This design comes from an exercise in tuning for small area, a short achievable clock period and few clock cycles on the open sky130 flow, not from production work. Where RTL was checked, it was by simulation tests only, not by an equivalence proof against the original. The series may have gaps, and a smaller design here may also do less where the tests do not look. Only the layout flow was run in runs 2 to 7; the RTL was not checked for function there.

[flow/config.mk]
export PLATFORM = sky130hd
export DESIGN_NAME = Conv
export DESIGN_NICKNAME = Conv
export VERILOG_FILES = /design/flow/design.v
export SDC_FILE = /design/flow/constraint.sdc
export NUM_CORES = 4
export LEC_CHECK = 0
export CAP_MARGIN = 20
export CORE_MARGIN = 2
export CORE_UTILIZATION = 40
export SLEW_MARGIN = 20
[flow/run.sh]
#!/bin/bash
# synth_recipe.tcl (not shown) runs the flow's synth.tcl, then flattens the netlist and writes it again
# the make line also repeats each setting of config.mk as NAME=value (left out here)
make -C /OpenROAD-flow-scripts/flow DESIGN_CONFIG=/design/flow/config.mk WORK_HOME=/design/flow/orfs CLKGATE_MAP_FILE= SYNTH_SCRIPT=/design/flow/synth_recipe.tcl finish
[flow/design.v]
module Conv(
  clk,
  rst_n,
  image_valid,
  filter_valid,
  in_data,
  out_valid,
  out_data
);
input clk,rst_n,image_valid,filter_valid;
input [2:0] in_data;
output logic [8:0]out_data;
output logic out_valid;
logic [2:0] A,B,C,D,E,F,G,H,I;
logic [2:0] A1,A2,A3,A4,A5,A6,A7,A8,B1,B2,B3,B4,B5,B6,B7,B8,C1,C2,C3,C4,C5,C6,C7,C8,D1,D2,D3,D4,D5,D6,D7,D8,E1,E2,E3,E4,E5,E6,E7,E8,F1,F2,F3,F4,F5,F6,F7,F8,G1,G2,G3,G4,G5,G6,G7,G8,H1,H2,H3,H4,H5,H6,H7,H8;
logic [5:0] cntin;
logic [5:0] cnt_mul;
logic [3:0] cnt_out;
logic [8:0] CO1,CO2,CO3,CO4;
logic [8:0] CON1,CON2,CON3,CON4,CON5,CON6,CON7,CON8,CON9,CON10,CON11,CON12,CON13,CON14,CON15,CON16,CON17,CON18,CON19,CON20,CON21,CON22,CON23,CON24,CON25,CON26,CON27,CON28,CON29,CON30,CON31,CON32,CON33,CON34,CON35,CON36;
logic [2:0] i1,i2,i3,i4,i5,i6,i7,i8,i9;
logic [1:0] c_state, n_state;
logic [8:0] comp1,comp2,sol,temp_con;
parameter GET_dATA= 2'b00,MUL= 2'b01,OUT = 2'b10;
	assign comp1 = (CO1>CO2)? CO1 : CO2;
	assign comp2 = (CO3>CO4)? CO3 : CO4;
	assign sol = (comp1 >comp2)? comp1 : comp2;
always_ff @(posedge clk or negedge rst_n)
begin
	if (!rst_n) 
	begin
		out_data <= 0;
		out_valid <= 0 ;
		c_state <= 2'b00;
		cntin <=0;
		cnt_out<=0;
		cnt_mul<=0;
	end
    else        
	begin
	c_state <= n_state;
		case (c_state)
		  GET_dATA: 
			begin
				out_valid <= 0 ;
				out_data <=0;
				cnt_out<=0;
				if (filter_valid)
				begin
					A<=B;B<=C;C<=D;
					D<=E;E<=F;F<=G;
					G<=H;H<=I;I<=in_data;
				end
				else if (image_valid)
				begin
					cntin<=cntin+1;
					A1<=A2;A2<=A3;A3<=A4;A4<=A5;A5<=A6;A6<=A7;A7<=A8;A8<=B1;
					B1<=B2;B2<=B3;B3<=B4;B4<=B5;B5<=B6;B6<=B7;B7<=B8;B8<=C1;
					C1<=C2;C2<=C3;C3<=C4;C4<=C5;C5<=C6;C6<=C7;C7<=C8;C8<=D1;
					D1<=D2;D2<=D3;D3<=D4;D4<=D5;D5<=D6;D6<=D7;D7<=D8;D8<=E1;
					E1<=E2;E2<=E3;E3<=E4;E4<=E5;E5<=E6;E6<=E7;E7<=E8;E8<=F1;
					F1<=F2;F2<=F3;F3<=F4;F4<=F5;F5<=F6;F6<=F7;F7<=F8;F8<=G1;
					G1<=G2;G2<=G3;G3<=G4;G4<=G5;G5<=G6;G6<=G7;G7<=G8;G8<=H1;
					H1<=H2;H2<=H3;H3<=H4;H4<=H5;H5<=H6;H6<=H7;H7<=H8;H8<=in_data;
				end
			end
		  MUL: 
			begin
				cntin<=0;
				cnt_mul<=cnt_mul+1;
				CON1<=CON2;CON2<=CON3;CON3<=CON4;CON4<=CON5;CON5<=CON6;CON6<=CON7;CON7<=CON8;CON8<=CON9;CON9<=CON10;
				CON10<=CON11;CON11<=CON12;CON12<=CON13;CON13<=CON14;CON14<=CON15;CON15<=CON16;CON16<=CON17;CON17<=CON18;CON18<=CON19;CON19<=CON20;
				CON20<=CON21;CON21<=CON22;CON22<=CON23;CON23<=CON24;CON24<=CON25;CON25<=CON26;CON26<=CON27;CON27<=CON28;CON28<=CON29;CON29<=CON30;
				CON30<=CON31;CON31<=CON32;CON32<=CON33;CON33<=CON34;CON34<=CON35;CON35<=CON36;CON36<=temp_con;
				if (cnt_mul==0)begin
					i1<=A1;
					i2<=A2;i3<=A3;i4<=B1;i5<=B2;i6<=B3;i7<=C1;i8<=C2;i9<=C3;
				end
				else if(cnt_mul==1)begin
					i1<=A2;
					i2<=A3;i3<=A4;i4<=B2;i5<=B3;i6<=B4;i7<=C2;i8<=C3;i9<=C4;			
				end
				else if(cnt_mul==2)begin
					i1<=A3;
					i2<=A4;i3<=A5;i4<=B3;i5<=B4;i6<=B5;i7<=C3;i8<=C4;i9<=C5;				
				end
				else if(cnt_mul==3)begin
					i1<=A4;
					i2<=A5;i3<=A6;i4<=B4;i5<=B5;i6<=B6;i7<=C4;i8<=C5;i9<=C6;		
				end
				else if(cnt_mul==4)begin
					i1<=A5
					;i2<=A6;i3<=A7;i4<=B5;i5<=B6;i6<=B7;i7<=C5;i8<=C6;i9<=C7;					
				end
				else if(cnt_mul==5)begin
					i1<=A6;
					i2<=A7;i3<=A8;i4<=B6;i5<=B7;i6<=B8;i7<=C6;i8<=C7;i9<=C8;				
				end
				else if(cnt_mul==6)begin
					i1<=B1;
					i2<=B2;i3<=B3;i4<=C1;i5<=C2;i6<=C3;i7<=D1;i8<=D2;i9<=D3;
				end
				else if(cnt_mul==7)begin
					i1<=B2;
					i2<=B3;i3<=B4;i4<=C2;i5<=C3;i6<=C4;i7<=D2;i8<=D3;i9<=D4;			
				end
				else if(cnt_mul==8)begin
					i1<=B3;
					i2<=B4;i3<=B5;i4<=C3;i5<=C4;i6<=C5;i7<=D3;i8<=D4;i9<=D5;				
				end
				else if(cnt_mul==9)begin
					i1<=B4;
					i2<=B5;i3<=B6;i4<=C4;i5<=C5;i6<=C6;i7<=D4;i8<=D5;i9<=D6;		
				end
				else if(cnt_mul==10)begin
					i1<=B5;
					i2<=B6;i3<=B7;i4<=C5;i5<=C6;i6<=C7;i7<=D5;i8<=D6;i9<=D7;					
				end
				else if(cnt_mul==11)begin
					i1<=B6;
					i2<=B7;i3<=B8;i4<=C6;i5<=C7;i6<=C8;i7<=D6;i8<=D7;i9<=D8;						
				end
				else if(cnt_mul==12)begin
					i1<=C1;
					i2<=C2;i3<=C3;i4<=D1;i5<=D2;i6<=D3;i7<=E1;i8<=E2;i9<=E3;
				end
				else if(cnt_mul==13)begin
					i1<=C2;
					i2<=C3;i3<=C4;i4<=D2;i5<=D3;i6<=D4;i7<=E2;i8<=E3;i9<=E4;			
				end
				else if(cnt_mul==14)begin
					i1<=C3;
					i2<=C4;i3<=C5;i4<=D3;i5<=D4;i6<=D5;i7<=E3;i8<=E4;i9<=E5;				
				end
				else if(cnt_mul==15)begin
					i1<=C4;
					i2<=C5;i3<=C6;i4<=D4;i5<=D5;i6<=D6;i7<=E4;i8<=E5;i9<=E6;		
				end
				else if(cnt_mul==16)begin
					i1<=C5;
					i2<=C6;i3<=C7;i4<=D5;i5<=D6;i6<=D7;i7<=E5;i8<=E6;i9<=E7;					
				end
				else if(cnt_mul==17)begin
					i1<=C6;
					i2<=C7;i3<=C8;i4<=D6;i5<=D7;i6<=D8;i7<=E6;i8<=E7;i9<=E8;	
				end	
				else if (cnt_mul==18)begin
					i1<=D1;
					i2<=D2;i3<=D3;i4<=E1;i5<=E2;i6<=E3;i7<=F1;i8<=F2;i9<=F3;
				end
				else if(cnt_mul==19)begin
					i1<=D2;
					i2<=D3;i3<=D4;i4<=E2;i5<=E3;i6<=E4;i7<=F2;i8<=F3;i9<=F4;			
				end
				else if(cnt_mul==20)begin
					i1<=D3;
					i2<=D4;i3<=D5;i4<=E3;i5<=E4;i6<=E5;i7<=F3;i8<=F4;i9<=F5;				
				end
				else if(cnt_mul==21)begin
					i1<=D4;
					i2<=D5;i3<=D6;i4<=E4;i5<=E5;i6<=E6;i7<=F4;i8<=F5;i9<=F6;		
				end
				else if(cnt_mul==22)begin
					i1<=D5;
					i2<=D6;i3<=D7;i4<=E5;i5<=E6;i6<=E7;i7<=F5;i8<=F6;i9<=F7;					
				end
				else if(cnt_mul==23)begin
					i1<=D6;
					i2<=D7;i3<=D8;i4<=E6;i5<=E7;i6<=E8;i7<=F6;i8<=F7;i9<=F8;	
				end
				else if(cnt_mul==24)begin
					i1<=E1;
					i2<=E2;i3<=E3;i4<=F1;i5<=F2;i6<=F3;i7<=G1;i8<=G2;i9<=G3;
				end
				else if(cnt_mul==25)begin
					i1<=E2;
					i2<=E3;i3<=E4;i4<=F2;i5<=F3;i6<=F4;i7<=G2;i8<=G3;i9<=G4;			
				end
				else if(cnt_mul==26)begin
					i1<=E3;
					i2<=E4;i3<=E5;i4<=F3;i5<=F4;i6<=F5;i7<=G3;i8<=G4;i9<=G5;				
				end
				else if(cnt_mul==27)begin
					i1<=E4;
					i2<=E5;i3<=E6;i4<=F4;i5<=F5;i6<=F6;i7<=G4;i8<=G5;i9<=G6;		
				end
				else if(cnt_mul==28)begin
					i1<=E5;
					i2<=E6;i3<=E7;i4<=F5;i5<=F6;i6<=F7;i7<=G5;i8<=G6;i9<=G7;					
				end
				else if(cnt_mul==29)begin
					i1<=E6;
					i2<=E7;i3<=E8;i4<=F6;i5<=F7;i6<=F8;i7<=G6;i8<=G7;i9<=G8;	
				end	
				else if(cnt_mul==30)begin
					i1<=F1;
					i2<=F2;i3<=F3;i4<=G1;i5<=G2;i6<=G3;i7<=H1;i8<=H2;i9<=H3;
				end
				else if(cnt_mul==31)begin
					i1<=F2;
					i2<=F3;i3<=F4;i4<=G2;i5<=G3;i6<=G4;i7<=H2;i8<=H3;i9<=H4;			
				end
				else if(cnt_mul==32)begin
					i1<=F3;
					i2<=F4;i3<=F5;i4<=G3;i5<=G4;i6<=G5;i7<=H3;i8<=H4;i9<=H5;				
				end
				else if(cnt_mul==33)begin
					i1<=F4;
					i2<=F5;i3<=F6;i4<=G4;i5<=G5;i6<=G6;i7<=H4;i8<=H5;i9<=H6;		
				end
				else if(cnt_mul==34)begin
					i1<=F5;
					i2<=F6;i3<=F7;i4<=G5;i5<=G6;i6<=G7;i7<=H5;i8<=H6;i9<=H7;					
				end
				else if(cnt_mul==35)begin
					i1<=F6;
					i2<=F7;i3<=F8;i4<=G6;i5<=G7;i6<=G8;i7<=H6;i8<=H7;i9<=H8;	
				end
			end
		  OUT:
			begin
				cnt_mul<=0;
				cnt_out<=cnt_out+1;
				cntin <=0;
				CO1 <= CON1;CON1<=CON3;CON3<=CON5;CON5<=CON13;CON13<=CON15;CON15<=CON17;CON17<=CON25;CON25<=CON27;CON27<=CON29;
				CO2 <= CON2;CON2<=CON4;CON4<=CON6;CON6<=CON14;CON14<=CON16;CON16<=CON18;CON18<=CON26;CON26<=CON28;CON28<=CON30;
				CO3 <= CON7;CON7<=CON9;CON9<=CON11;CON11<=CON19;CON19<=CON21;CON21<=CON23;CON23<=CON31;CON31<=CON33;CON33<=CON35;
				CO4 <= CON8;CON8<=CON10;CON10<=CON12;CON12<=CON20;CON20<=CON22;CON22<=CON24;CON24<=CON32;CON32<=CON34;CON34<=CON36;
				if (cnt_out > 0 && cnt_out < 10)
				begin
					out_data<=sol;
					out_valid <= 1;
				end
			end
		endcase
    end
end	
always_comb      
begin
	n_state ='bx;
	case (c_state)
		GET_dATA: 
		    begin
			if (image_valid||filter_valid) 
				begin
				if(cntin==63) n_state = MUL;
				else n_state = GET_dATA;
				end 
			else 
				begin
				n_state = GET_dATA;
				end
			end
		MUL:
			begin
				if(cnt_mul==36)
				n_state = OUT;	
				else 
				n_state = MUL;
			end
		OUT:
			begin
			if (cnt_out == 9) n_state = GET_dATA;
			else n_state = OUT;
			end
	endcase
	temp_con = A*i1+B*i2+C*i3+D*i4+E*i5+F*i6+G*i7+H*i8+I*i9;
end
endmodule
[flow/constraint.sdc]
create_clock -name core_clock -period 6.0 [get_ports {clk}]
set_input_delay 1.2000 -clock core_clock [delete_from_list [all_inputs] [get_ports {clk}]]
set_output_delay 1.2000 -clock core_clock [all_outputs]
set_load 0.01 [all_outputs]
Fig. 1: run 1, supply network
Scale: 1.5 px per um. Pins as bars on the die edge. Tap cells in gray.
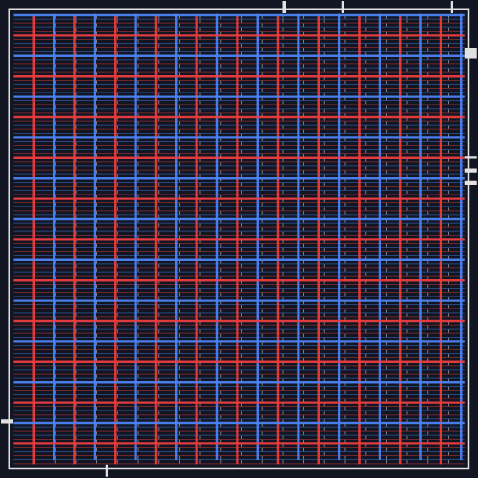
legend:
  blue:
    net: VDD
  red:
    net: VSS
tap cells: 1176
met5 straps: 22
met1 rails: 111
signal pins: 17
rows: 110
core area: 90000 um2
die height: 305 um

Fig. 2: run 1, cell classes on the final placement
Scale: 1 px per um. Fill, decap, tap and diode cells in gray.
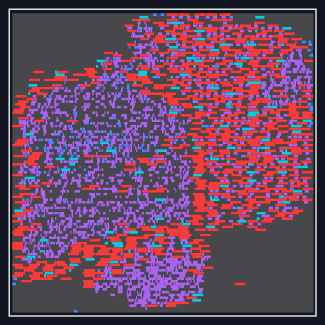
legend:
  cyan:
    class: clock drivers and dummy loads
    cells: 133
  red:
    class: flops
    cells: 634
  blue:
    class: other buffers and delay cells
    cells: 129
  purple:
    class: combinational and other logic
    cells: 2250
post-route cell area: 40300 um2
Seq/total area: 46.9%
standard-cell row count: 110
final core utilization: 44.8%

Fig. 3: run 1, routed clock nets over the placement
Scale: 1.5 px per um.
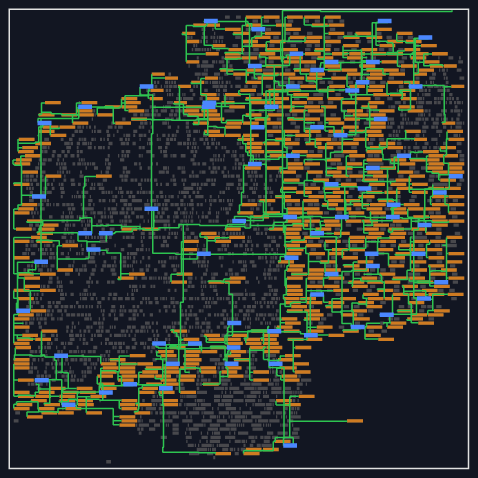
legend:
  blue:
    item: clock drivers
    count: 72
  green:
    item: clock wires
    length: 8630 um
  orange:
    item: flip-flops
    count: 634
routed clock nets: 73
clock latency (worst-skew pair): 630 ps
Clock Skews: 25.2 ps

==> flow_metrics.tcl, run 1 <==
set metrics [dict create \
    crit_fanout 4 \
    cts_root_buffer "clkbuf_16" \
    cp_slowest_stage_delay_ps 530 \
    fmax_mhz 179 \
    grt.met3_usage_pct 6.69 \
    post-route-drc-count 0 \
    dpl.hpwl_um 78800 \
    arrival_ps 5950 \
    grt-ovfl-total 0 \
    clkTransAtPathRegs_ps 60 \
    grt_max_degree 196 \
    mostFrequentLayoutCell "edfxtp_1" \
    netlist_top_cells_area "edfxtp_1 (50%), mux2_2 (9.0%), fa_1 (3.7%)" \
    synthSimpleGateAreaFrac_pct 10.6 \
    min_from "CON1[7]" \
    antennaDiodeCount 0 \
    synth_mux_area_share_pct 10.1 \
    dr_wl_met3_um 12200 \
    dr.pass1.iters 6 \
    cts_hold_buf 0 \
    status "timing/DRC/antenna clean" \
    die_w_um 305 \
    crit_top_cell "fa_1" \
    vias 27700 \
    use_met1_pct 32.3 \
    antenna_found_initial 0 \
    synth_compound_area_share_pct 16.3 \
    cts_resized 0 \
    wl_met1_um 46300 \
    hp-class "reg -> reg" \
    ys_seq_area_share_pct 52.1 \
    syn_inst 3112 \
    synth_cell_type_count 94 \
    numPortBuffers 16 \
    grt_pass1_vias 26500 \
    min_to "CO1[7]" \
    postPlaceCellArea_um2 37900 \
    cts.htree.levels 3 \
    synth_top_family_by_area "compound AO/OA/AOI/OAI gates" \
    synth_top_cell_by_area "edfxtp_1" \
    drt_iter0_drc 3833 \
    maxCapViolations 0 \
    fin_worst_hold_slack_ps 418 \
    routed.top_layer "met4" \
    critical_path.reg2reg.endpoint "CON36[8]" \
    grt-busiest-layer "met2" \
    synth_top_area_share_pct 50.1 \
    final_cell_mix "edfxtp_1 (606), mux2_2 (290), nand2_1 (211)" \
    period_share_pct 93.1 \
    drv_slew 0 \
    syn-num-nets 3273 \
    ys.flop_type "edfxtp_1" \
    numCtsBuffers 72 \
    drive_above_1_share_pct 18.2 \
    synthTopCellsByCount "edfxtp_1 (606), mux2_2 (290), nand2_1 (211)" \
    clock_tree.buffer_depth 3 \
    crit_end "CON36[8]" \
    grtUsageMet2_pct 35.2 \
    synth.most_common_cell "edfxtp_1" \
    maxSlewHeadroom_pct 20.4 \
    rrSetupSlack_ps 420 \
    gp_congestion 0.998 \
    routedWlPerCell_um 26.8 \
    grt_pass1_wl_um 173000 \
    hold_viol 0 \
    nets 3248 \
    path_class "reg -> reg" \
    fin_cells 4322 \
    yosysWarnings 1 \
    synth_xor_area_share_pct 0.169 \
    dp_cells 4189 \
    vias_per_cell 6.41 \
    cts_tree "yes" \
    startpoint "D[2]" \
    wl_um 116000 \
    fin_crit_ps 5580 \
    die_area_um2 93200 \
    wl_met2_um 49000 \
    crit_chain "nand2_1, fa_1, fa_1, inv_1, fa_1, inv_1, fa_1, fa_1, fa_1, inv_1, ha_1, ha_1, fa_1, a21o_1, a21oi_1, o21bai_1, a21oi_1, xor2_1" \
    syn_avg_cell_area_um2 11.7 \
    ys_seq_elements 634 \
]
Testbench counts for the RTL of run 1, summed over its fixed seeds: cycles 15,360.
-- run 1: layout make-up --
type	count	area, um2	share of cell area, %
clock inverters	42	508	1.26
inverters	129	484	1.20
flip-flops and latches	634	18900	46.9
repair buffers	129	1080	2.68
multi-input cells	2121	15900	39.6
well taps	1176	1470	3.65
clock buffers	91	1920	4.77
-- run 1: critical path: cells and delay by family, from the launching register on --
kind	cells	cell delay [ps]
DFF	1	390
AOI/OAI and AO/OA	4	690
buffers and inverters	3	140
and+or+nand+nor	1	100
xor gates and xnor gates	1	80
adders and majority gates	9	3940
-- run 1: cell families (layout without fill, tap and decap cells) --
logic type | after synthesis | after routing
XOR/XNOR | 7 | 7
adder cells (fa/ha/maj) | 154 | 154
multiplexers | 330 | 330
buffers and inverters | 357 | 391
AND/OR/NAND/NOR | 778 | 778
AO/OA/AOI/OAI | 852 | 852
flip-flops | 634 | 634
Fig. 4: run 1, wiring by layer
Scale: 1.5 px per um.
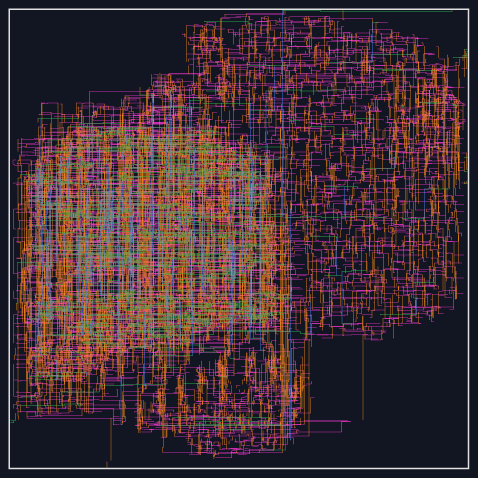

==> run 2, diff against run 1 <==
==> flow/design.v (replaced) <==
module Conv(
  clk,
  rst_n,
  image_valid,
  filter_valid,
  in_data,
  out_valid,
  out_data
);
input clk,rst_n,image_valid,filter_valid;
input [2:0] in_data;
output logic [8:0] out_data;
output logic out_valid;
logic [2:0] f [0:8];     
logic [2:0] q [0:16];    
logic [5:0] cnt;         
logic [8:0] U;           
logic [8:0] S;           
logic [8:0] C;           
logic [8:0] M [0:2];     
logic v0, v1;
logic first0, last0, first1, last1;
logic [2:0] sel0, sel1;
wire [2:0] row = cnt[5:3];
wire [2:0] col = cnt[2:0];
always_ff @(posedge clk) begin
  if (filter_valid) begin
    for (int k = 0; k < 8; k++) f[k] <= f[k+1];
    f[8] <= in_data;
  end
  if (image_valid) begin
    q[0] <= in_data;
    for (int k = 1; k < 17; k++) q[k] <= q[k-1];
    U <= f[0]*q[16] + f[1]*q[15] + f[2]*q[14] + f[3]*q[8] + f[4]*q[7] + f[5]*q[6];
    S <= U + f[6]*q[1] + f[7]*q[0];
    first0 <= ~row[0] & ~col[0];
    last0  <= row[0] & col[0];
    sel0   <= {col[2] & col[1], col[2] & ~col[1], ~col[2]};
  end
  C <= S + f[8]*q[0];
  first1 <= first0;
  last1  <= last0;
  sel1   <= sel0;
end
logic [8:0] mb, mx;
always_comb begin
  mb = sel1[0] ? M[0] : (sel1[1] ? M[1] : M[2]);
  mx = (C > mb) ? C : mb;
end
always_ff @(posedge clk) begin
  if (v1) begin
    if (sel1[0]) M[0] <= first1 ? C : mx;
    if (sel1[1]) M[1] <= first1 ? C : mx;
    if (sel1[2]) M[2] <= first1 ? C : mx;
  end
  out_data <= mx;
end
always_ff @(posedge clk or negedge rst_n) begin
  if (!rst_n) begin
    cnt <= 0;
    v0 <= 0;
    v1 <= 0;
    out_valid <= 0;
  end else begin
    if (image_valid) cnt <= cnt + 1;
    v0 <= image_valid & (row[2] | row[1]) & (col[2] | col[1]);
    v1 <= v0;
    out_valid <= v1 & last1;
  end
end
endmodule
Fig. 5: run 2, wiring by layer
Scale: 3 px per um.
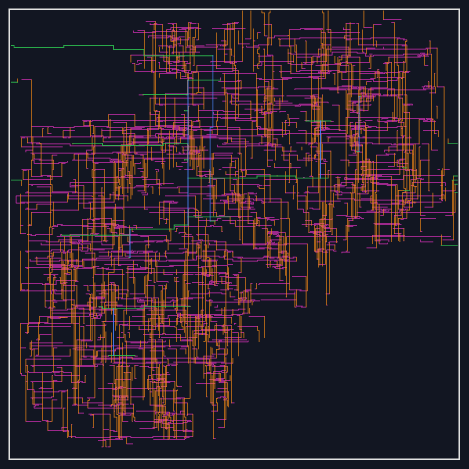
legend:
  magenta:
    layer: metal 1
    wire_length: 6690 um
  green:
    layer: metal 3
    wire_length: 319 um
  orange:
    layer: metal 2
    wire_length: 6960 um
  blue:
    layer: metal 4
    wire_length: 167 um
total track usage: 14.0%
via count: 4370
DR WL/cell: 15.0 um
final WL: 14100 um

Fig. 6: run 2, routed clock nets over the placement
Scale: 3 px per um.
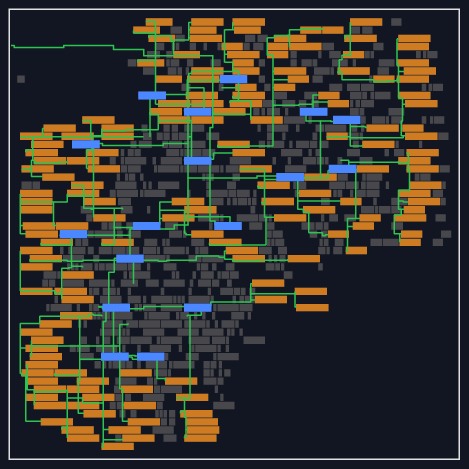
legend:
  green:
    item: clock wires
    length: 2140 um
  orange:
    item: flip-flops
    count: 160
  blue:
    item: clock drivers
    count: 17
flops lie: widely spread
routed clock nets: 18
clock latency (worst-skew pair): 430 ps
Clock Skews: 9.09 ps

Fig. 7: run 2, cell classes on the final placement
Scale: 2 px per um. Fill, decap, tap and diode cells in gray.
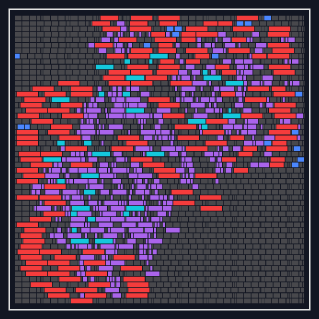
legend:
  blue:
    class: other buffers and delay cells
    cells: 17
  cyan:
    class: clock drivers and dummy loads
    cells: 32
  purple:
    class: combinational and other logic
    cells: 457
  red:
    class: flops
    cells: 160
Seq/total area: 47.6%
core area: 20900 um2
final core utilization: 45.6%
standard-cell row count: 53
post-route cell area: 9520 um2

Fig. 8: run 2, supply network
Scale: 3 px per um. Pins as bars on the die edge. Tap cells in gray.
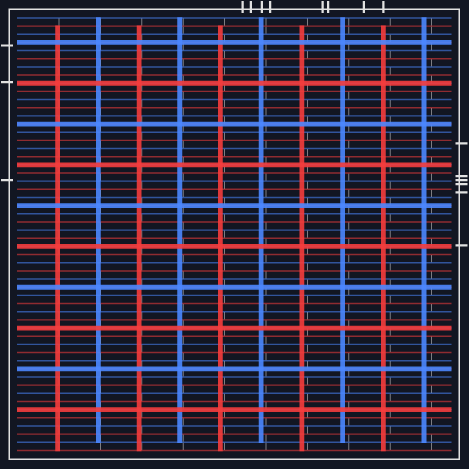
die height: 150 um
Die Span X: 150 um

==> run 2 against run 1 <==
Compared with the run above: still clean; register-to-register slack improved by 260 ps; sequential share of layout area increased by 0.70 points; critical path depth did not move; first-iteration DRC count is 96% lower; sequential cell count is 474 lower; core utilization up 0.78 points; cell count decreased by 78%; design area down 76%; critical endpoint is now U[8].
==> flow_metrics.tcl, run 2 <==
set metrics [dict create \
    ys.flop_type "edfxtp_1" \
    synth.most_common_cell "edfxtp_1" \
    worstMarginPinSlew_ps 1010 \
    postPlaceCellArea_um2 8950 \
    crit_end "U[8]" \
    grt_pass1_wl_um 23800 \
    cts_tree "yes" \
    numPortBuffers 16 \
    critical_path.reg2reg.endpoint "U[8]" \
    mostFrequentLayoutCell "edfxtp_1" \
    nets 786 \
    vias_per_cell 4.64 \
    numCtsBuffers 17 \
    cp.buffers_inverters 4 \
    cts_resized 0 \
    hp-class "reg -> reg" \
    synthTopCellsByCount "edfxtp_1 (128), inv_1 (114), ha_1 (67)" \
    maxSlewHeadroom_pct 32.9 \
    dpl.hpwl_um 10200 \
    maxCapViolations 0 \
    cp_top_family "adder cells" \
    cts_hold_buf 0 \
    crit_fanout 4 \
    cp_slowest_stage_delay_ps 550 \
    final_cell_mix "edfxtp_1 (128), inv_1 (114), ha_1 (67)" \
    status "timing/DRC/antenna clean" \
    wl_met1_um 6690 \
    fmax_mhz 188 \
    grt-ovfl-total 0 \
    arrival_ps 5510 \
    cts.htree.levels 4 \
    ys_seq_elements 160 \
    min_to "sel1[1]" \
    netlist_top_cells_area "edfxtp_1 (45%), fa_1 (14%), ha_1 (9.9%)" \
    min_from "sel0[1]" \
    dp_cells 909 \
    regArea_um2 4530 \
    grt_max_degree 81 \
    antenna_found_initial 0 \
    crit_chain "and2_1, fa_1, inv_1, fa_1, inv_1, fa_1, fa_1, inv_1, fa_1, inv_1, ha_1, ha_1, fa_1, a21o_1, a21oi_1, nor2b_1, o21ai_0, nand2b_1" \
    wl_met2_um 6960 \
    startpoint "f[2][0]" \
    dr.pass1.iters 4 \
    drt_iter0_drc 158 \
    path_depth 18 \
    antennaDiodeCount 0 \
    rrSetupSlack_ps 680 \
    clock_tree.buffer_depth 2 \
    gp_congestion 0.834 \
    fin_worst_hold_slack_ps 341 \
    synth_cell_type_count 38 \
    syn_inst 622 \
    path_class "reg -> reg" \
    crit_top_cell "fa_1" \
    yosysWarnings 4 \
    syn_avg_cell_area_um2 13.6 \
    drive_above_1_share_pct 8.56 \
    dr_wl_met3_um 318 \
    fin_cells 941 \
    multiInputGateArea_um2 3490 \
    regMostFlops "q" \
]
-- run 2: changes by cell type in the layout (fill, tap and decap cells not counted), sizes merged, moves of 110 or more --
cell	delta
edfxtp	-478
mux2	-271
nor2	-222
nand2	-175
o21ai	-168
buf	-112
a21oi	-110
-- run 2: final cells by class --
cell class	count	share of cell area (%)
clock buffers	17	4.47
clock inverters	15	1.49
inverters	114	4.50
multi-input cells	343	36.6
flip-flops and latches	160	47.6
well taps	275	3.61
repair buffers	17	1.74
-- run 2: cell families (layout without fill, tap and decap cells) --
kind of cell | after synthesis | in the layout | share of synthesized area [%]
and+or+nand+nor | 128 | 128 | 8.18
buffers and inverters | 119 | 163 | 5.39
xor gates and xnor gates | 19 | 19 | 1.96
AOI/OAI and AO/OA | 42 | 42 | 3.18
muxes | 28 | 28 | 3.99
DFF | 160 | 160 | 53.5
adders and majority gates | 126 | 126 | 23.8
-- run 2: layer usage --
layer,global-route usage [%],up-vias
met5,0,-
met4,3.71,0
met3,3.66,19
met2,23.6,33
met1,17.8,2191
li1,-,2127
Fig. 9: run 2, path with the least slack
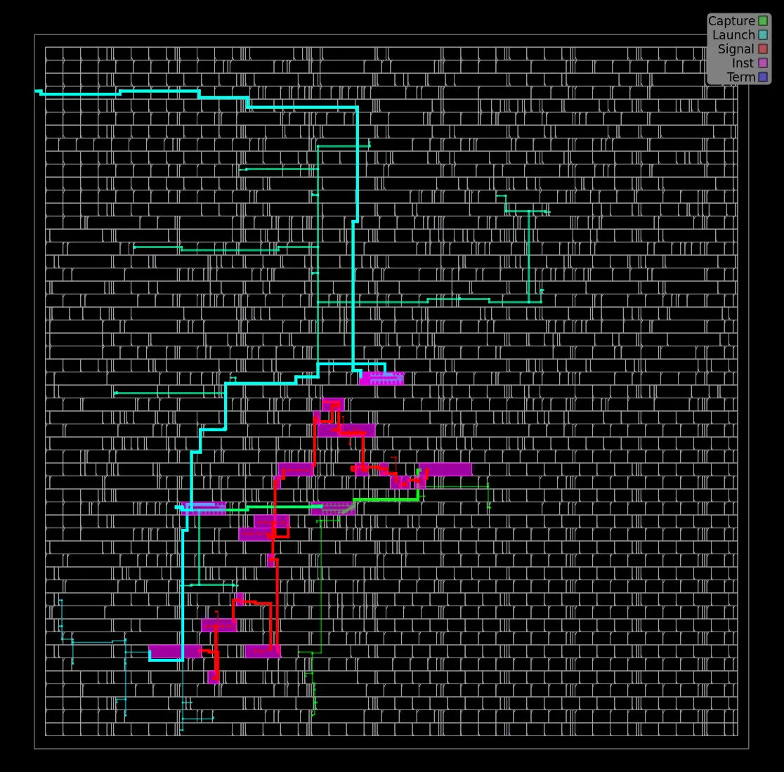

==> run 3, diff against run 2 <==
--- a/flow/config.mk
+++ b/flow/config.mk
@@ -10,2 +10,3 @@
 export CORE_UTILIZATION = 40
+export SETUP_SLACK_MARGIN = 3.0
 export SLEW_MARGIN = 20
Fig. 10: run 3, path with the least slack
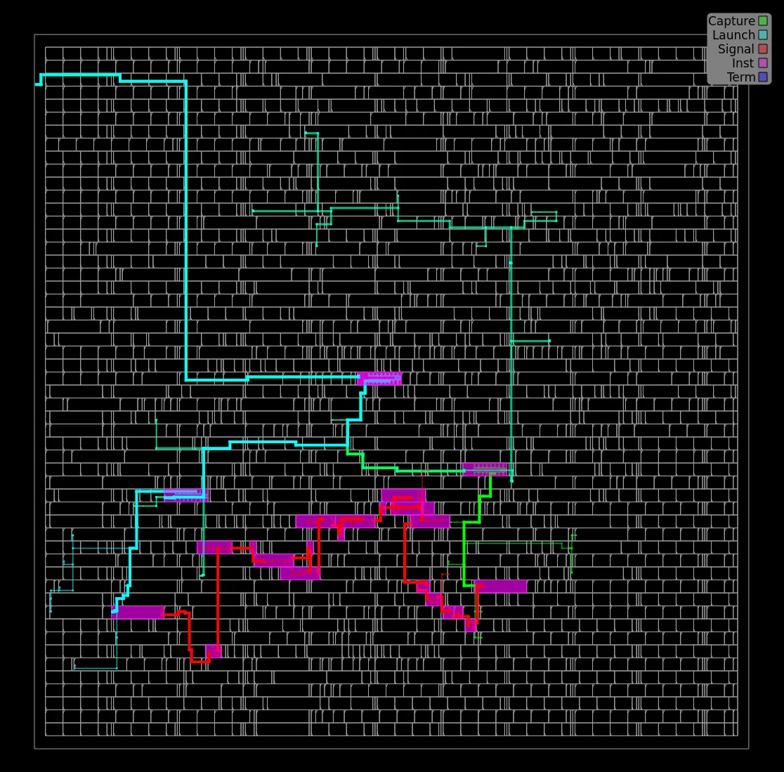
crit path time final: 4830 ps
final core utilization: 47.4%
Final TNS setup: 0 ps
setup ws final: 1170 ps

Fig. 11: run 3, routed clock nets over the placement
Scale: 3 px per um.
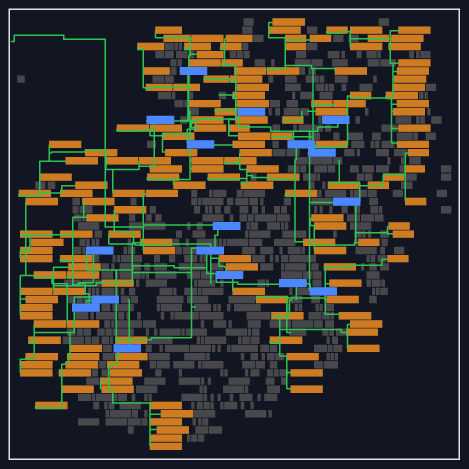
Clock Skews: 13.4 ps

Fig. 12: run 3, supply network
Scale: 3 px per um. Pins as bars on the die edge. Tap cells in gray.
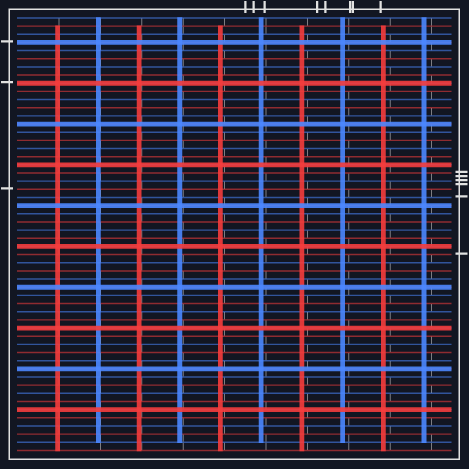
legend:
  red:
    net: VSS
  blue:
    net: VDD
tap cells: 275
signal pins: 17
rows: 53
met5 straps: 10
met1 rails: 54

Fig. 13: run 3, wiring by layer
Scale: 3 px per um.
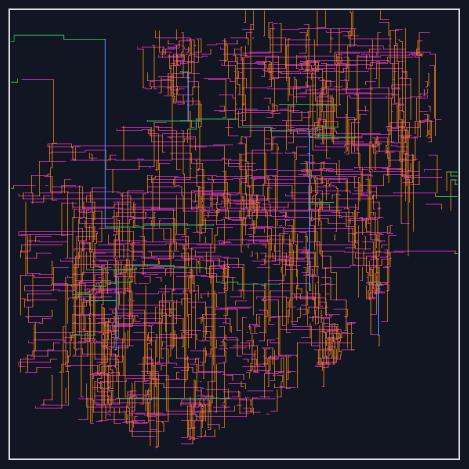
legend:
  green:
    layer: metal 3
    wire_length: 362 um
  orange:
    layer: metal 2
    wire_length: 7440 um
  magenta:
    layer: metal 1
    wire_length: 6620 um
  blue:
    layer: metal 4
    wire_length: 175 um
final WL: 14600 um
via count: 4539

==> run 3 against run 2 <==
Compared with the run above: still clean on timing, DRC and antenna; design area increased by 4.0%; sequential cell count is the same; cell count up 2.9%; clock skew is 4.3 ps higher; sequential share of layout area is 1.8 points lower; routed wire length up 3.3%; synthesized area did not move; count of clock-buffer cells in the layout unchanged; highest routed layer unchanged.
==> flow_metrics.tcl, run 3 <==
set metrics [dict create \
    status "timing/DRC/antenna clean" \
    nets 813 \
    ys_seq_area_share_pct 53.5 \
    grt-ovfl-total 0 \
    multiInputGateArea_um2 3630 \
    path_depth 18 \
    postPlaceCellArea_um2 9030 \
    drv_slew 0 \
    dp_cells 909 \
    grtUsageMet2_pct 24.4 \
    vias_per_cell 4.69 \
    numPortBuffers 16 \
    gp_congestion 0.765 \
    bufAreaShareNonClock_pct 3.79 \
    critical_path.reg2reg.endpoint "U[8]" \
    syn_inst 622 \
    antennaDiodeCount 0 \
    crit_chain "and2_4, fa_1, inv_2, fa_2, inv_2, fa_2, fa_2, inv_2, fa_2, inv_2, ha_4, ha_4, fa_2, a21o_1, a21oi_2, nor2b_1, o21ai_1, nand2b_1" \
    cts_tree "yes" \
    nWellTaps 275 \
    die_w_um 150 \
    arrival_ps 5010 \
    fmax_mhz 207 \
    cts_hold_buf 0 \
    cp.buffers_inverters 4 \
    dr_wl_met3_um 362 \
    crit_end "U[8]" \
    sh_seq_area_pct 45.8 \
    wl_met2_um 7440 \
    cp_slowest_stage_delay_ps 540 \
    wl_met1_um 6620 \
    path_class "reg -> reg" \
    rows 53 \
    grt.met3_usage_pct 3.08 \
    clock_buffers 17 \
    drive_above_1_share_pct 17.7 \
    n_all_inverters 114 \
    final_cell_mix "edfxtp_1 (128), inv_1 (105), and2_1 (61), ha_1 (61), fa_1 (52)" \
    maxCapViolations 0 \
    antenna_found_initial 0 \
    grt-busiest-layer "met2" \
    cts.htree.levels 4 \
    period_share_pct 80.5 \
    synth_top_area_share_pct 45.4 \
    synth_top_cell_by_area "edfxtp_1" \
]
[run 3: cell count changes in the layout (fill, tap and decap cells not counted), moves of 5 or more]
| cell | previous run | this run |
|---|---|---|
| a21oi_1 | 11 | 4 |
| a21oi_2 | 0 | 7 |
| and2_1 | 66 | 61 |
| and2_4 | 0 | 5 |
| buf_4 | 2 | 27 |
| fa_1 | 59 | 52 |
| fa_2 | 0 | 7 |
| ha_1 | 67 | 61 |
| ha_4 | 0 | 6 |
| inv_1 | 114 | 105 |
| inv_2 | 0 | 9 |
| o21ai_0 | 15 | 8 |
| o21ai_1 | 0 | 6 |
[run 3: cells by family (layout without fill, tap and decap cells)]
logic type | count (synthesis) | after routing | synth area share, %
buffers and inverters | 119 | 190 | 5.39
multiplexers | 28 | 28 | 3.99
XOR/XNOR | 19 | 19 | 1.96
adder cells (fa/ha/maj) | 126 | 126 | 23.8
AO/OA/AOI/OAI | 42 | 42 | 3.18
AND/OR/NAND/NOR | 128 | 128 | 8.18
flip-flops | 160 | 160 | 53.5
Fig. 14: run 3, cell classes on the final placement
Scale: 2 px per um. Fill, decap, tap and diode cells in gray.
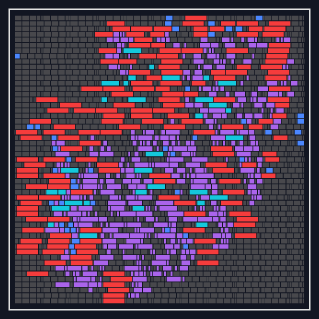

==> run 4, diff against run 3 <==
==> flow/design.v (replaced) <==
module Conv(
  clk,
  rst_n,
  image_valid,
  filter_valid,
  in_data,
  out_valid,
  out_data
);
input clk,rst_n,image_valid,filter_valid;
input [2:0] in_data;
output logic [8:0] out_data;
output logic out_valid;
function automatic [5:0] m3(input [2:0] a, input [2:0] b);
  case ({a, b})
    6'd0: m3 = 6'd0;
    6'd1: m3 = 6'd0;
    6'd2: m3 = 6'd0;
    6'd3: m3 = 6'd0;
    6'd4: m3 = 6'd0;
    6'd5: m3 = 6'd0;
    6'd6: m3 = 6'd0;
    6'd7: m3 = 6'd0;
    6'd8: m3 = 6'd0;
    6'd9: m3 = 6'd1;
    6'd10: m3 = 6'd2;
    6'd11: m3 = 6'd3;
    6'd12: m3 = 6'd4;
    6'd13: m3 = 6'd5;
    6'd14: m3 = 6'd6;
    6'd15: m3 = 6'd7;
    6'd16: m3 = 6'd0;
    6'd17: m3 = 6'd2;
    6'd18: m3 = 6'd4;
    6'd19: m3 = 6'd6;
    6'd20: m3 = 6'd8;
    6'd21: m3 = 6'd10;
    6'd22: m3 = 6'd12;
    6'd23: m3 = 6'd14;
    6'd24: m3 = 6'd0;
    6'd25: m3 = 6'd3;
    6'd26: m3 = 6'd6;
    6'd27: m3 = 6'd9;
    6'd28: m3 = 6'd12;
    6'd29: m3 = 6'd15;
    6'd30: m3 = 6'd18;
    6'd31: m3 = 6'd21;
    6'd32: m3 = 6'd0;
    6'd33: m3 = 6'd4;
    6'd34: m3 = 6'd8;
    6'd35: m3 = 6'd12;
    6'd36: m3 = 6'd16;
    6'd37: m3 = 6'd20;
    6'd38: m3 = 6'd24;
    6'd39: m3 = 6'd28;
    6'd40: m3 = 6'd0;
    6'd41: m3 = 6'd5;
    6'd42: m3 = 6'd10;
    6'd43: m3 = 6'd15;
    6'd44: m3 = 6'd20;
    6'd45: m3 = 6'd25;
    6'd46: m3 = 6'd30;
    6'd47: m3 = 6'd35;
    6'd48: m3 = 6'd0;
    6'd49: m3 = 6'd6;
    6'd50: m3 = 6'd12;
    6'd51: m3 = 6'd18;
    6'd52: m3 = 6'd24;
    6'd53: m3 = 6'd30;
    6'd54: m3 = 6'd36;
    6'd55: m3 = 6'd42;
    6'd56: m3 = 6'd0;
    6'd57: m3 = 6'd7;
    6'd58: m3 = 6'd14;
    6'd59: m3 = 6'd21;
    6'd60: m3 = 6'd28;
    6'd61: m3 = 6'd35;
    6'd62: m3 = 6'd42;
    6'd63: m3 = 6'd49;
  endcase
endfunction
logic [2:0] f [0:8];     
logic [2:0] q [0:15];    
logic [5:0] cnt;         
logic [7:0] A;           
logic [8:0] B, S;
logic [5:0] Z;           
logic [8:0] M [0:2];     
logic v0;                
always_ff @(posedge clk) begin
  if (filter_valid) begin
    for (int k = 0; k < 8; k++) f[k] <= f[k+1];
    f[8] <= in_data;
  end
  if (image_valid) begin
    q[0] <= in_data;
    for (int k = 1; k < 16; k++) q[k] <= q[k-1];
    A <= m3(f[0], q[15]) + m3(f[1], q[14]) + m3(f[2], q[13]) + m3(f[3], q[7]);
    B <= A + m3(f[4], q[7]) + m3(f[5], q[6]);
    S <= B + m3(f[6], q[1]) + m3(f[7], q[0]);
  end
  Z <= m3(f[8], in_data);
end
wire [2:0] cc = cnt[2:0];
wire xeven = cc[0];
wire yeven = ~(cnt[3] ^ (cc == 3'd0));
wire first = yeven & xeven;
wire last  = ~yeven & ~xeven;
wire [2:0] sel = {cc == 3'd7 || cc == 3'd0, cc == 3'd5 || cc == 3'd6, cc == 3'd3 || cc == 3'd4};
logic [8:0] C, mb, mx;
always_comb begin
  C  = S + Z;
  mb = sel[0] ? M[0] : (sel[1] ? M[1] : M[2]);
  mx = (C > mb) ? C : mb;
end
always_ff @(posedge clk) begin
  if (v0) begin
    if (sel[0]) M[0] <= first ? C : mx;
    if (sel[1]) M[1] <= first ? C : mx;
    if (sel[2]) M[2] <= first ? C : mx;
  end
  out_data <= mx;
end
wire [2:0] row = cnt[5:3];
wire [2:0] col = cnt[2:0];
always_ff @(posedge clk or negedge rst_n) begin
  if (!rst_n) begin
    cnt <= 0;
    v0 <= 0;
    out_valid <= 0;
  end else begin
    if (image_valid) cnt <= cnt + 1;
    v0 <= image_valid & (row[2] | row[1]) & (col[2] | col[1]);
    out_valid <= v0 & last;
  end
end
endmodule
--- a/flow/config.mk
+++ b/flow/config.mk
@@ -10,3 +10,2 @@
 export CORE_UTILIZATION = 40
-export SETUP_SLACK_MARGIN = 3.0
 export SLEW_MARGIN = 20
Fig. 15: run 4, cell classes on the final placement
Scale: 2 px per um. Fill, decap, tap and diode cells in gray.
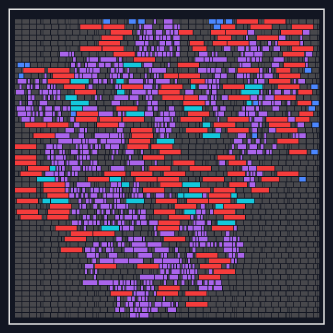
legend:
  blue:
    class: other buffers and delay cells
    cells: 20
  purple:
    class: combinational and other logic
    cells: 690
  cyan:
    class: clock drivers and dummy loads
    cells: 32
  red:
    class: flops
    cells: 151
final core utilization: 45.4%
standard-cell row count: 55
core area: 22800 um2
Seq/total area: 42.0%
post-route cell area: 10300 um2

Fig. 16: run 4, routed clock nets over the placement
Scale: 3 px per um.
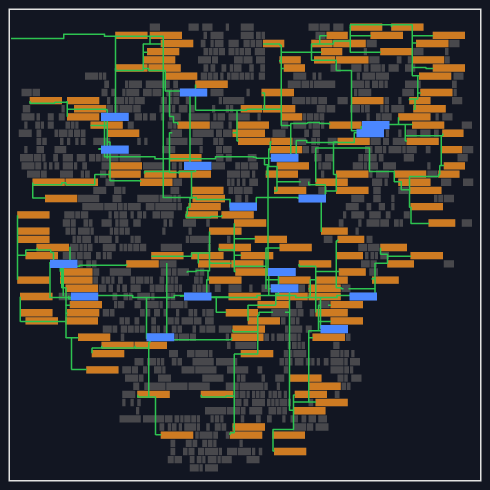
legend:
  green:
    item: clock wires
    length: 2040 um
  blue:
    item: clock drivers
    count: 17
  orange:
    item: flip-flops
    count: 151
flops lie: widely spread
Clock Skews: 17.7 ps

Fig. 17: run 4, path with the least slack
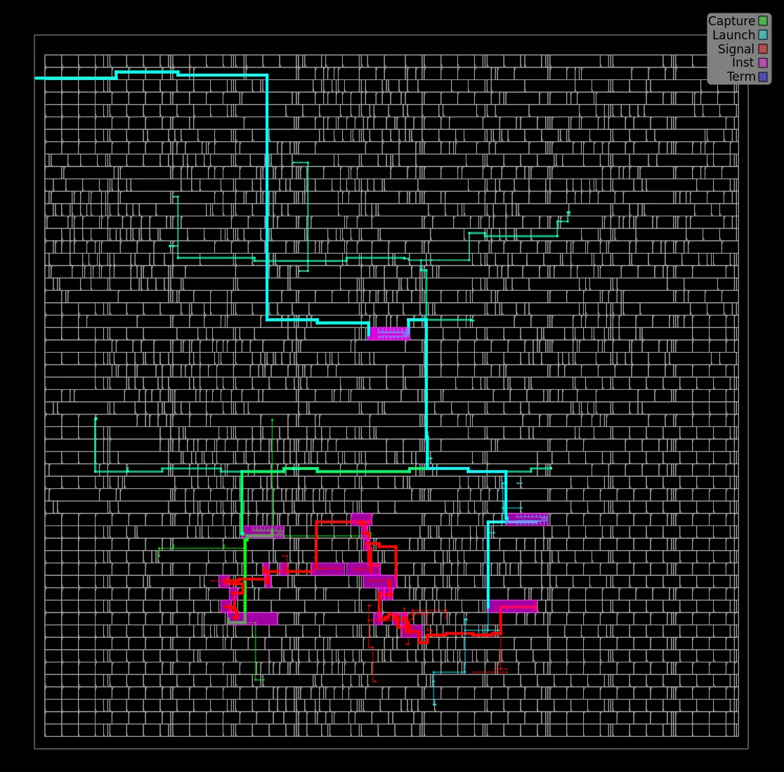
crit path time final: 4120 ps
setup ws final: 1880 ps
fin cells: 1206

Fig. 18: run 4, wiring by layer
Scale: 3 px per um.
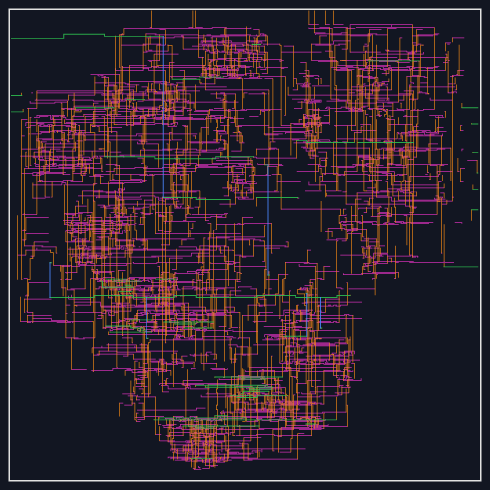
legend:
  green:
    layer: metal 3
    wire_length: 747 um
  magenta:
    layer: metal 1
    wire_length: 8840 um
  orange:
    layer: metal 2
    wire_length: 7650 um
  blue:
    layer: metal 4
    wire_length: 140 um
DR WL/cell: 14.4 um
final WL: 17400 um
via count: 6098

==> run 4 against run 3 <==
Compared with the run above: sequential cell count decreased by 9; via count increased by 34%; synthesized cell count increased by 41%; core utilization decreased by 2.0 points; sequential share of layout area decreased by 3.8 points; non-clock buffer count decreased by 24; synthesized area increased by 10%; critical path type unchanged.
==> flow_metrics.tcl, run 4 <==
set metrics [dict create \
    status "timing/DRC/antenna clean" \
    nets 987 \
    syn-num-nets 986 \
    regMostFlops "q" \
    grtUsageMet2_pct 22.7 \
    hold_viol 0 \
    wl_met2_um 7650 \
    grt.met3_usage_pct 3.85 \
    ys_seq_elements 151 \
    nMultiInputCombCells 618 \
    dr.pass1.iters 6 \
    grt_pass1_wl_um 29300 \
    yosysWarnings 4 \
    multiInputGateArea_um2 4550 \
    cts_root_buffer "clkbuf_16" \
    bufAreaShareNonClock_pct 1.81 \
    die_h_um 157 \
    numPortBuffers 16 \
    drive_above_1_share_pct 5.49 \
    grt-busiest-layer "met2" \
    crit_fanout 12 \
    use_met1_pct 22.3 \
    vias_per_cell 5.06 \
    rrSetupSlack_ps 1880 \
    mostFrequentLayoutCell "edfxtp_1" \
    clk_latency_ps 440 \
    clkTransAtPathRegs_ps 70 \
    multi_input_area_share_pct 44.0 \
    nWellTaps 313 \
    drt_iter0_drc 399 \
    clock_buffers 17 \
    cts_hold_buf 0 \
    maxCapViolations 0 \
    startpoint "q[14][1]" \
    die_area_um2 24600 \
    dpl.hpwl_um 12000 \
    period_share_pct 68.6 \
    crit_end "A[7]" \
    dr_wl_met3_um 747 \
    ys.flop_type "edfxtp_1" \
    synth_top_area_share_pct 41.2 \
    gp_congestion 0.843 \
    synth.most_common_cell "edfxtp_1" \
    design.seq.count 151 \
    numCtsBuffers 17 \
    dp_cells 1174 \
    regArea_um2 4340 \
    path_class "reg -> reg" \
    n_all_inverters 72 \
    clock_tree.buffer_depth 2 \
    grt_pass1_vias 5703 \
    min_from "q[10][0]" \
]
run 4: cell types whose count changed after synthesis, moves of 13 or more:
cell,delta
nor2_1,+29
nor2b_1,+25
a21oi_1,+59
o21ai_0,+57
xnor2_1,+13
inv_1,-42
nand2_1,+68
mux2i_1,+30
fa_1,-32
and2_1,-62
clkbuf_1,+31
run 4: logic make-up (layout without fill, tap and decap cells):
kind of cell             after synthesis  after routing  synth area share [%]
XOR/XNOR                              40             40                  3.76
buffers and inverters                110            124                  4.62
flip-flops                           151            151                  46.6
multiplexers                          49             49                  5.68
AO/OA/AOI/OAI                        206            206                  12.9
AND/OR/NAND/NOR                      223            223                  10.9
adder cells (fa/ha/maj)              100            100                  15.6
run 4: stage by stage:
step / worst slack, ps
after CTS: 1900
final: 1880
after global routing: 1600
after global placement: 2010
after floorplan: 2300
after detailed placement: 1930
Fig. 19: run 4, supply network
Scale: 3 px per um. Pins as bars on the die edge. Tap cells in gray.
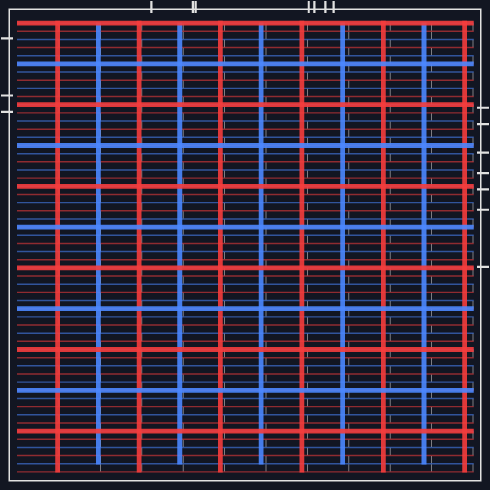

==> run 5, diff against run 4 <==
--- a/flow/config.mk
+++ b/flow/config.mk
@@ -10,2 +10,3 @@
 export CORE_UTILIZATION = 40
+export SETUP_SLACK_MARGIN = 3.5
 export SLEW_MARGIN = 20
Fig. 20: run 5, supply network
Scale: 3 px per um. Pins as bars on the die edge. Tap cells in gray.
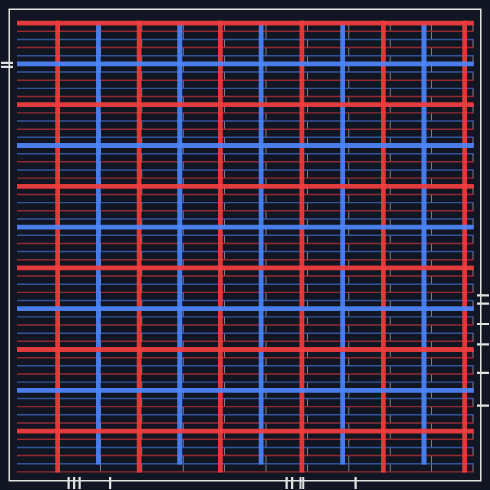
legend:
  red:
    net: VSS
  blue:
    net: VDD
met1 rails: 56
signal pins: 17
met4 straps: 11
Die Span X: 157 um

Fig. 21: run 5, routed clock nets over the placement
Scale: 3 px per um.
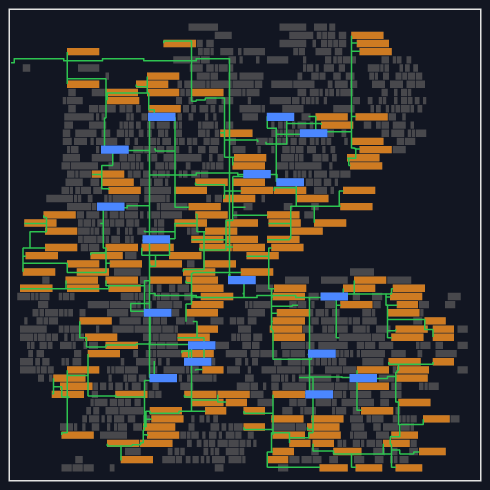
legend:
  orange:
    item: flip-flops
    count: 151
  blue:
    item: clock drivers
    count: 17
  green:
    item: clock wires
    length: 2010 um
flops lie: widely spread
routed clock nets: 18

==> run 5 against run 4 <==
Compared with the run above: worst hold slack got worse by 0.57 ps; global-route usage is 1.0 points higher; non-clock buffer count grew 82; routed wire length up 11%; design area increased by 14%; synthesized area unchanged; sequential share of layout area decreased by 5.1 points; fmax grew 12%; synthesized cell count is the same; largest cell class unchanged; first-iteration DRC count decreased by 25%; die area did not move.
==> flow_metrics.tcl, run 5 <==
set metrics [dict create \
    status "timing/DRC/antenna clean" \
    hp-class "reg -> reg" \
    cp.buffers_inverters 0 \
    synth_mux_area_share_pct 5.68 \
    dr_wl_met3_um 424 \
    drt_iter0_drc 301 \
    nets 1069 \
    synth_xor_area_share_pct 3.76 \
    regMostFlops "q" \
    synthAdderAreaFrac_pct 15.6 \
    tns_ps 0 \
    arrival_ps 3860 \
    clock_tree.buffer_depth 2 \
    dpl.hpwl_um 12200 \
    wl_met1_um 9410 \
    cp_top_family "adder cells" \
    synth.most_common_cell "edfxtp_1" \
    yosysWarnings 4 \
    grt-busiest-layer "met2" \
    wl_met2_um 9120 \
    syn-num-nets 986 \
    worstMarginPinSlew_ps 945 \
    drive_above_1_share_pct 27.1 \
    clk_latency_ps 430 \
    rows 55 \
    period_share_pct 61.2 \
    grtUsageMet2_pct 25.5 \
    hold_viol 0 \
    ys_seq_area_share_pct 46.6 \
    synthSimpleGateAreaFrac_pct 10.9 \
    maxCapViolations 0 \
    core_area_um2 22800 \
    worst_clock_skew_ps 14.0 \
    grt_max_degree 43 \
    crit_chain "ha_2, nand2_2, o21ai_1, mux4_2, nand2_2, o21ai_2, fa_1, fa_1, ha_1, a21o_1, a21oi_2, o21bai_1, a21oi_2, xnor2_1" \
    fmax_mhz 272 \
    antennaDiodeCount 0 \
    cts_root_buffer "clkbuf_16" \
    path_class "reg -> reg" \
    synthTopCellsByCount "edfxtp_1 (128), nand2_1 (108), ha_1 (73)" \
    grt_pass1_wl_um 31200 \
    dominant-cell-class "multi-input combinational cells" \
    gp_congestion 0.836 \
    multiInputGateArea_um2 5290 \
    cts_tree "yes" \
    maxSlewHeadroom_pct 36.8 \
    multi_input_area_share_pct 44.8 \
    synth_top_cell_by_area "edfxtp_1" \
    design.seq.count 151 \
    die_area_um2 24600 \
    clkTransAtPathRegs_ps 70 \
    critical_path.reg2reg.endpoint "A[6]" \
    syn_avg_cell_area_um2 10.6 \
    dr.pass1.iters 5 \
]
Fig. 22: run 5, cell classes on the final placement
Scale: 2 px per um. Fill, decap, tap and diode cells in gray.
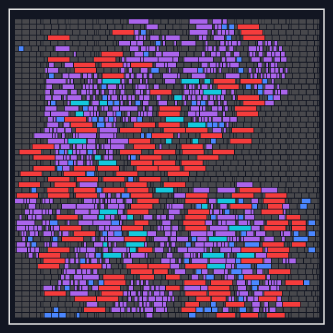
legend:
  purple:
    class: combinational and other logic
    cells: 690
  cyan:
    class: clock drivers and dummy loads
    cells: 32
  red:
    class: flops
    cells: 151
  blue:
    class: other buffers and delay cells
    cells: 102
final core utilization: 51.8%
Seq/total area: 36.9%

Fig. 23: run 5, wiring by layer
Scale: 3 px per um.
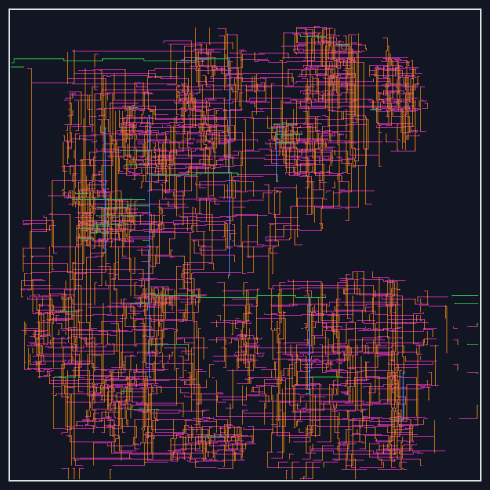
legend:
  orange:
    layer: metal 2
    wire_length: 9120 um
  blue:
    layer: metal 4
    wire_length: 271 um
  green:
    layer: metal 3
    wire_length: 424 um
  magenta:
    layer: metal 1
    wire_length: 9410 um
via count: 6527
DR WL/cell: 14.9 um
final WL: 19200 um
total track usage: 16.3%

==> run 5: metrics by stage <==
| stage | instance area (um2) | setup WS (ps) | instances | hold slack [ps] | utilization [%] |
|---|---|---|---|---|---|
| after CTS | 11300 | 2340 | 1266 | 419 | 49.5 |
| after detailed placement | 9910 | 2150 | 1174 | 406 | 43.5 |
| final | 11800 | 2330 | 1288 | 416 | 51.8 |
| after floorplan | 9510 | 2430 | 879 | 400 | - |
| after global routing | 11800 | 2170 | 1288 | 418 | 51.8 |
| after global placement | 9910 | 2190 | 1174 | 400 | 43.5 |
==> run 5: cell families after synthesis <==
logic type,after synthesis
DFF,151
adders and majority gates,100
AOI/OAI and AO/OA,206
buffers and inverters,110
and+or+nand+nor,223
muxes,49
xor gates and xnor gates,40
==> run 5: worst max-delay path by stage <==
stage | slack [ps] | end | from
global placement | 2190 | A[7] | q[14][1]
detailed placement | 2150 | A[7] | q[14][1]
finish | 2330 | A[6] | q[14][1]
floorplan | 2430 | A[7] | q[14][1]
CTS | 2340 | A[6] | q[14][1]
global route | 2170 | A[7] | q[14][1]
Fig. 24: run 5, path with the least slack
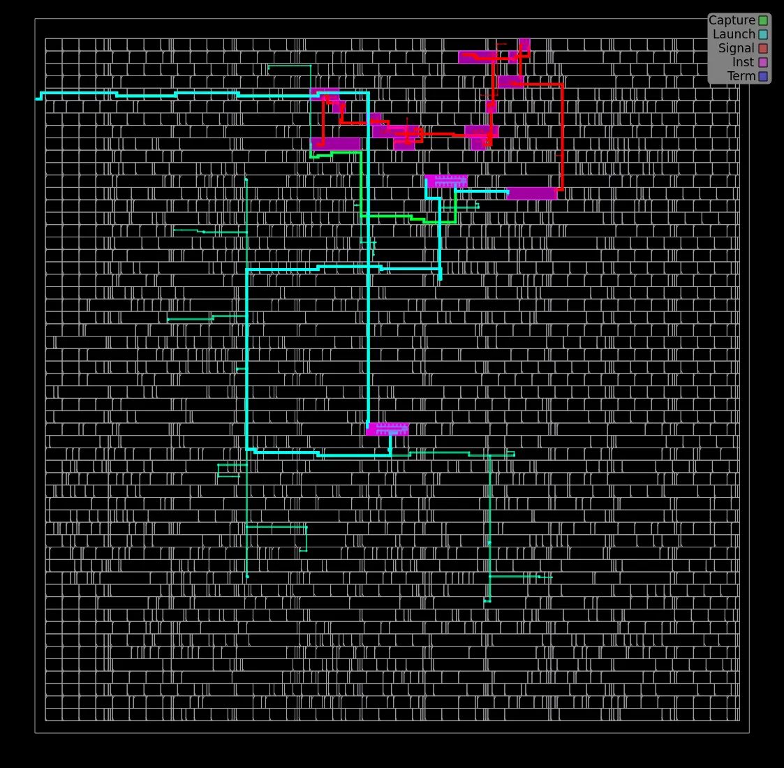

## Run 6: files that changed since run 5, shown whole
==> flow/design.v <==
module Conv(
  clk,
  rst_n,
  image_valid,
  filter_valid,
  in_data,
  out_valid,
  out_data
);
input clk,rst_n,image_valid,filter_valid;
input [2:0] in_data;
output [8:0] out_data;
output logic out_valid;
logic [2:0] f [0:8];     
logic [2:0] q [0:14];    
logic [5:0] cnt;         
logic [6:0] U1_s, U1_c;
logic [7:0] U2_s, U2_c;
logic [8:0] U3_s, U3_c;
logic [8:0] S_s, S_c;
logic [8:0] C;          
logic [8:0] M0, M1, M2;  
logic v0, v1;            
logic [5:0] pos1;        
wire u1_1, u1_2;
assign {u1_2, u1_1} = (f[0][0] & q[14][1]) + (f[0][1] & q[14][0]) + (f[1][0] & q[13][1]);
wire u1_3, u1_4;
assign {u1_4, u1_3} = (f[0][0] & q[14][2]) + (f[0][1] & q[14][1]) + (f[0][2] & q[14][0]);
wire u1_5, u1_6;
assign {u1_6, u1_5} = (f[1][0] & q[13][2]) + (f[1][1] & q[13][1]) + (f[1][2] & q[13][0]);
wire u1_7, u1_8;
assign {u1_8, u1_7} = u1_2 + u1_3 + u1_5;
wire u1_9, u1_10;
assign {u1_10, u1_9} = (f[0][1] & q[14][2]) + (f[0][2] & q[14][1]) + (f[1][1] & q[13][2]);
wire u1_11, u1_12;
assign {u1_12, u1_11} = (f[1][2] & q[13][1]) + u1_4 + u1_6;
wire u1_13, u1_14;
assign {u1_14, u1_13} = u1_9 + u1_11 + u1_8;
wire u1_15, u1_16;
assign {u1_16, u1_15} = (f[0][2] & q[14][2]) + (f[1][2] & q[13][2]) + u1_10;
wire u1_17, u1_18;
assign {u1_18, u1_17} = u1_12 + u1_15 + u1_14;
wire [6:0] u1_a = {1'b0, u1_16, u1_17, u1_13, u1_7, (f[1][1] & q[13][0]), (f[0][0] & q[14][0])};
wire [6:0] u1_b = {1'b0, u1_18, 1'b0, 1'b0, 1'b0, u1_1, (f[1][0] & q[13][0])};
wire u2_1, u2_2;
assign {u2_2, u2_1} = U1_c[0] + U1_s[0] + (f[2][0] & q[13][0]);
wire u2_3, u2_4;
assign {u2_4, u2_3} = U1_c[1] + U1_s[1] + (f[2][0] & q[13][1]);
wire u2_5, u2_6;
assign {u2_6, u2_5} = (f[2][1] & q[13][0]) + (f[3][0] & q[7][1]) + (f[3][1] & q[7][0]);
wire u2_7, u2_8;
assign {u2_8, u2_7} = u2_2 + u2_3 + u2_5;
wire u2_9, u2_10;
assign {u2_10, u2_9} = U1_c[2] + U1_s[2] + (f[2][0] & q[13][2]);
wire u2_11, u2_12;
assign {u2_12, u2_11} = (f[2][1] & q[13][1]) + (f[2][2] & q[13][0]) + (f[3][0] & q[7][2]);
wire u2_13, u2_14;
assign {u2_14, u2_13} = (f[3][1] & q[7][1]) + (f[3][2] & q[7][0]) + u2_4;
wire u2_15, u2_16;
assign {u2_16, u2_15} = u2_6 + u2_11 + u2_9;
wire u2_17, u2_18;
assign {u2_18, u2_17} = u2_13 + u2_8 + u2_15;
wire u2_19, u2_20;
assign {u2_20, u2_19} = U1_c[3] + U1_s[3] + (f[2][1] & q[13][2]);
wire u2_21, u2_22;
assign {u2_22, u2_21} = (f[2][2] & q[13][1]) + (f[3][1] & q[7][2]) + (f[3][2] & q[7][1]);
wire u2_23, u2_24;
assign {u2_24, u2_23} = u2_10 + u2_12 + u2_19;
wire u2_25, u2_26;
assign {u2_26, u2_25} = u2_21 + u2_14 + u2_16;
wire u2_27, u2_28;
assign {u2_28, u2_27} = u2_23 + u2_18 + u2_25;
wire u2_29, u2_30;
assign {u2_30, u2_29} = U1_c[4] + U1_s[4] + (f[2][2] & q[13][2]);
wire u2_31, u2_32;
assign {u2_32, u2_31} = (f[3][2] & q[7][2]) + u2_20 + u2_22;
wire u2_33, u2_34;
assign {u2_34, u2_33} = u2_29 + u2_24 + u2_31;
wire u2_35, u2_36;
assign {u2_36, u2_35} = u2_26 + u2_33 + u2_28;
wire u2_37, u2_38;
assign {u2_38, u2_37} = U1_c[5] + U1_s[5] + u2_30;
wire u2_39, u2_40;
assign {u2_40, u2_39} = u2_32 + u2_37 + u2_34;
wire u2_41, u2_42;
assign {u2_42, u2_41} = U1_c[6] + U1_s[6] + u2_38;
wire [7:0] u2_a = {u2_42, u2_41, u2_39, u2_35, u2_27, u2_17, u2_7, (f[3][0] & q[7][0])};
wire [7:0] u2_b = {1'b0, u2_40, u2_36, 1'b0, 1'b0, 1'b0, 1'b0, u2_1};
wire u3_1, u3_2;
assign {u3_2, u3_1} = U2_c[0] + U2_s[0] + (f[4][0] & q[7][0]);
wire u3_3, u3_4;
assign {u3_4, u3_3} = U2_c[1] + U2_s[1] + (f[4][0] & q[7][1]);
wire u3_5, u3_6;
assign {u3_6, u3_5} = (f[4][1] & q[7][0]) + (f[5][0] & q[6][1]) + (f[5][1] & q[6][0]);
wire u3_7, u3_8;
assign {u3_8, u3_7} = u3_2 + u3_3 + u3_5;
wire u3_9, u3_10;
assign {u3_10, u3_9} = U2_c[2] + U2_s[2] + (f[4][0] & q[7][2]);
wire u3_11, u3_12;
assign {u3_12, u3_11} = (f[4][1] & q[7][1]) + (f[4][2] & q[7][0]) + (f[5][0] & q[6][2]);
wire u3_13, u3_14;
assign {u3_14, u3_13} = (f[5][1] & q[6][1]) + (f[5][2] & q[6][0]) + u3_4;
wire u3_15, u3_16;
assign {u3_16, u3_15} = u3_6 + u3_11 + u3_9;
wire u3_17, u3_18;
assign {u3_18, u3_17} = u3_13 + u3_8 + u3_15;
wire u3_19, u3_20;
assign {u3_20, u3_19} = U2_c[3] + U2_s[3] + (f[4][1] & q[7][2]);
wire u3_21, u3_22;
assign {u3_22, u3_21} = (f[4][2] & q[7][1]) + (f[5][1] & q[6][2]) + (f[5][2] & q[6][1]);
wire u3_23, u3_24;
assign {u3_24, u3_23} = u3_10 + u3_12 + u3_19;
wire u3_25, u3_26;
assign {u3_26, u3_25} = u3_21 + u3_14 + u3_16;
wire u3_27, u3_28;
assign {u3_28, u3_27} = u3_23 + u3_18 + u3_25;
wire u3_29, u3_30;
assign {u3_30, u3_29} = U2_c[4] + U2_s[4] + (f[4][2] & q[7][2]);
wire u3_31, u3_32;
assign {u3_32, u3_31} = (f[5][2] & q[6][2]) + u3_20 + u3_22;
wire u3_33, u3_34;
assign {u3_34, u3_33} = u3_29 + u3_24 + u3_31;
wire u3_35, u3_36;
assign {u3_36, u3_35} = u3_26 + u3_33 + u3_28;
wire u3_37, u3_38;
assign {u3_38, u3_37} = U2_c[5] + U2_s[5] + u3_30;
wire u3_39, u3_40;
assign {u3_40, u3_39} = u3_32 + u3_37 + u3_34;
wire u3_41, u3_42;
assign {u3_42, u3_41} = U2_c[6] + U2_s[6] + u3_38;
wire u3_43, u3_44;
assign {u3_44, u3_43} = U2_c[7] + U2_s[7] + u3_42;
wire [8:0] u3_a = {u3_44, u3_43, u3_41, u3_39, u3_35, u3_27, u3_17, u3_7, (f[5][0] & q[6][0])};
wire [8:0] u3_b = {1'b0, 1'b0, u3_40, u3_36, 1'b0, 1'b0, 1'b0, 1'b0, u3_1};
wire s_1, s_2;
assign {s_2, s_1} = U3_c[0] + U3_s[0] + (f[6][0] & q[1][0]);
wire s_3, s_4;
assign {s_4, s_3} = U3_c[1] + U3_s[1] + (f[6][0] & q[1][1]);
wire s_5, s_6;
assign {s_6, s_5} = (f[6][1] & q[1][0]) + (f[7][0] & q[0][1]) + (f[7][1] & q[0][0]);
wire s_7, s_8;
assign {s_8, s_7} = s_2 + s_3 + s_5;
wire s_9, s_10;
assign {s_10, s_9} = U3_c[2] + U3_s[2] + (f[6][0] & q[1][2]);
wire s_11, s_12;
assign {s_12, s_11} = (f[6][1] & q[1][1]) + (f[6][2] & q[1][0]) + (f[7][0] & q[0][2]);
wire s_13, s_14;
assign {s_14, s_13} = (f[7][1] & q[0][1]) + (f[7][2] & q[0][0]) + s_4;
wire s_15, s_16;
assign {s_16, s_15} = s_6 + s_11 + s_9;
wire s_17, s_18;
assign {s_18, s_17} = s_13 + s_8 + s_15;
wire s_19, s_20;
assign {s_20, s_19} = U3_c[3] + U3_s[3] + (f[6][1] & q[1][2]);
wire s_21, s_22;
assign {s_22, s_21} = (f[6][2] & q[1][1]) + (f[7][1] & q[0][2]) + (f[7][2] & q[0][1]);
wire s_23, s_24;
assign {s_24, s_23} = s_10 + s_12 + s_19;
wire s_25, s_26;
assign {s_26, s_25} = s_21 + s_14 + s_16;
wire s_27, s_28;
assign {s_28, s_27} = s_23 + s_18 + s_25;
wire s_29, s_30;
assign {s_30, s_29} = U3_c[4] + U3_s[4] + (f[6][2] & q[1][2]);
wire s_31, s_32;
assign {s_32, s_31} = (f[7][2] & q[0][2]) + s_20 + s_22;
wire s_33, s_34;
assign {s_34, s_33} = s_29 + s_24 + s_31;
wire s_35, s_36;
assign {s_36, s_35} = s_26 + s_33 + s_28;
wire s_37, s_38;
assign {s_38, s_37} = U3_c[5] + U3_s[5] + s_30;
wire s_39, s_40;
assign {s_40, s_39} = s_32 + s_37 + s_34;
wire s_41, s_42;
assign {s_42, s_41} = U3_c[6] + U3_s[6] + s_38;
wire s_43, s_44;
assign {s_44, s_43} = U3_c[7] + U3_s[7] + s_42;
wire s_45, s_46;
assign {s_46, s_45} = U3_c[8] + U3_s[8] + s_44;
wire [8:0] s_a = {s_45, s_43, s_41, s_39, s_35, s_27, s_17, s_7, (f[7][0] & q[0][0])};
wire [8:0] s_b = {1'b0, 1'b0, s_40, s_36, 1'b0, 1'b0, 1'b0, 1'b0, s_1};
wire c_1, c_2;
assign {c_2, c_1} = S_c[0] + S_s[0] + (f[8][0] & q[0][0]);
wire c_3, c_4;
assign {c_4, c_3} = S_c[1] + S_s[1] + (f[8][0] & q[0][1]);
wire c_5, c_6;
assign {c_6, c_5} = (f[8][1] & q[0][0]) + c_2 + c_3;
wire c_7, c_8;
assign {c_8, c_7} = S_c[2] + S_s[2] + (f[8][0] & q[0][2]);
wire c_9, c_10;
assign {c_10, c_9} = (f[8][1] & q[0][1]) + (f[8][2] & q[0][0]) + c_4;
wire c_11, c_12;
assign {c_12, c_11} = c_7 + c_6 + c_9;
wire c_13, c_14;
assign {c_14, c_13} = S_c[3] + S_s[3] + (f[8][1] & q[0][2]);
wire c_15, c_16;
assign {c_16, c_15} = (f[8][2] & q[0][1]) + c_8 + c_13;
wire c_17, c_18;
assign {c_18, c_17} = c_10 + c_15 + c_12;
wire c_19, c_20;
assign {c_20, c_19} = S_c[4] + S_s[4] + (f[8][2] & q[0][2]);
wire c_21, c_22;
assign {c_22, c_21} = c_14 + c_19 + c_16;
wire c_23, c_24;
assign {c_24, c_23} = S_c[5] + S_s[5] + c_20;
wire c_25, c_26;
assign {c_26, c_25} = S_c[6] + S_s[6] + c_24;
wire c_27, c_28;
assign {c_28, c_27} = S_c[7] + S_s[7] + c_26;
wire c_29, c_30;
assign {c_30, c_29} = S_c[8] + S_s[8] + c_28;
wire [8:0] c_a = {c_29, c_27, c_25, c_23, c_21, c_17, c_11, c_5, c_1};
wire [8:0] c_b = {1'b0, 1'b0, 1'b0, c_22, c_18, 1'b0, 1'b0, 1'b0, 1'b0};
always_ff @(posedge clk) begin
  if (filter_valid) begin
    for (int k = 0; k < 8; k++) f[k] <= f[k+1];
    f[8] <= in_data;
  end
  if (image_valid) begin
    q[0] <= in_data;
    for (int k = 1; k < 15; k++) q[k] <= q[k-1];
    U1_s <= u1_a;
    U1_c <= u1_b;
    U2_s <= u2_a;
    U2_c <= u2_b;
    U3_s <= u3_a;
    U3_c <= u3_b;
    S_s <= s_a;
    S_c <= s_b;
  end
  C <= c_a + c_b;
  pos1 <= cnt;
end
wire [2:0] cc = pos1[2:0];
wire codd  = ~cc[0];                            
wire rodd  = pos1[3] ^ (cc == 3'd0);            
wire first = ~rodd & ~codd;
wire last  = rodd & codd;
logic [8:0] mx;
always_comb mx = (C > M0) ? C : M0;
always_ff @(posedge clk) begin
  if (v1) begin
    if (codd) begin
      M0 <= M1;
      M1 <= M2;
      M2 <= mx;
    end else begin
      M0 <= first ? C : mx;
    end
  end
end
assign out_data = M2;
wire [2:0] row = cnt[5:3];
wire [2:0] col = cnt[2:0];
always_ff @(posedge clk or negedge rst_n) begin
  if (!rst_n) begin
    cnt <= 0;
    v0 <= 0;
    v1 <= 0;
    out_valid <= 0;
  end else begin
    if (image_valid) cnt <= cnt + 1;
    v0 <= image_valid & (row[2] | row[1]) & (col[2] | col[1]);
    v1 <= v0;
    out_valid <= v1 & last;
  end
end
endmodule
==> flow/config.mk <==
export PLATFORM = sky130hd
export DESIGN_NAME = Conv
export DESIGN_NICKNAME = Conv
export VERILOG_FILES = /design/flow/design.v
export SDC_FILE = /design/flow/constraint.sdc
export NUM_CORES = 4
export LEC_CHECK = 0
export CAP_MARGIN = 20
export CORE_MARGIN = 2
export CORE_UTILIZATION = 70
export CTS_BUF_LIST = sky130_fd_sc_hd__clkbuf_8
export CTS_CLUSTER_DIAMETER = 100
export CTS_CLUSTER_SIZE = 40
export SETUP_SLACK_MARGIN = 3.0
export SLEW_MARGIN = 20
Fig. 25: run 6, path with the least slack
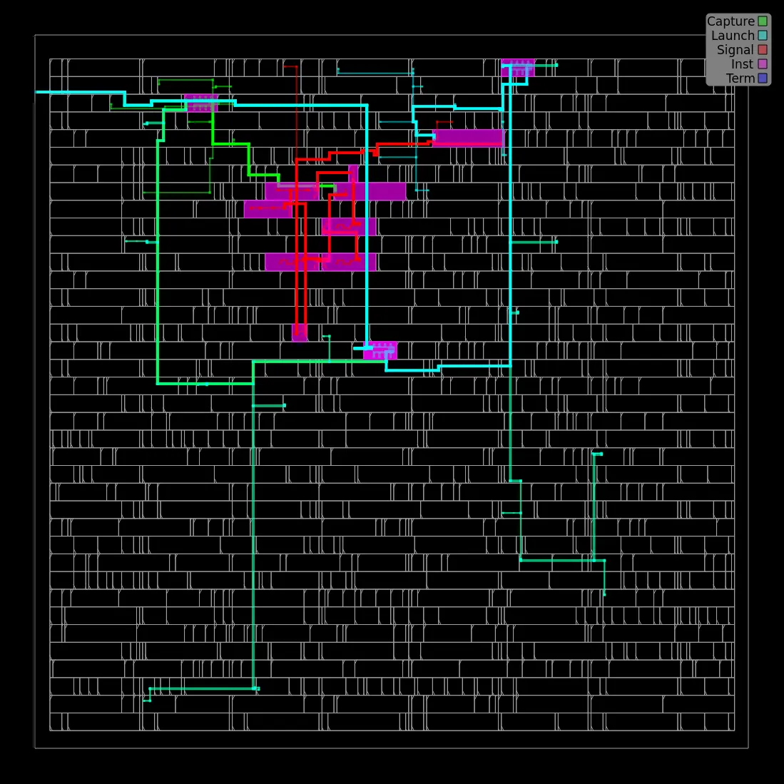
setup ws final: 2980 ps
crit path time final: 3020 ps
final core utilization: 80.1%
fin cells: 706

Fig. 26: run 6, wiring by layer
Scale: 4 px per um.
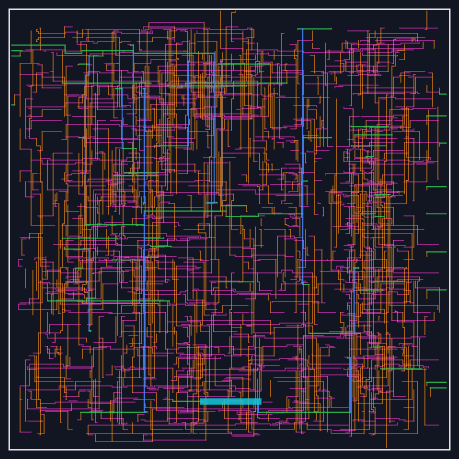
DR WL/cell: 18.7 um
via count: 3978
total track usage: 24.5%
final WL: 13200 um

==> run 6 against run 5 <==
Compared with the run above: via count is 39% lower; worst setup slack improved by 660 ps; die area is 51% lower; critical endpoint is now S_s[4]; design area is 26% lower; core utilization is 28 points higher; register-to-register slack better by 660 ps; still clean; sequential share of layout area grew 17 points; fmax grew 22%.
==> flow_metrics.tcl, run 6 <==
set metrics [dict create \
    critical_path.reg2reg.endpoint "S_s[4]" \
    path_depth 7 \
    bufAreaShareNonClock_pct 3.49 \
    synth.most_common_cell "edfxtp_1" \
    syn_avg_cell_area_um2 15.6 \
    path_class "reg -> reg" \
    synth_cell_type_count 28 \
    syn-num-nets 609 \
    hp-class "reg -> reg" \
    multi_input_area_share_pct 32.8 \
    dr_wl_met3_um 534 \
    cp.buffers_inverters 1 \
    grt-busiest-layer "met2" \
    crit_end "S_s[4]" \
    cts_tree "yes" \
    numCtsBuffers 17 \
    wl_met1_um 5640 \
    worstMarginPinSlew_ps 764 \
    dominant-cell-class "sequential cells" \
    grt-ovfl-total 0 \
    clkTransAtPathRegs_ps 80 \
    yosysWarnings 3 \
    fmax_mhz 331 \
    die_w_um 110 \
    wl_met2_um 6640 \
    grt_pass1_wl_um 21100 \
    regMostFlops "q" \
    multiInputGateArea_um2 2860 \
    fin_worst_hold_slack_ps 363 \
    nets 659 \
    startpoint "f[7][0]" \
    clock_tree.buffer_depth 2 \
    cts_resized 15 \
    status "timing/DRC/antenna clean" \
    min_to "v1" \
    antenna_found_initial 1 \
    final_cell_mix "edfxtp_1 (141), inv_1 (78), and2_1 (61)" \
    dr.pass1.iters 4 \
    vias_per_cell 5.63 \
    n_all_inverters 77 \
    ys_seq_elements 163 \
    cts_root_buffer "clkbuf_8" \
]
Fig. 27: run 6, cell classes on the final placement
Scale: 3 px per um. Fill, decap, tap and diode cells in gray.
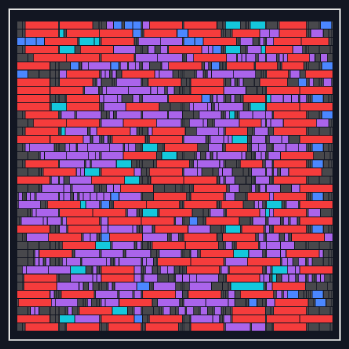
standard-cell row count: 38
Seq/total area: 54.1%
core area: 10900 um2

Fig. 28: run 6, routed clock nets over the placement
Scale: 4 px per um.
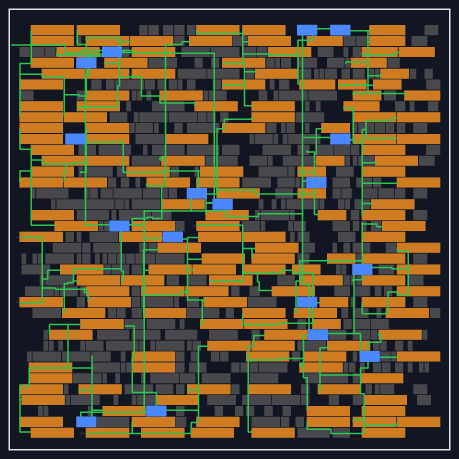
legend:
  blue:
    item: clock drivers
    count: 17
  orange:
    item: flip-flops
    count: 163
  green:
    item: clock wires
    length: 1790 um
routed clock nets: 18
flops lie: widely spread
clock latency (worst-skew pair): 450 ps
Clock Skews: 11.1 ps

-- run 6: changes by cell type after synthesis, sizes merged, moves of 31 or more --
| cell | previous run | this run |
|---|---|---|
| fa | 27 | 70 |
| clkbuf | 33 | 2 |
| a21oi | 70 | 3 |
| ha | 73 | 29 |
| o21ai | 72 | 7 |
| mux2i | 39 | 0 |
| and2 | 4 | 65 |
| nand2 | 108 | 23 |
-- run 6: metrics by stage --
step | worst slack (ps) | instance area (um2)
final | 2980 | 8720
after global routing | 2900 | 8720
after CTS | 2970 | 8650
after detailed placement | 2810 | 8150
after global placement | 2910 | 8150
after floorplan | 3010 | 7830
-- run 6: logic make-up (layout without fill, tap and decap cells) --
| kind of cell | Yosys count | in the layout | synth area share [%] |
|---|---|---|---|
| buffers and inverters | 81 | 144 | 4.12 |
| muxes | 7 | 7 | 1.01 |
| DFF | 163 | 163 | 60.3 |
| AOI/OAI and AO/OA | 29 | 29 | 2.86 |
| and+or+nand+nor | 114 | 114 | 8.09 |
| adders and majority gates | 99 | 99 | 22.5 |
| xor gates and xnor gates | 10 | 10 | 1.12 |
Fig. 29: run 6, supply network
Scale: 4 px per um. Pins as bars on the die edge. Tap cells in gray.
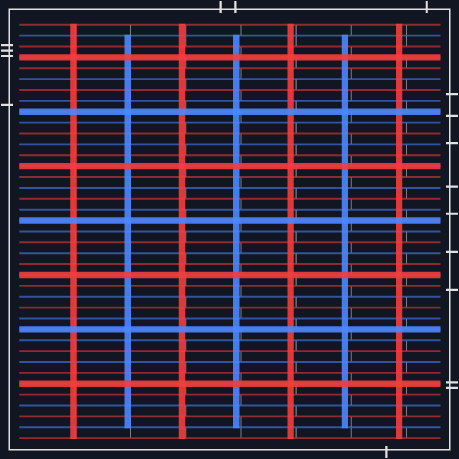

==> run 7: a larger rewrite; changed files in full <==
==> flow/design.v <==
module Conv(
  clk,
  rst_n,
  image_valid,
  filter_valid,
  in_data,
  out_valid,
  out_data
);
input clk,rst_n,image_valid,filter_valid;
input [2:0] in_data;
output [8:0] out_data;
output logic out_valid;
logic [2:0] f [0:8];     
logic [2:0] q [0:16];    
logic [5:0] cnt;         
logic [8:0] U1_s, U1_c;
logic [8:0] S_s, S_c;
logic [8:0] C;          
logic [8:0] M0, M1, M2;  
logic v0, v1;            
logic [5:0] pos1;        
wire u1_1 = (f[0][0] & q[16][0]) ^ (f[1][0] & q[15][0]) ^ (f[2][0] & q[14][0]);
wire u1_2 = ((f[0][0] & q[16][0]) & (f[1][0] & q[15][0])) | ((f[2][0] & q[14][0]) & ((f[0][0] & q[16][0]) ^ (f[1][0] & q[15][0])));
wire u1_3 = (f[3][0] & q[8][0]) ^ (f[4][0] & q[7][0]) ^ (f[5][0] & q[6][0]);
wire u1_4 = ((f[3][0] & q[8][0]) & (f[4][0] & q[7][0])) | ((f[5][0] & q[6][0]) & ((f[3][0] & q[8][0]) ^ (f[4][0] & q[7][0])));
wire u1_5 = (f[0][0] & q[16][1]) ^ (f[0][1] & q[16][0]) ^ (f[1][0] & q[15][1]);
wire u1_6 = ((f[0][0] & q[16][1]) & (f[0][1] & q[16][0])) | ((f[1][0] & q[15][1]) & ((f[0][0] & q[16][1]) ^ (f[0][1] & q[16][0])));
wire u1_7 = (f[1][1] & q[15][0]) ^ (f[2][0] & q[14][1]) ^ (f[2][1] & q[14][0]);
wire u1_8 = ((f[1][1] & q[15][0]) & (f[2][0] & q[14][1])) | ((f[2][1] & q[14][0]) & ((f[1][1] & q[15][0]) ^ (f[2][0] & q[14][1])));
wire u1_9 = (f[3][0] & q[8][1]) ^ (f[3][1] & q[8][0]) ^ (f[4][0] & q[7][1]);
wire u1_10 = ((f[3][0] & q[8][1]) & (f[3][1] & q[8][0])) | ((f[4][0] & q[7][1]) & ((f[3][0] & q[8][1]) ^ (f[3][1] & q[8][0])));
wire u1_11 = (f[4][1] & q[7][0]) ^ (f[5][0] & q[6][1]) ^ (f[5][1] & q[6][0]);
wire u1_12 = ((f[4][1] & q[7][0]) & (f[5][0] & q[6][1])) | ((f[5][1] & q[6][0]) & ((f[4][1] & q[7][0]) ^ (f[5][0] & q[6][1])));
wire u1_13 = u1_2 ^ u1_4 ^ u1_11;
wire u1_14 = (u1_2 & u1_4) | (u1_11 & (u1_2 ^ u1_4));
wire u1_15 = u1_5 ^ u1_7 ^ u1_9;
wire u1_16 = (u1_5 & u1_7) | (u1_9 & (u1_5 ^ u1_7));
wire u1_17 = (f[0][0] & q[16][2]) ^ (f[0][1] & q[16][1]) ^ (f[0][2] & q[16][0]);
wire u1_18 = ((f[0][0] & q[16][2]) & (f[0][1] & q[16][1])) | ((f[0][2] & q[16][0]) & ((f[0][0] & q[16][2]) ^ (f[0][1] & q[16][1])));
wire u1_19 = (f[1][0] & q[15][2]) ^ (f[1][1] & q[15][1]) ^ (f[1][2] & q[15][0]);
wire u1_20 = ((f[1][0] & q[15][2]) & (f[1][1] & q[15][1])) | ((f[1][2] & q[15][0]) & ((f[1][0] & q[15][2]) ^ (f[1][1] & q[15][1])));
wire u1_21 = (f[2][0] & q[14][2]) ^ (f[2][1] & q[14][1]) ^ (f[2][2] & q[14][0]);
wire u1_22 = ((f[2][0] & q[14][2]) & (f[2][1] & q[14][1])) | ((f[2][2] & q[14][0]) & ((f[2][0] & q[14][2]) ^ (f[2][1] & q[14][1])));
wire u1_23 = (f[3][0] & q[8][2]) ^ (f[3][1] & q[8][1]) ^ (f[3][2] & q[8][0]);
wire u1_24 = ((f[3][0] & q[8][2]) & (f[3][1] & q[8][1])) | ((f[3][2] & q[8][0]) & ((f[3][0] & q[8][2]) ^ (f[3][1] & q[8][1])));
wire u1_25 = (f[4][0] & q[7][2]) ^ (f[4][1] & q[7][1]) ^ (f[4][2] & q[7][0]);
wire u1_26 = ((f[4][0] & q[7][2]) & (f[4][1] & q[7][1])) | ((f[4][2] & q[7][0]) & ((f[4][0] & q[7][2]) ^ (f[4][1] & q[7][1])));
wire u1_27 = (f[5][0] & q[6][2]) ^ (f[5][1] & q[6][1]) ^ (f[5][2] & q[6][0]);
wire u1_28 = ((f[5][0] & q[6][2]) & (f[5][1] & q[6][1])) | ((f[5][2] & q[6][0]) & ((f[5][0] & q[6][2]) ^ (f[5][1] & q[6][1])));
wire u1_29 = u1_10 ^ u1_12 ^ u1_6;
wire u1_30 = (u1_10 & u1_12) | (u1_6 & (u1_10 ^ u1_12));
wire u1_31 = u1_8 ^ u1_17 ^ u1_19;
wire u1_32 = (u1_8 & u1_17) | (u1_19 & (u1_8 ^ u1_17));
wire u1_33 = u1_21 ^ u1_23 ^ u1_25;
wire u1_34 = (u1_21 & u1_23) | (u1_25 & (u1_21 ^ u1_23));
wire u1_35 = u1_27 ^ u1_14 ^ u1_16;
wire u1_36 = (u1_27 & u1_14) | (u1_16 & (u1_27 ^ u1_14));
wire u1_37 = u1_29 ^ u1_31 ^ u1_33;
wire u1_38 = (u1_29 & u1_31) | (u1_33 & (u1_29 ^ u1_31));
wire u1_39 = (f[0][1] & q[16][2]) ^ (f[0][2] & q[16][1]) ^ (f[1][1] & q[15][2]);
wire u1_40 = ((f[0][1] & q[16][2]) & (f[0][2] & q[16][1])) | ((f[1][1] & q[15][2]) & ((f[0][1] & q[16][2]) ^ (f[0][2] & q[16][1])));
wire u1_41 = (f[1][2] & q[15][1]) ^ (f[2][1] & q[14][2]) ^ (f[2][2] & q[14][1]);
wire u1_42 = ((f[1][2] & q[15][1]) & (f[2][1] & q[14][2])) | ((f[2][2] & q[14][1]) & ((f[1][2] & q[15][1]) ^ (f[2][1] & q[14][2])));
wire u1_43 = (f[3][1] & q[8][2]) ^ (f[3][2] & q[8][1]) ^ (f[4][1] & q[7][2]);
wire u1_44 = ((f[3][1] & q[8][2]) & (f[3][2] & q[8][1])) | ((f[4][1] & q[7][2]) & ((f[3][1] & q[8][2]) ^ (f[3][2] & q[8][1])));
wire u1_45 = (f[4][2] & q[7][1]) ^ (f[5][1] & q[6][2]) ^ (f[5][2] & q[6][1]);
wire u1_46 = ((f[4][2] & q[7][1]) & (f[5][1] & q[6][2])) | ((f[5][2] & q[6][1]) & ((f[4][2] & q[7][1]) ^ (f[5][1] & q[6][2])));
wire u1_47 = u1_18 ^ u1_20 ^ u1_22;
wire u1_48 = (u1_18 & u1_20) | (u1_22 & (u1_18 ^ u1_20));
wire u1_49 = u1_24 ^ u1_26 ^ u1_28;
wire u1_50 = (u1_24 & u1_26) | (u1_28 & (u1_24 ^ u1_26));
wire u1_51 = u1_39 ^ u1_41 ^ u1_43;
wire u1_52 = (u1_39 & u1_41) | (u1_43 & (u1_39 ^ u1_41));
wire u1_53 = u1_45 ^ u1_30 ^ u1_32;
wire u1_54 = (u1_45 & u1_30) | (u1_32 & (u1_45 ^ u1_30));
wire u1_55 = u1_34 ^ u1_47 ^ u1_49;
wire u1_56 = (u1_34 & u1_47) | (u1_49 & (u1_34 ^ u1_47));
wire u1_57 = u1_51 ^ u1_36 ^ u1_38;
wire u1_58 = (u1_51 & u1_36) | (u1_38 & (u1_51 ^ u1_36));
wire u1_59 = u1_53 ^ u1_55 ^ u1_57;
wire u1_60 = (u1_53 & u1_55) | (u1_57 & (u1_53 ^ u1_55));
wire u1_61 = (f[0][2] & q[16][2]) ^ (f[1][2] & q[15][2]) ^ (f[2][2] & q[14][2]);
wire u1_62 = ((f[0][2] & q[16][2]) & (f[1][2] & q[15][2])) | ((f[2][2] & q[14][2]) & ((f[0][2] & q[16][2]) ^ (f[1][2] & q[15][2])));
wire u1_63 = (f[3][2] & q[8][2]) ^ (f[4][2] & q[7][2]) ^ (f[5][2] & q[6][2]);
wire u1_64 = ((f[3][2] & q[8][2]) & (f[4][2] & q[7][2])) | ((f[5][2] & q[6][2]) & ((f[3][2] & q[8][2]) ^ (f[4][2] & q[7][2])));
wire u1_65 = u1_40 ^ u1_42 ^ u1_44;
wire u1_66 = (u1_40 & u1_42) | (u1_44 & (u1_40 ^ u1_42));
wire u1_67 = u1_46 ^ u1_61 ^ u1_63;
wire u1_68 = (u1_46 & u1_61) | (u1_63 & (u1_46 ^ u1_61));
wire u1_69 = u1_48 ^ u1_50 ^ u1_52;
wire u1_70 = (u1_48 & u1_50) | (u1_52 & (u1_48 ^ u1_50));
wire u1_71 = u1_65 ^ u1_67 ^ u1_54;
wire u1_72 = (u1_65 & u1_67) | (u1_54 & (u1_65 ^ u1_67));
wire u1_73 = u1_56 ^ u1_69 ^ u1_71;
wire u1_74 = (u1_56 & u1_69) | (u1_71 & (u1_56 ^ u1_69));
wire u1_75 = u1_58 ^ u1_73 ^ u1_60;
wire u1_76 = (u1_58 & u1_73) | (u1_60 & (u1_58 ^ u1_73));
wire u1_77 = u1_62 ^ u1_64 ^ u1_66;
wire u1_78 = (u1_62 & u1_64) | (u1_66 & (u1_62 ^ u1_64));
wire u1_79 = u1_68 ^ u1_70 ^ u1_77;
wire u1_80 = (u1_68 & u1_70) | (u1_77 & (u1_68 ^ u1_70));
wire u1_81 = u1_72 ^ u1_79 ^ u1_74;
wire u1_82 = (u1_72 & u1_79) | (u1_74 & (u1_72 ^ u1_79));
wire u1_83 = u1_78 ^ u1_80 ^ u1_82;
wire u1_84 = (u1_78 & u1_80) | (u1_82 & (u1_78 ^ u1_80));
wire [8:0] u1_a = {1'b0, u1_84, u1_83, u1_81, u1_75, u1_59, u1_35, u1_13, u1_1};
wire [8:0] u1_b = {1'b0, 1'b0, 1'b0, u1_76, 1'b0, 1'b0, u1_37, u1_15, u1_3};
wire s_1 = U1_c[0] ^ U1_s[0] ^ (f[6][0] & q[1][0]);
wire s_2 = (U1_c[0] & U1_s[0]) | ((f[6][0] & q[1][0]) & (U1_c[0] ^ U1_s[0]));
wire s_3 = U1_c[1] ^ U1_s[1] ^ (f[6][0] & q[1][1]);
wire s_4 = (U1_c[1] & U1_s[1]) | ((f[6][0] & q[1][1]) & (U1_c[1] ^ U1_s[1]));
wire s_5 = (f[6][1] & q[1][0]) ^ (f[7][0] & q[0][1]) ^ (f[7][1] & q[0][0]);
wire s_6 = ((f[6][1] & q[1][0]) & (f[7][0] & q[0][1])) | ((f[7][1] & q[0][0]) & ((f[6][1] & q[1][0]) ^ (f[7][0] & q[0][1])));
wire s_7 = s_2 ^ s_3 ^ s_5;
wire s_8 = (s_2 & s_3) | (s_5 & (s_2 ^ s_3));
wire s_9 = U1_c[2] ^ U1_s[2] ^ (f[6][0] & q[1][2]);
wire s_10 = (U1_c[2] & U1_s[2]) | ((f[6][0] & q[1][2]) & (U1_c[2] ^ U1_s[2]));
wire s_11 = (f[6][1] & q[1][1]) ^ (f[6][2] & q[1][0]) ^ (f[7][0] & q[0][2]);
wire s_12 = ((f[6][1] & q[1][1]) & (f[6][2] & q[1][0])) | ((f[7][0] & q[0][2]) & ((f[6][1] & q[1][1]) ^ (f[6][2] & q[1][0])));
wire s_13 = (f[7][1] & q[0][1]) ^ (f[7][2] & q[0][0]) ^ s_4;
wire s_14 = ((f[7][1] & q[0][1]) & (f[7][2] & q[0][0])) | (s_4 & ((f[7][1] & q[0][1]) ^ (f[7][2] & q[0][0])));
wire s_15 = s_6 ^ s_11 ^ s_9;
wire s_16 = (s_6 & s_11) | (s_9 & (s_6 ^ s_11));
wire s_17 = s_13 ^ s_8 ^ s_15;
wire s_18 = (s_13 & s_8) | (s_15 & (s_13 ^ s_8));
wire s_19 = U1_c[3] ^ U1_s[3] ^ (f[6][1] & q[1][2]);
wire s_20 = (U1_c[3] & U1_s[3]) | ((f[6][1] & q[1][2]) & (U1_c[3] ^ U1_s[3]));
wire s_21 = (f[6][2] & q[1][1]) ^ (f[7][1] & q[0][2]) ^ (f[7][2] & q[0][1]);
wire s_22 = ((f[6][2] & q[1][1]) & (f[7][1] & q[0][2])) | ((f[7][2] & q[0][1]) & ((f[6][2] & q[1][1]) ^ (f[7][1] & q[0][2])));
wire s_23 = s_10 ^ s_12 ^ s_19;
wire s_24 = (s_10 & s_12) | (s_19 & (s_10 ^ s_12));
wire s_25 = s_21 ^ s_14 ^ s_16;
wire s_26 = (s_21 & s_14) | (s_16 & (s_21 ^ s_14));
wire s_27 = s_23 ^ s_18 ^ s_25;
wire s_28 = (s_23 & s_18) | (s_25 & (s_23 ^ s_18));
wire s_29 = U1_c[4] ^ U1_s[4] ^ (f[6][2] & q[1][2]);
wire s_30 = (U1_c[4] & U1_s[4]) | ((f[6][2] & q[1][2]) & (U1_c[4] ^ U1_s[4]));
wire s_31 = (f[7][2] & q[0][2]) ^ s_20 ^ s_22;
wire s_32 = ((f[7][2] & q[0][2]) & s_20) | (s_22 & ((f[7][2] & q[0][2]) ^ s_20));
wire s_33 = s_29 ^ s_24 ^ s_31;
wire s_34 = (s_29 & s_24) | (s_31 & (s_29 ^ s_24));
wire s_35 = s_26 ^ s_33 ^ s_28;
wire s_36 = (s_26 & s_33) | (s_28 & (s_26 ^ s_33));
wire s_37 = U1_c[5] ^ U1_s[5] ^ s_30;
wire s_38 = (U1_c[5] & U1_s[5]) | (s_30 & (U1_c[5] ^ U1_s[5]));
wire s_39 = s_32 ^ s_37 ^ s_34;
wire s_40 = (s_32 & s_37) | (s_34 & (s_32 ^ s_37));
wire s_41 = U1_c[6] ^ U1_s[6] ^ s_38;
wire s_42 = (U1_c[6] & U1_s[6]) | (s_38 & (U1_c[6] ^ U1_s[6]));
wire s_43 = U1_c[7] ^ U1_s[7] ^ s_42;
wire s_44 = (U1_c[7] & U1_s[7]) | (s_42 & (U1_c[7] ^ U1_s[7]));
wire s_45 = U1_c[8] ^ U1_s[8] ^ s_44;
wire s_46 = (U1_c[8] & U1_s[8]) | (s_44 & (U1_c[8] ^ U1_s[8]));
wire [8:0] s_a = {s_45, s_43, s_41, s_39, s_35, s_27, s_17, s_7, (f[7][0] & q[0][0])};
wire [8:0] s_b = {1'b0, 1'b0, s_40, s_36, 1'b0, 1'b0, 1'b0, 1'b0, s_1};
wire c_1 = S_c[0] ^ S_s[0] ^ (f[8][0] & q[0][0]);
wire c_2 = (S_c[0] & S_s[0]) | ((f[8][0] & q[0][0]) & (S_c[0] ^ S_s[0]));
wire c_3 = S_c[1] ^ S_s[1] ^ (f[8][0] & q[0][1]);
wire c_4 = (S_c[1] & S_s[1]) | ((f[8][0] & q[0][1]) & (S_c[1] ^ S_s[1]));
wire c_5 = (f[8][1] & q[0][0]) ^ c_2 ^ c_3;
wire c_6 = ((f[8][1] & q[0][0]) & c_2) | (c_3 & ((f[8][1] & q[0][0]) ^ c_2));
wire c_7 = S_c[2] ^ S_s[2] ^ (f[8][0] & q[0][2]);
wire c_8 = (S_c[2] & S_s[2]) | ((f[8][0] & q[0][2]) & (S_c[2] ^ S_s[2]));
wire c_9 = (f[8][1] & q[0][1]) ^ (f[8][2] & q[0][0]) ^ c_4;
wire c_10 = ((f[8][1] & q[0][1]) & (f[8][2] & q[0][0])) | (c_4 & ((f[8][1] & q[0][1]) ^ (f[8][2] & q[0][0])));
wire c_11 = c_7 ^ c_6 ^ c_9;
wire c_12 = (c_7 & c_6) | (c_9 & (c_7 ^ c_6));
wire c_13 = S_c[3] ^ S_s[3] ^ (f[8][1] & q[0][2]);
wire c_14 = (S_c[3] & S_s[3]) | ((f[8][1] & q[0][2]) & (S_c[3] ^ S_s[3]));
wire c_15 = (f[8][2] & q[0][1]) ^ c_8 ^ c_13;
wire c_16 = ((f[8][2] & q[0][1]) & c_8) | (c_13 & ((f[8][2] & q[0][1]) ^ c_8));
wire c_17 = c_10 ^ c_15 ^ c_12;
wire c_18 = (c_10 & c_15) | (c_12 & (c_10 ^ c_15));
wire c_19 = S_c[4] ^ S_s[4] ^ (f[8][2] & q[0][2]);
wire c_20 = (S_c[4] & S_s[4]) | ((f[8][2] & q[0][2]) & (S_c[4] ^ S_s[4]));
wire c_21 = c_14 ^ c_19 ^ c_16;
wire c_22 = (c_14 & c_19) | (c_16 & (c_14 ^ c_19));
wire c_23 = S_c[5] ^ S_s[5] ^ c_20;
wire c_24 = (S_c[5] & S_s[5]) | (c_20 & (S_c[5] ^ S_s[5]));
wire c_25 = S_c[6] ^ S_s[6] ^ c_24;
wire c_26 = (S_c[6] & S_s[6]) | (c_24 & (S_c[6] ^ S_s[6]));
wire c_27 = S_c[7] ^ S_s[7] ^ c_26;
wire c_28 = (S_c[7] & S_s[7]) | (c_26 & (S_c[7] ^ S_s[7]));
wire c_29 = S_c[8] ^ S_s[8] ^ c_28;
wire c_30 = (S_c[8] & S_s[8]) | (c_28 & (S_c[8] ^ S_s[8]));
wire [8:0] c_a = {c_29, c_27, c_25, c_23, c_21, c_17, c_11, c_5, c_1};
wire [8:0] c_b = {1'b0, 1'b0, 1'b0, c_22, c_18, 1'b0, 1'b0, 1'b0, 1'b0};
always_ff @(posedge clk) begin
  if (filter_valid) begin
    for (int k = 0; k < 8; k++) f[k] <= f[k+1];
    f[8] <= in_data;
  end
  if (image_valid) begin
    q[0] <= in_data;
    for (int k = 1; k < 17; k++) q[k] <= q[k-1];
    U1_s <= u1_a;
    U1_c <= u1_b;
    S_s <= s_a;
    S_c <= s_b;
  end
  C <= c_a + c_b;
  pos1 <= cnt;
end
wire [2:0] cc = pos1[2:0];
wire codd  = ~cc[0];                            
wire rodd  = pos1[3] ^ (cc == 3'd0);            
wire first = ~rodd & ~codd;
wire last  = rodd & codd;
logic [8:0] mx;
always_comb mx = (C > M0) ? C : M0;
always_ff @(posedge clk) begin
  if (v1) begin
    if (codd) begin
      M0 <= M1;
      M1 <= M2;
      M2 <= mx;
    end else begin
      M0 <= first ? C : mx;
    end
  end
end
assign out_data = M2;
wire [2:0] row = cnt[5:3];
wire [2:0] col = cnt[2:0];
always_ff @(posedge clk or negedge rst_n) begin
  if (!rst_n) begin
    cnt <= 0;
    v0 <= 0;
    v1 <= 0;
    out_valid <= 0;
  end else begin
    if (image_valid) cnt <= cnt + 1;
    v0 <= image_valid & (row[2] | row[1]) & (col[2] | col[1]);
    v1 <= v0;
    out_valid <= v1 & last;
  end
end
endmodule
==> flow/config.mk <==
export PLATFORM = sky130hd
export DESIGN_NAME = Conv
export DESIGN_NICKNAME = Conv
export VERILOG_FILES = /design/flow/design.v
export SDC_FILE = /design/flow/constraint.sdc
export NUM_CORES = 4
export LEC_CHECK = 0
export CAP_MARGIN = 20
export CORE_MARGIN = 2
export CORE_UTILIZATION = 40
export SLEW_MARGIN = 20
Fig. 30: run 7, supply network
Scale: 3 px per um. Pins as bars on the die edge. Tap cells in gray.
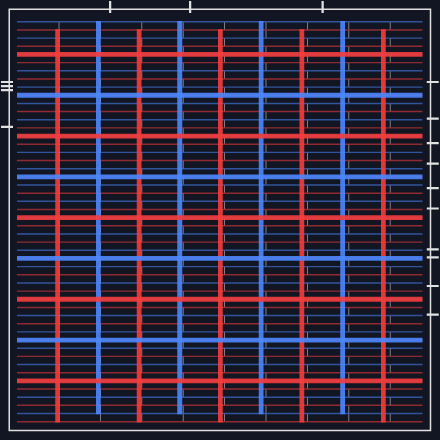
legend:
  red:
    net: VSS
  blue:
    net: VDD
met4 straps: 9
tap cells: 229
met1 rails: 50
met5 straps: 9
signal pins: 17
core area: 18000 um2
die height: 140 um
Die Span X: 140 um

Fig. 31: run 7, cell classes on the final placement
Scale: 3 px per um. Fill, decap, tap and diode cells in gray.
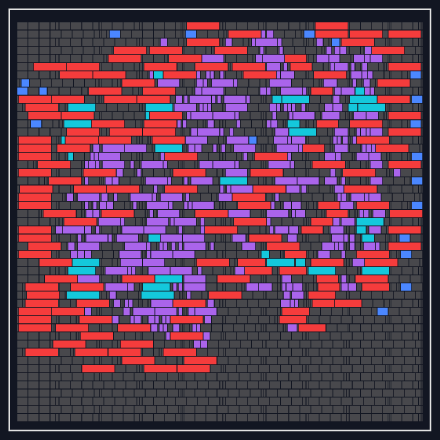
legend:
  blue:
    class: other buffers and delay cells
    cells: 19
  purple:
    class: combinational and other logic
    cells: 337
  cyan:
    class: clock drivers and dummy loads
    cells: 32
  red:
    class: flops
    cells: 151
Seq/total area: 51.7%
final core utilization: 46.8%
standard-cell row count: 49

==> run 7 against run 6 <==
Compared with the run above: synthesized cell count decreased by 2.2%; register-to-register slack got worse by 1000 ps; die area increased by 63%; sequential cell count decreased by 12; synthesized area decreased by 5.6%; worst hold slack got worse by 15 ps; clock skew decreased by 2.2 ps; sequential share of layout area decreased by 2.4 points; largest cell class unchanged.
==> flow_metrics.tcl, run 7 <==
set metrics [dict create \
    regMostFlops "q" \
    critical_path.reg2reg.endpoint "U1_s[6]" \
    cts_root_buffer "clkbuf_16" \
    yosysWarnings 3 \
    drt_iter0_drc 205 \
    grt_pass1_wl_um 19800 \
    routed.top_layer "met4" \
    routedWlPerCell_um 15.1 \
    synth_top_cell_by_area "edfxtp_1" \
    numCtsBuffers 17 \
    dr_wl_met3_um 374 \
    reg2regPathDepth 10 \
    postPlaceCellArea_um2 7840 \
    synth_async_sr_flop_share_pct 5.96 \
    use_met1_pct 17.6 \
    worstMarginPinSlew_ps 663 \
    cp_top_family "adder cells" \
    fin_worst_hold_slack_ps 348 \
    grt_pass1_vias 3879 \
    r2r_start "f[0][0]" \
    gp_congestion 0.837 \
    cp_slowest_stage_delay_ps 520 \
    netlist_top_cells_area "edfxtp_1 (52%), fa_1 (19%), inv_1 (4.2%)" \
    cts.htree.levels 4 \
    syn_avg_cell_area_um2 15.0 \
    crit_end "U1_s[6]" \
    io_pins 17 \
    fmax_mhz 247 \
    period_share_pct 67.4 \
    antenna_found_initial 0 \
    cp.buffers_inverters 2 \
    arrival_ps 4200 \
    ys_seq_elements 151 \
    startpoint "f[0][0]" \
    synth_top_area_share_pct 52.4 \
    drive_above_1_share_pct 9.46 \
    status "timing/DRC/antenna clean" \
    min_from "v0" \
    slowest_stage "fa_1" \
    synth.most_common_cell "edfxtp_1" \
    nets 624 \
    crit_fanout 3 \
    cts_resized 0 \
    mostFrequentLayoutCell "edfxtp_1" \
    grt-ovfl-total 0 \
    required_ps 6150 \
    synth_cell_type_count 28 \
    maxSlewHeadroom_pct 55.8 \
    cts_setup_buffers 0 \
    dpl.hpwl_um 8340 \
    numPortBuffers 16 \
    vias 3529 \
    min_to "v1" \
    end_kind "register" \
    grtUsageMet2_pct 21.3 \
    syn_inst 492 \
    pre_cts_ws_ps 1970 \
    rrSetupSlack_ps 1950 \
    track_usage_pct 13.2 \
    area.growth.synth_to_final_pct 14.0 \
    syn-num-nets 590 \
    ys.flop_type "edfxtp_1" \
    maxCapViolations 0 \
    wl_um 11600 \
    wl_met1_um 5360 \
    grt-busiest-layer "met2" \
    path_depth 10 \
    synthTopCellsByCount "edfxtp_1 (129), inv_1 (82), fa_1 (70)" \
    grt.met3_usage_pct 4.24 \
    hold_viol 0 \
    vias_per_cell 4.60 \
    die_area_um2 19600 \
    ys_seq_area_share_pct 59.0 \
    rsz0062_at_grt "no" \
    dr.pass1.iters 4 \
    antennaDiodeCount 0 \
    final_cell_mix "edfxtp_1 (129), inv_1 (82), fa_1 (70)" \
    drv_slew 0 \
    grt_max_degree 54 \
    crit_top_cell "fa_1" \
    clkTransAtPathRegs_ps 60 \
    clock_tree.buffer_depth 2 \
    post-route-drc-count 0 \
    reg_top3 "q (51), f (27)" \
    final_area_um2 8430 \
    synth_edf_count 129 \
    wl_met2_um 5800 \
    dp_cells 736 \
    cts_tree "yes" \
    hp-class "reg -> reg" \
    netlist_area_um2 7390 \
    hold_depth 0 \
    path_class "reg -> reg" \
    crit_chain "and2_1, fa_1, fa_1, fa_1, fa_1, inv_1, fa_1, fa_1, inv_1, fa_1" \
    tns_ps 0 \
    largest_reg_flops 51 \
    cts_hold_buf 0 \
    cts_sinks 151 \
]
Fig. 32: run 7, path with the least slack
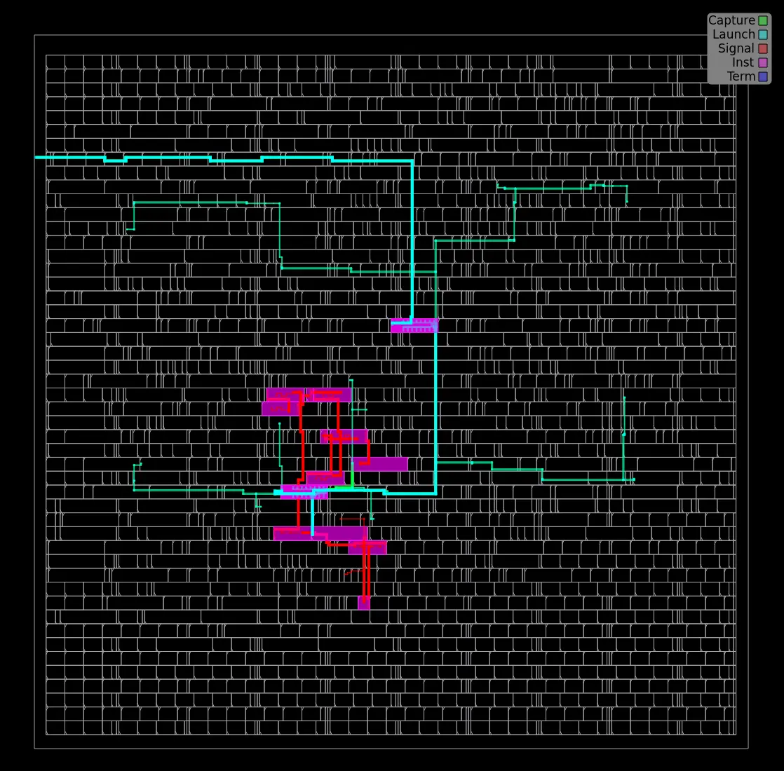
fin cells: 768
crit path time final: 4050 ps
setup ws final: 1950 ps

Fig. 33: run 7, routed clock nets over the placement
Scale: 3 px per um.
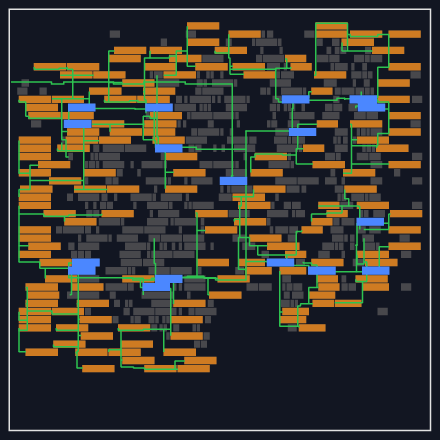
legend:
  blue:
    item: clock drivers
    count: 17
  orange:
    item: flip-flops
    count: 151
  green:
    item: clock wires
    length: 1760 um
flops lie: widely spread
Clock Skews: 8.89 ps
clock latency (worst-skew pair): 420 ps

[run 7: cell count changes in the layout (fill, tap and decap cells not counted), moves of 8 or more]
cell	before	now
ha_1	29	21
buf_4	19	4
nand2_1	18	40
edfxtp_1	141	129
a21oi_1	3	17
fa_2	20	0
clkbuf_16	0	17
fa_1	50	70
clkbuf_8	22	0
and2_1	61	47
[run 7: logic make-up (layout without fill, tap and decap cells)]
family | Yosys count | count (layout) | synth area share [%]
mux | 23 | 23 | 3.44
simple gates | 107 | 107 | 7.45
xor+xnor | 9 | 9 | 1.07
fa+ha+maj | 91 | 91 | 22.5
buf+inv | 86 | 133 | 4.47
compound gates | 25 | 25 | 2.10
flops | 151 | 151 | 59.0
[run 7: area by class of cell]
class | instances | area (um2) | share of cell area (%)
sequential | 151 | 4360 | 51.7
multi-input combinational | 255 | 2700 | 32.1
clock buffer | 17 | 425 | 5.05
inverter | 82 | 308 | 3.65
tap | 229 | 287 | 3.40
timing repair buffer | 19 | 180 | 2.14
clock inverter | 15 | 166 | 1.97
Fig. 34: run 7, wiring by layer
Scale: 3 px per um.
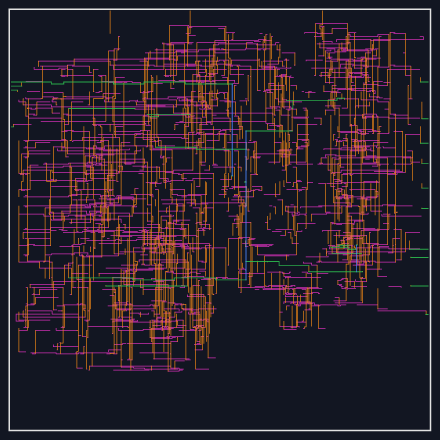

==> run 8: too many edits to list; what changed since run 7 <==
flow/design.v: 239 -> 269 lines; modules unchanged: 0
  Conv: edited, 239 -> 269 lines
Fig. 35: run 8, wiring by layer
Scale: 3 px per um.
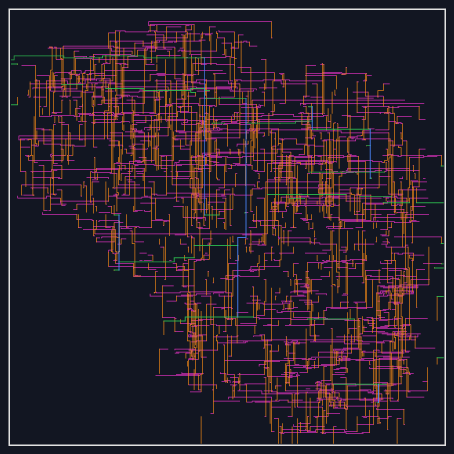
legend:
  magenta:
    layer: metal 1
    wire_length: 5650 um
  orange:
    layer: metal 2
    wire_length: 5930 um
  green:
    layer: metal 3
    wire_length: 391 um
  blue:
    layer: metal 4
    wire_length: 176 um
via count: 3936
final WL: 12100 um
DR WL/cell: 14.2 um

Fig. 36: run 8, cell classes on the final placement
Scale: 2 px per um. Fill, decap, tap and diode cells in gray.
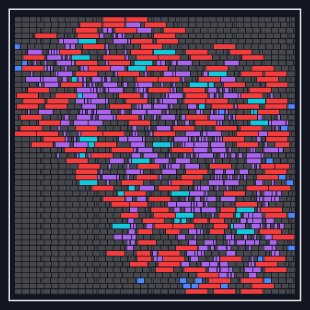
standard-cell row count: 51
post-route cell area: 8980 um2
final core utilization: 46.1%
Seq/total area: 52.6%

Fig. 37: run 8, routed clock nets over the placement
Scale: 3 px per um.
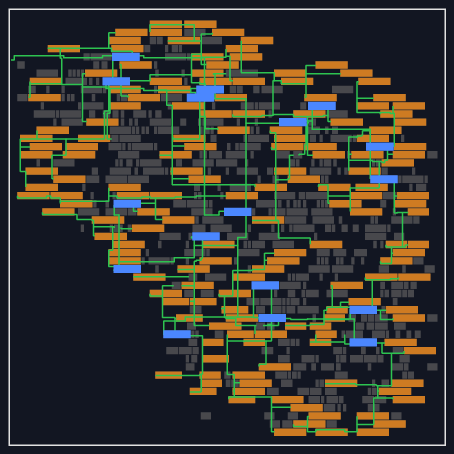
Clock Skews: 11.2 ps
clock latency (worst-skew pair): 430 ps

Fig. 38: run 8, supply network
Scale: 3 px per um. Pins as bars on the die edge. Tap cells in gray.
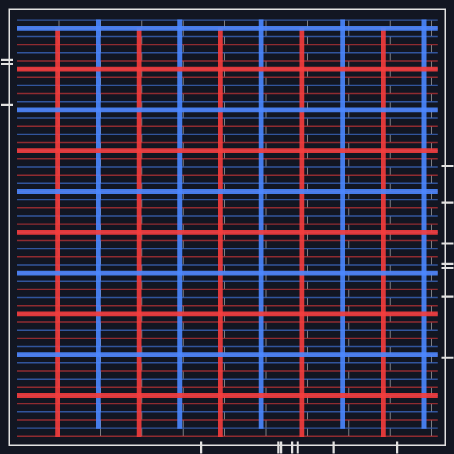
legend:
  red:
    net: VSS
  blue:
    net: VDD
signal pins: 17
met5 straps: 10
die height: 145 um
Die Span X: 145 um

==> run 8 against run 7 <==
Compared with the run above: critical endpoint is now U3_s[4]; sequential share of layout area is 0.84 points higher; first-iteration DRC count up 36%; largest cell class unchanged; design area is 6.5% higher; via count grew 12%; clock skew rose by 2.3 ps; cell count rose by 11%; fmax is 25% higher; register-to-register slack gained 810 ps.
==> flow_metrics.tcl, run 8 <==
set metrics [dict create \
    yosysWarnings 3 \
    fmax_mhz 309 \
    period_share_pct 54.0 \
    clock_tree.buffer_depth 2 \
    track_usage_pct 12.9 \
    cts_tree "yes" \
    gp_congestion 0.789 \
    crit_fanout 7 \
    wl_met1_um 5650 \
    path_class "reg -> reg" \
    final_cell_mix "edfxtp_1 (141), inv_1 (111), fa_1 (70)" \
    grt-ovfl-total 0 \
    syn_inst 542 \
    cp_top_family "adder cells" \
    ys_seq_elements 163 \
    required_ps 6170 \
    drt_iter0_drc 279 \
    synth_edf_count 141 \
    reg_top3 "q (45), f (27)" \
    setup_ws_ps 2760 \
    crit_chain "nand2_1, fa_1, inv_1, fa_1, inv_1, fa_1, fa_1, inv_1, fa_1" \
    use_met1_pct 16.9 \
    grt_pass1_wl_um 20400 \
    fin_crit_ps 3240 \
    regMostFlops "q" \
    cts_hold_buf 0 \
    rsz0062_at_grt "no" \
    nets 682 \
    routed.top_layer "met4" \
    antennaDiodeCount 0 \
    synth_top_area_share_pct 53.4 \
    synth.most_common_cell "edfxtp_1" \
    maxCapViolations 0 \
    antenna_found_initial 0 \
    hold_viol 0 \
    ys.flop_type "edfxtp_1" \
    status "timing/DRC/antenna clean" \
    grt.met3_usage_pct 3.55 \
    mostFrequentLayoutCell "edfxtp_1" \
    cts_setup_buffers 0 \
    maxSlewHeadroom_pct 48.9 \
    clkTransAtPathRegs_ps 70 \
    fin_worst_hold_slack_ps 348 \
    end_kind "register" \
    cts_root_buffer "clkbuf_16" \
    tns_ps 0 \
    rrSetupSlack_ps 2760 \
    ys_seq_area_share_pct 59.5 \
    dpl.hpwl_um 8420 \
    dr.pass1.iters 4 \
    post-route-drc-count 0 \
    die_area_um2 21000 \
    slowest_stage "fa_1" \
    crit_top_cell "fa_1" \
    pre_cts_ws_ps 2750 \
    io_pins 17 \
    synth_cell_type_count 28 \
    synth_top_cell_by_area "edfxtp_1" \
    area.growth.synth_to_final_pct 13.2 \
    synthTopCellsByCount "edfxtp_1 (141), inv_1 (111), fa_1 (70)" \
    drv_slew 0 \
    syn_avg_cell_area_um2 14.6 \
    cp_slowest_stage_delay_ps 550 \
    dr_wl_met3_um 390 \
    netlist_area_um2 7930 \
    numPortBuffers 16 \
    wl_met2_um 5930 \
    cts_resized 0 \
    synth_async_sr_flop_share_pct 5.52 \
    grt_pass1_vias 4154 \
    grt_max_degree 57 \
    grtUsageMet2_pct 20.6 \
    arrival_ps 3400 \
    worstMarginPinSlew_ps 765 \
    syn-num-nets 648 \
    numCtsBuffers 17 \
]
Testbench counts for the RTL of run 8, summed over its fixed seeds: cycles 9,600.
-- run 8: final timing paths --
kind / to / start / depth (start not counted)
max in group asynchronous: cnt[3] / rst_n / 1
max: U3_s[4] / q[7][1] / 9
max reg2reg: U3_s[4] / q[7][1] / 9
min reg2reg: v1 / v0 / 0
min: v1 / v0 / 0
min in group asynchronous: out_valid / rst_n / 1
-- run 8: cell families (layout without fill, tap and decap cells) --
group,after synthesis,after routing,share of synthesized area [%]
compound gates,25,25,1.99
fa+ha+maj,99,99,22.2
mux,23,23,3.20
xor+xnor,9,9,0.994
buf+inv,115,162,5.54
simple gates,108,108,6.53
flops,163,163,59.5
-- run 8: cell type report --
class | count | area [um2]
inverters | 111 | 417
well taps | 265 | 332
repair buffers | 19 | 180
clock inverters | 14 | 129
flip-flops and latches | 163 | 4720
multi-input cells | 264 | 2770
fillers | 1713 | 10500
clock buffers | 18 | 429
-- run 8: stage by stage --
step                cells  util, %
finish                854     46.1
global route          854     46.1
CTS                   854     46.1
detailed placement    822     43.3
global placement      822     43.3
floorplan             542        -

afterwards: timing with drivers on the ports:
No port has a modelled driver above. Below, the same layouts with a new extraction and two added sets of constraints.
Step 1 (the two cells are an assumption about what drives the block):
set clk [get_ports {clk}]
set_driving_cell -lib_cell sky130_fd_sc_hd__clkbuf_16 $clk
set_driving_cell -lib_cell sky130_fd_sc_hd__buf_2 [delete_from_list [all_inputs] $clk]
Step 2 times the ports against the registers' clock, not the clock port: input delays grow and output delays shrink by t, the midpoint of the rising clock arrivals with the driver on.
a / b / c = no drivers / after step 1 / after step 2; a / b = the first two.
run | t (ns) | setup WS [ns] | latest minus earliest clock arrival (ns) | cell pins on the clock port's net
run 1 | 0.682 | 0.416 / 0.416 / 0.416 | 0.030 / 0.030 | 1
run 2 | 0.469 | 0.680 / 0.680 / 0.680 | 0.010 / 0.011 | 1
run 3 | 0.470 | 1.169 / 1.169 / 1.169 | 0.014 / 0.013 | 1
run 4 | 0.469 | 1.884 / 1.884 / 1.884 | 0.018 / 0.018 | 1
run 5 | 0.475 | 2.326 / 2.326 / 2.326 | 0.014 / 0.014 | 1
run 6 | 0.480 | 2.982 / 2.982 / 2.982 | 0.012 / 0.011 | 1
run 7 | 0.452 | 1.954 / 1.954 / 1.954 | 0.008 / 0.009 | 1
run 8 | 0.468 | 2.763 / 2.763 / 2.763 | 0.013 / 0.012 | 1
After both steps every run listed still meets setup and hold.
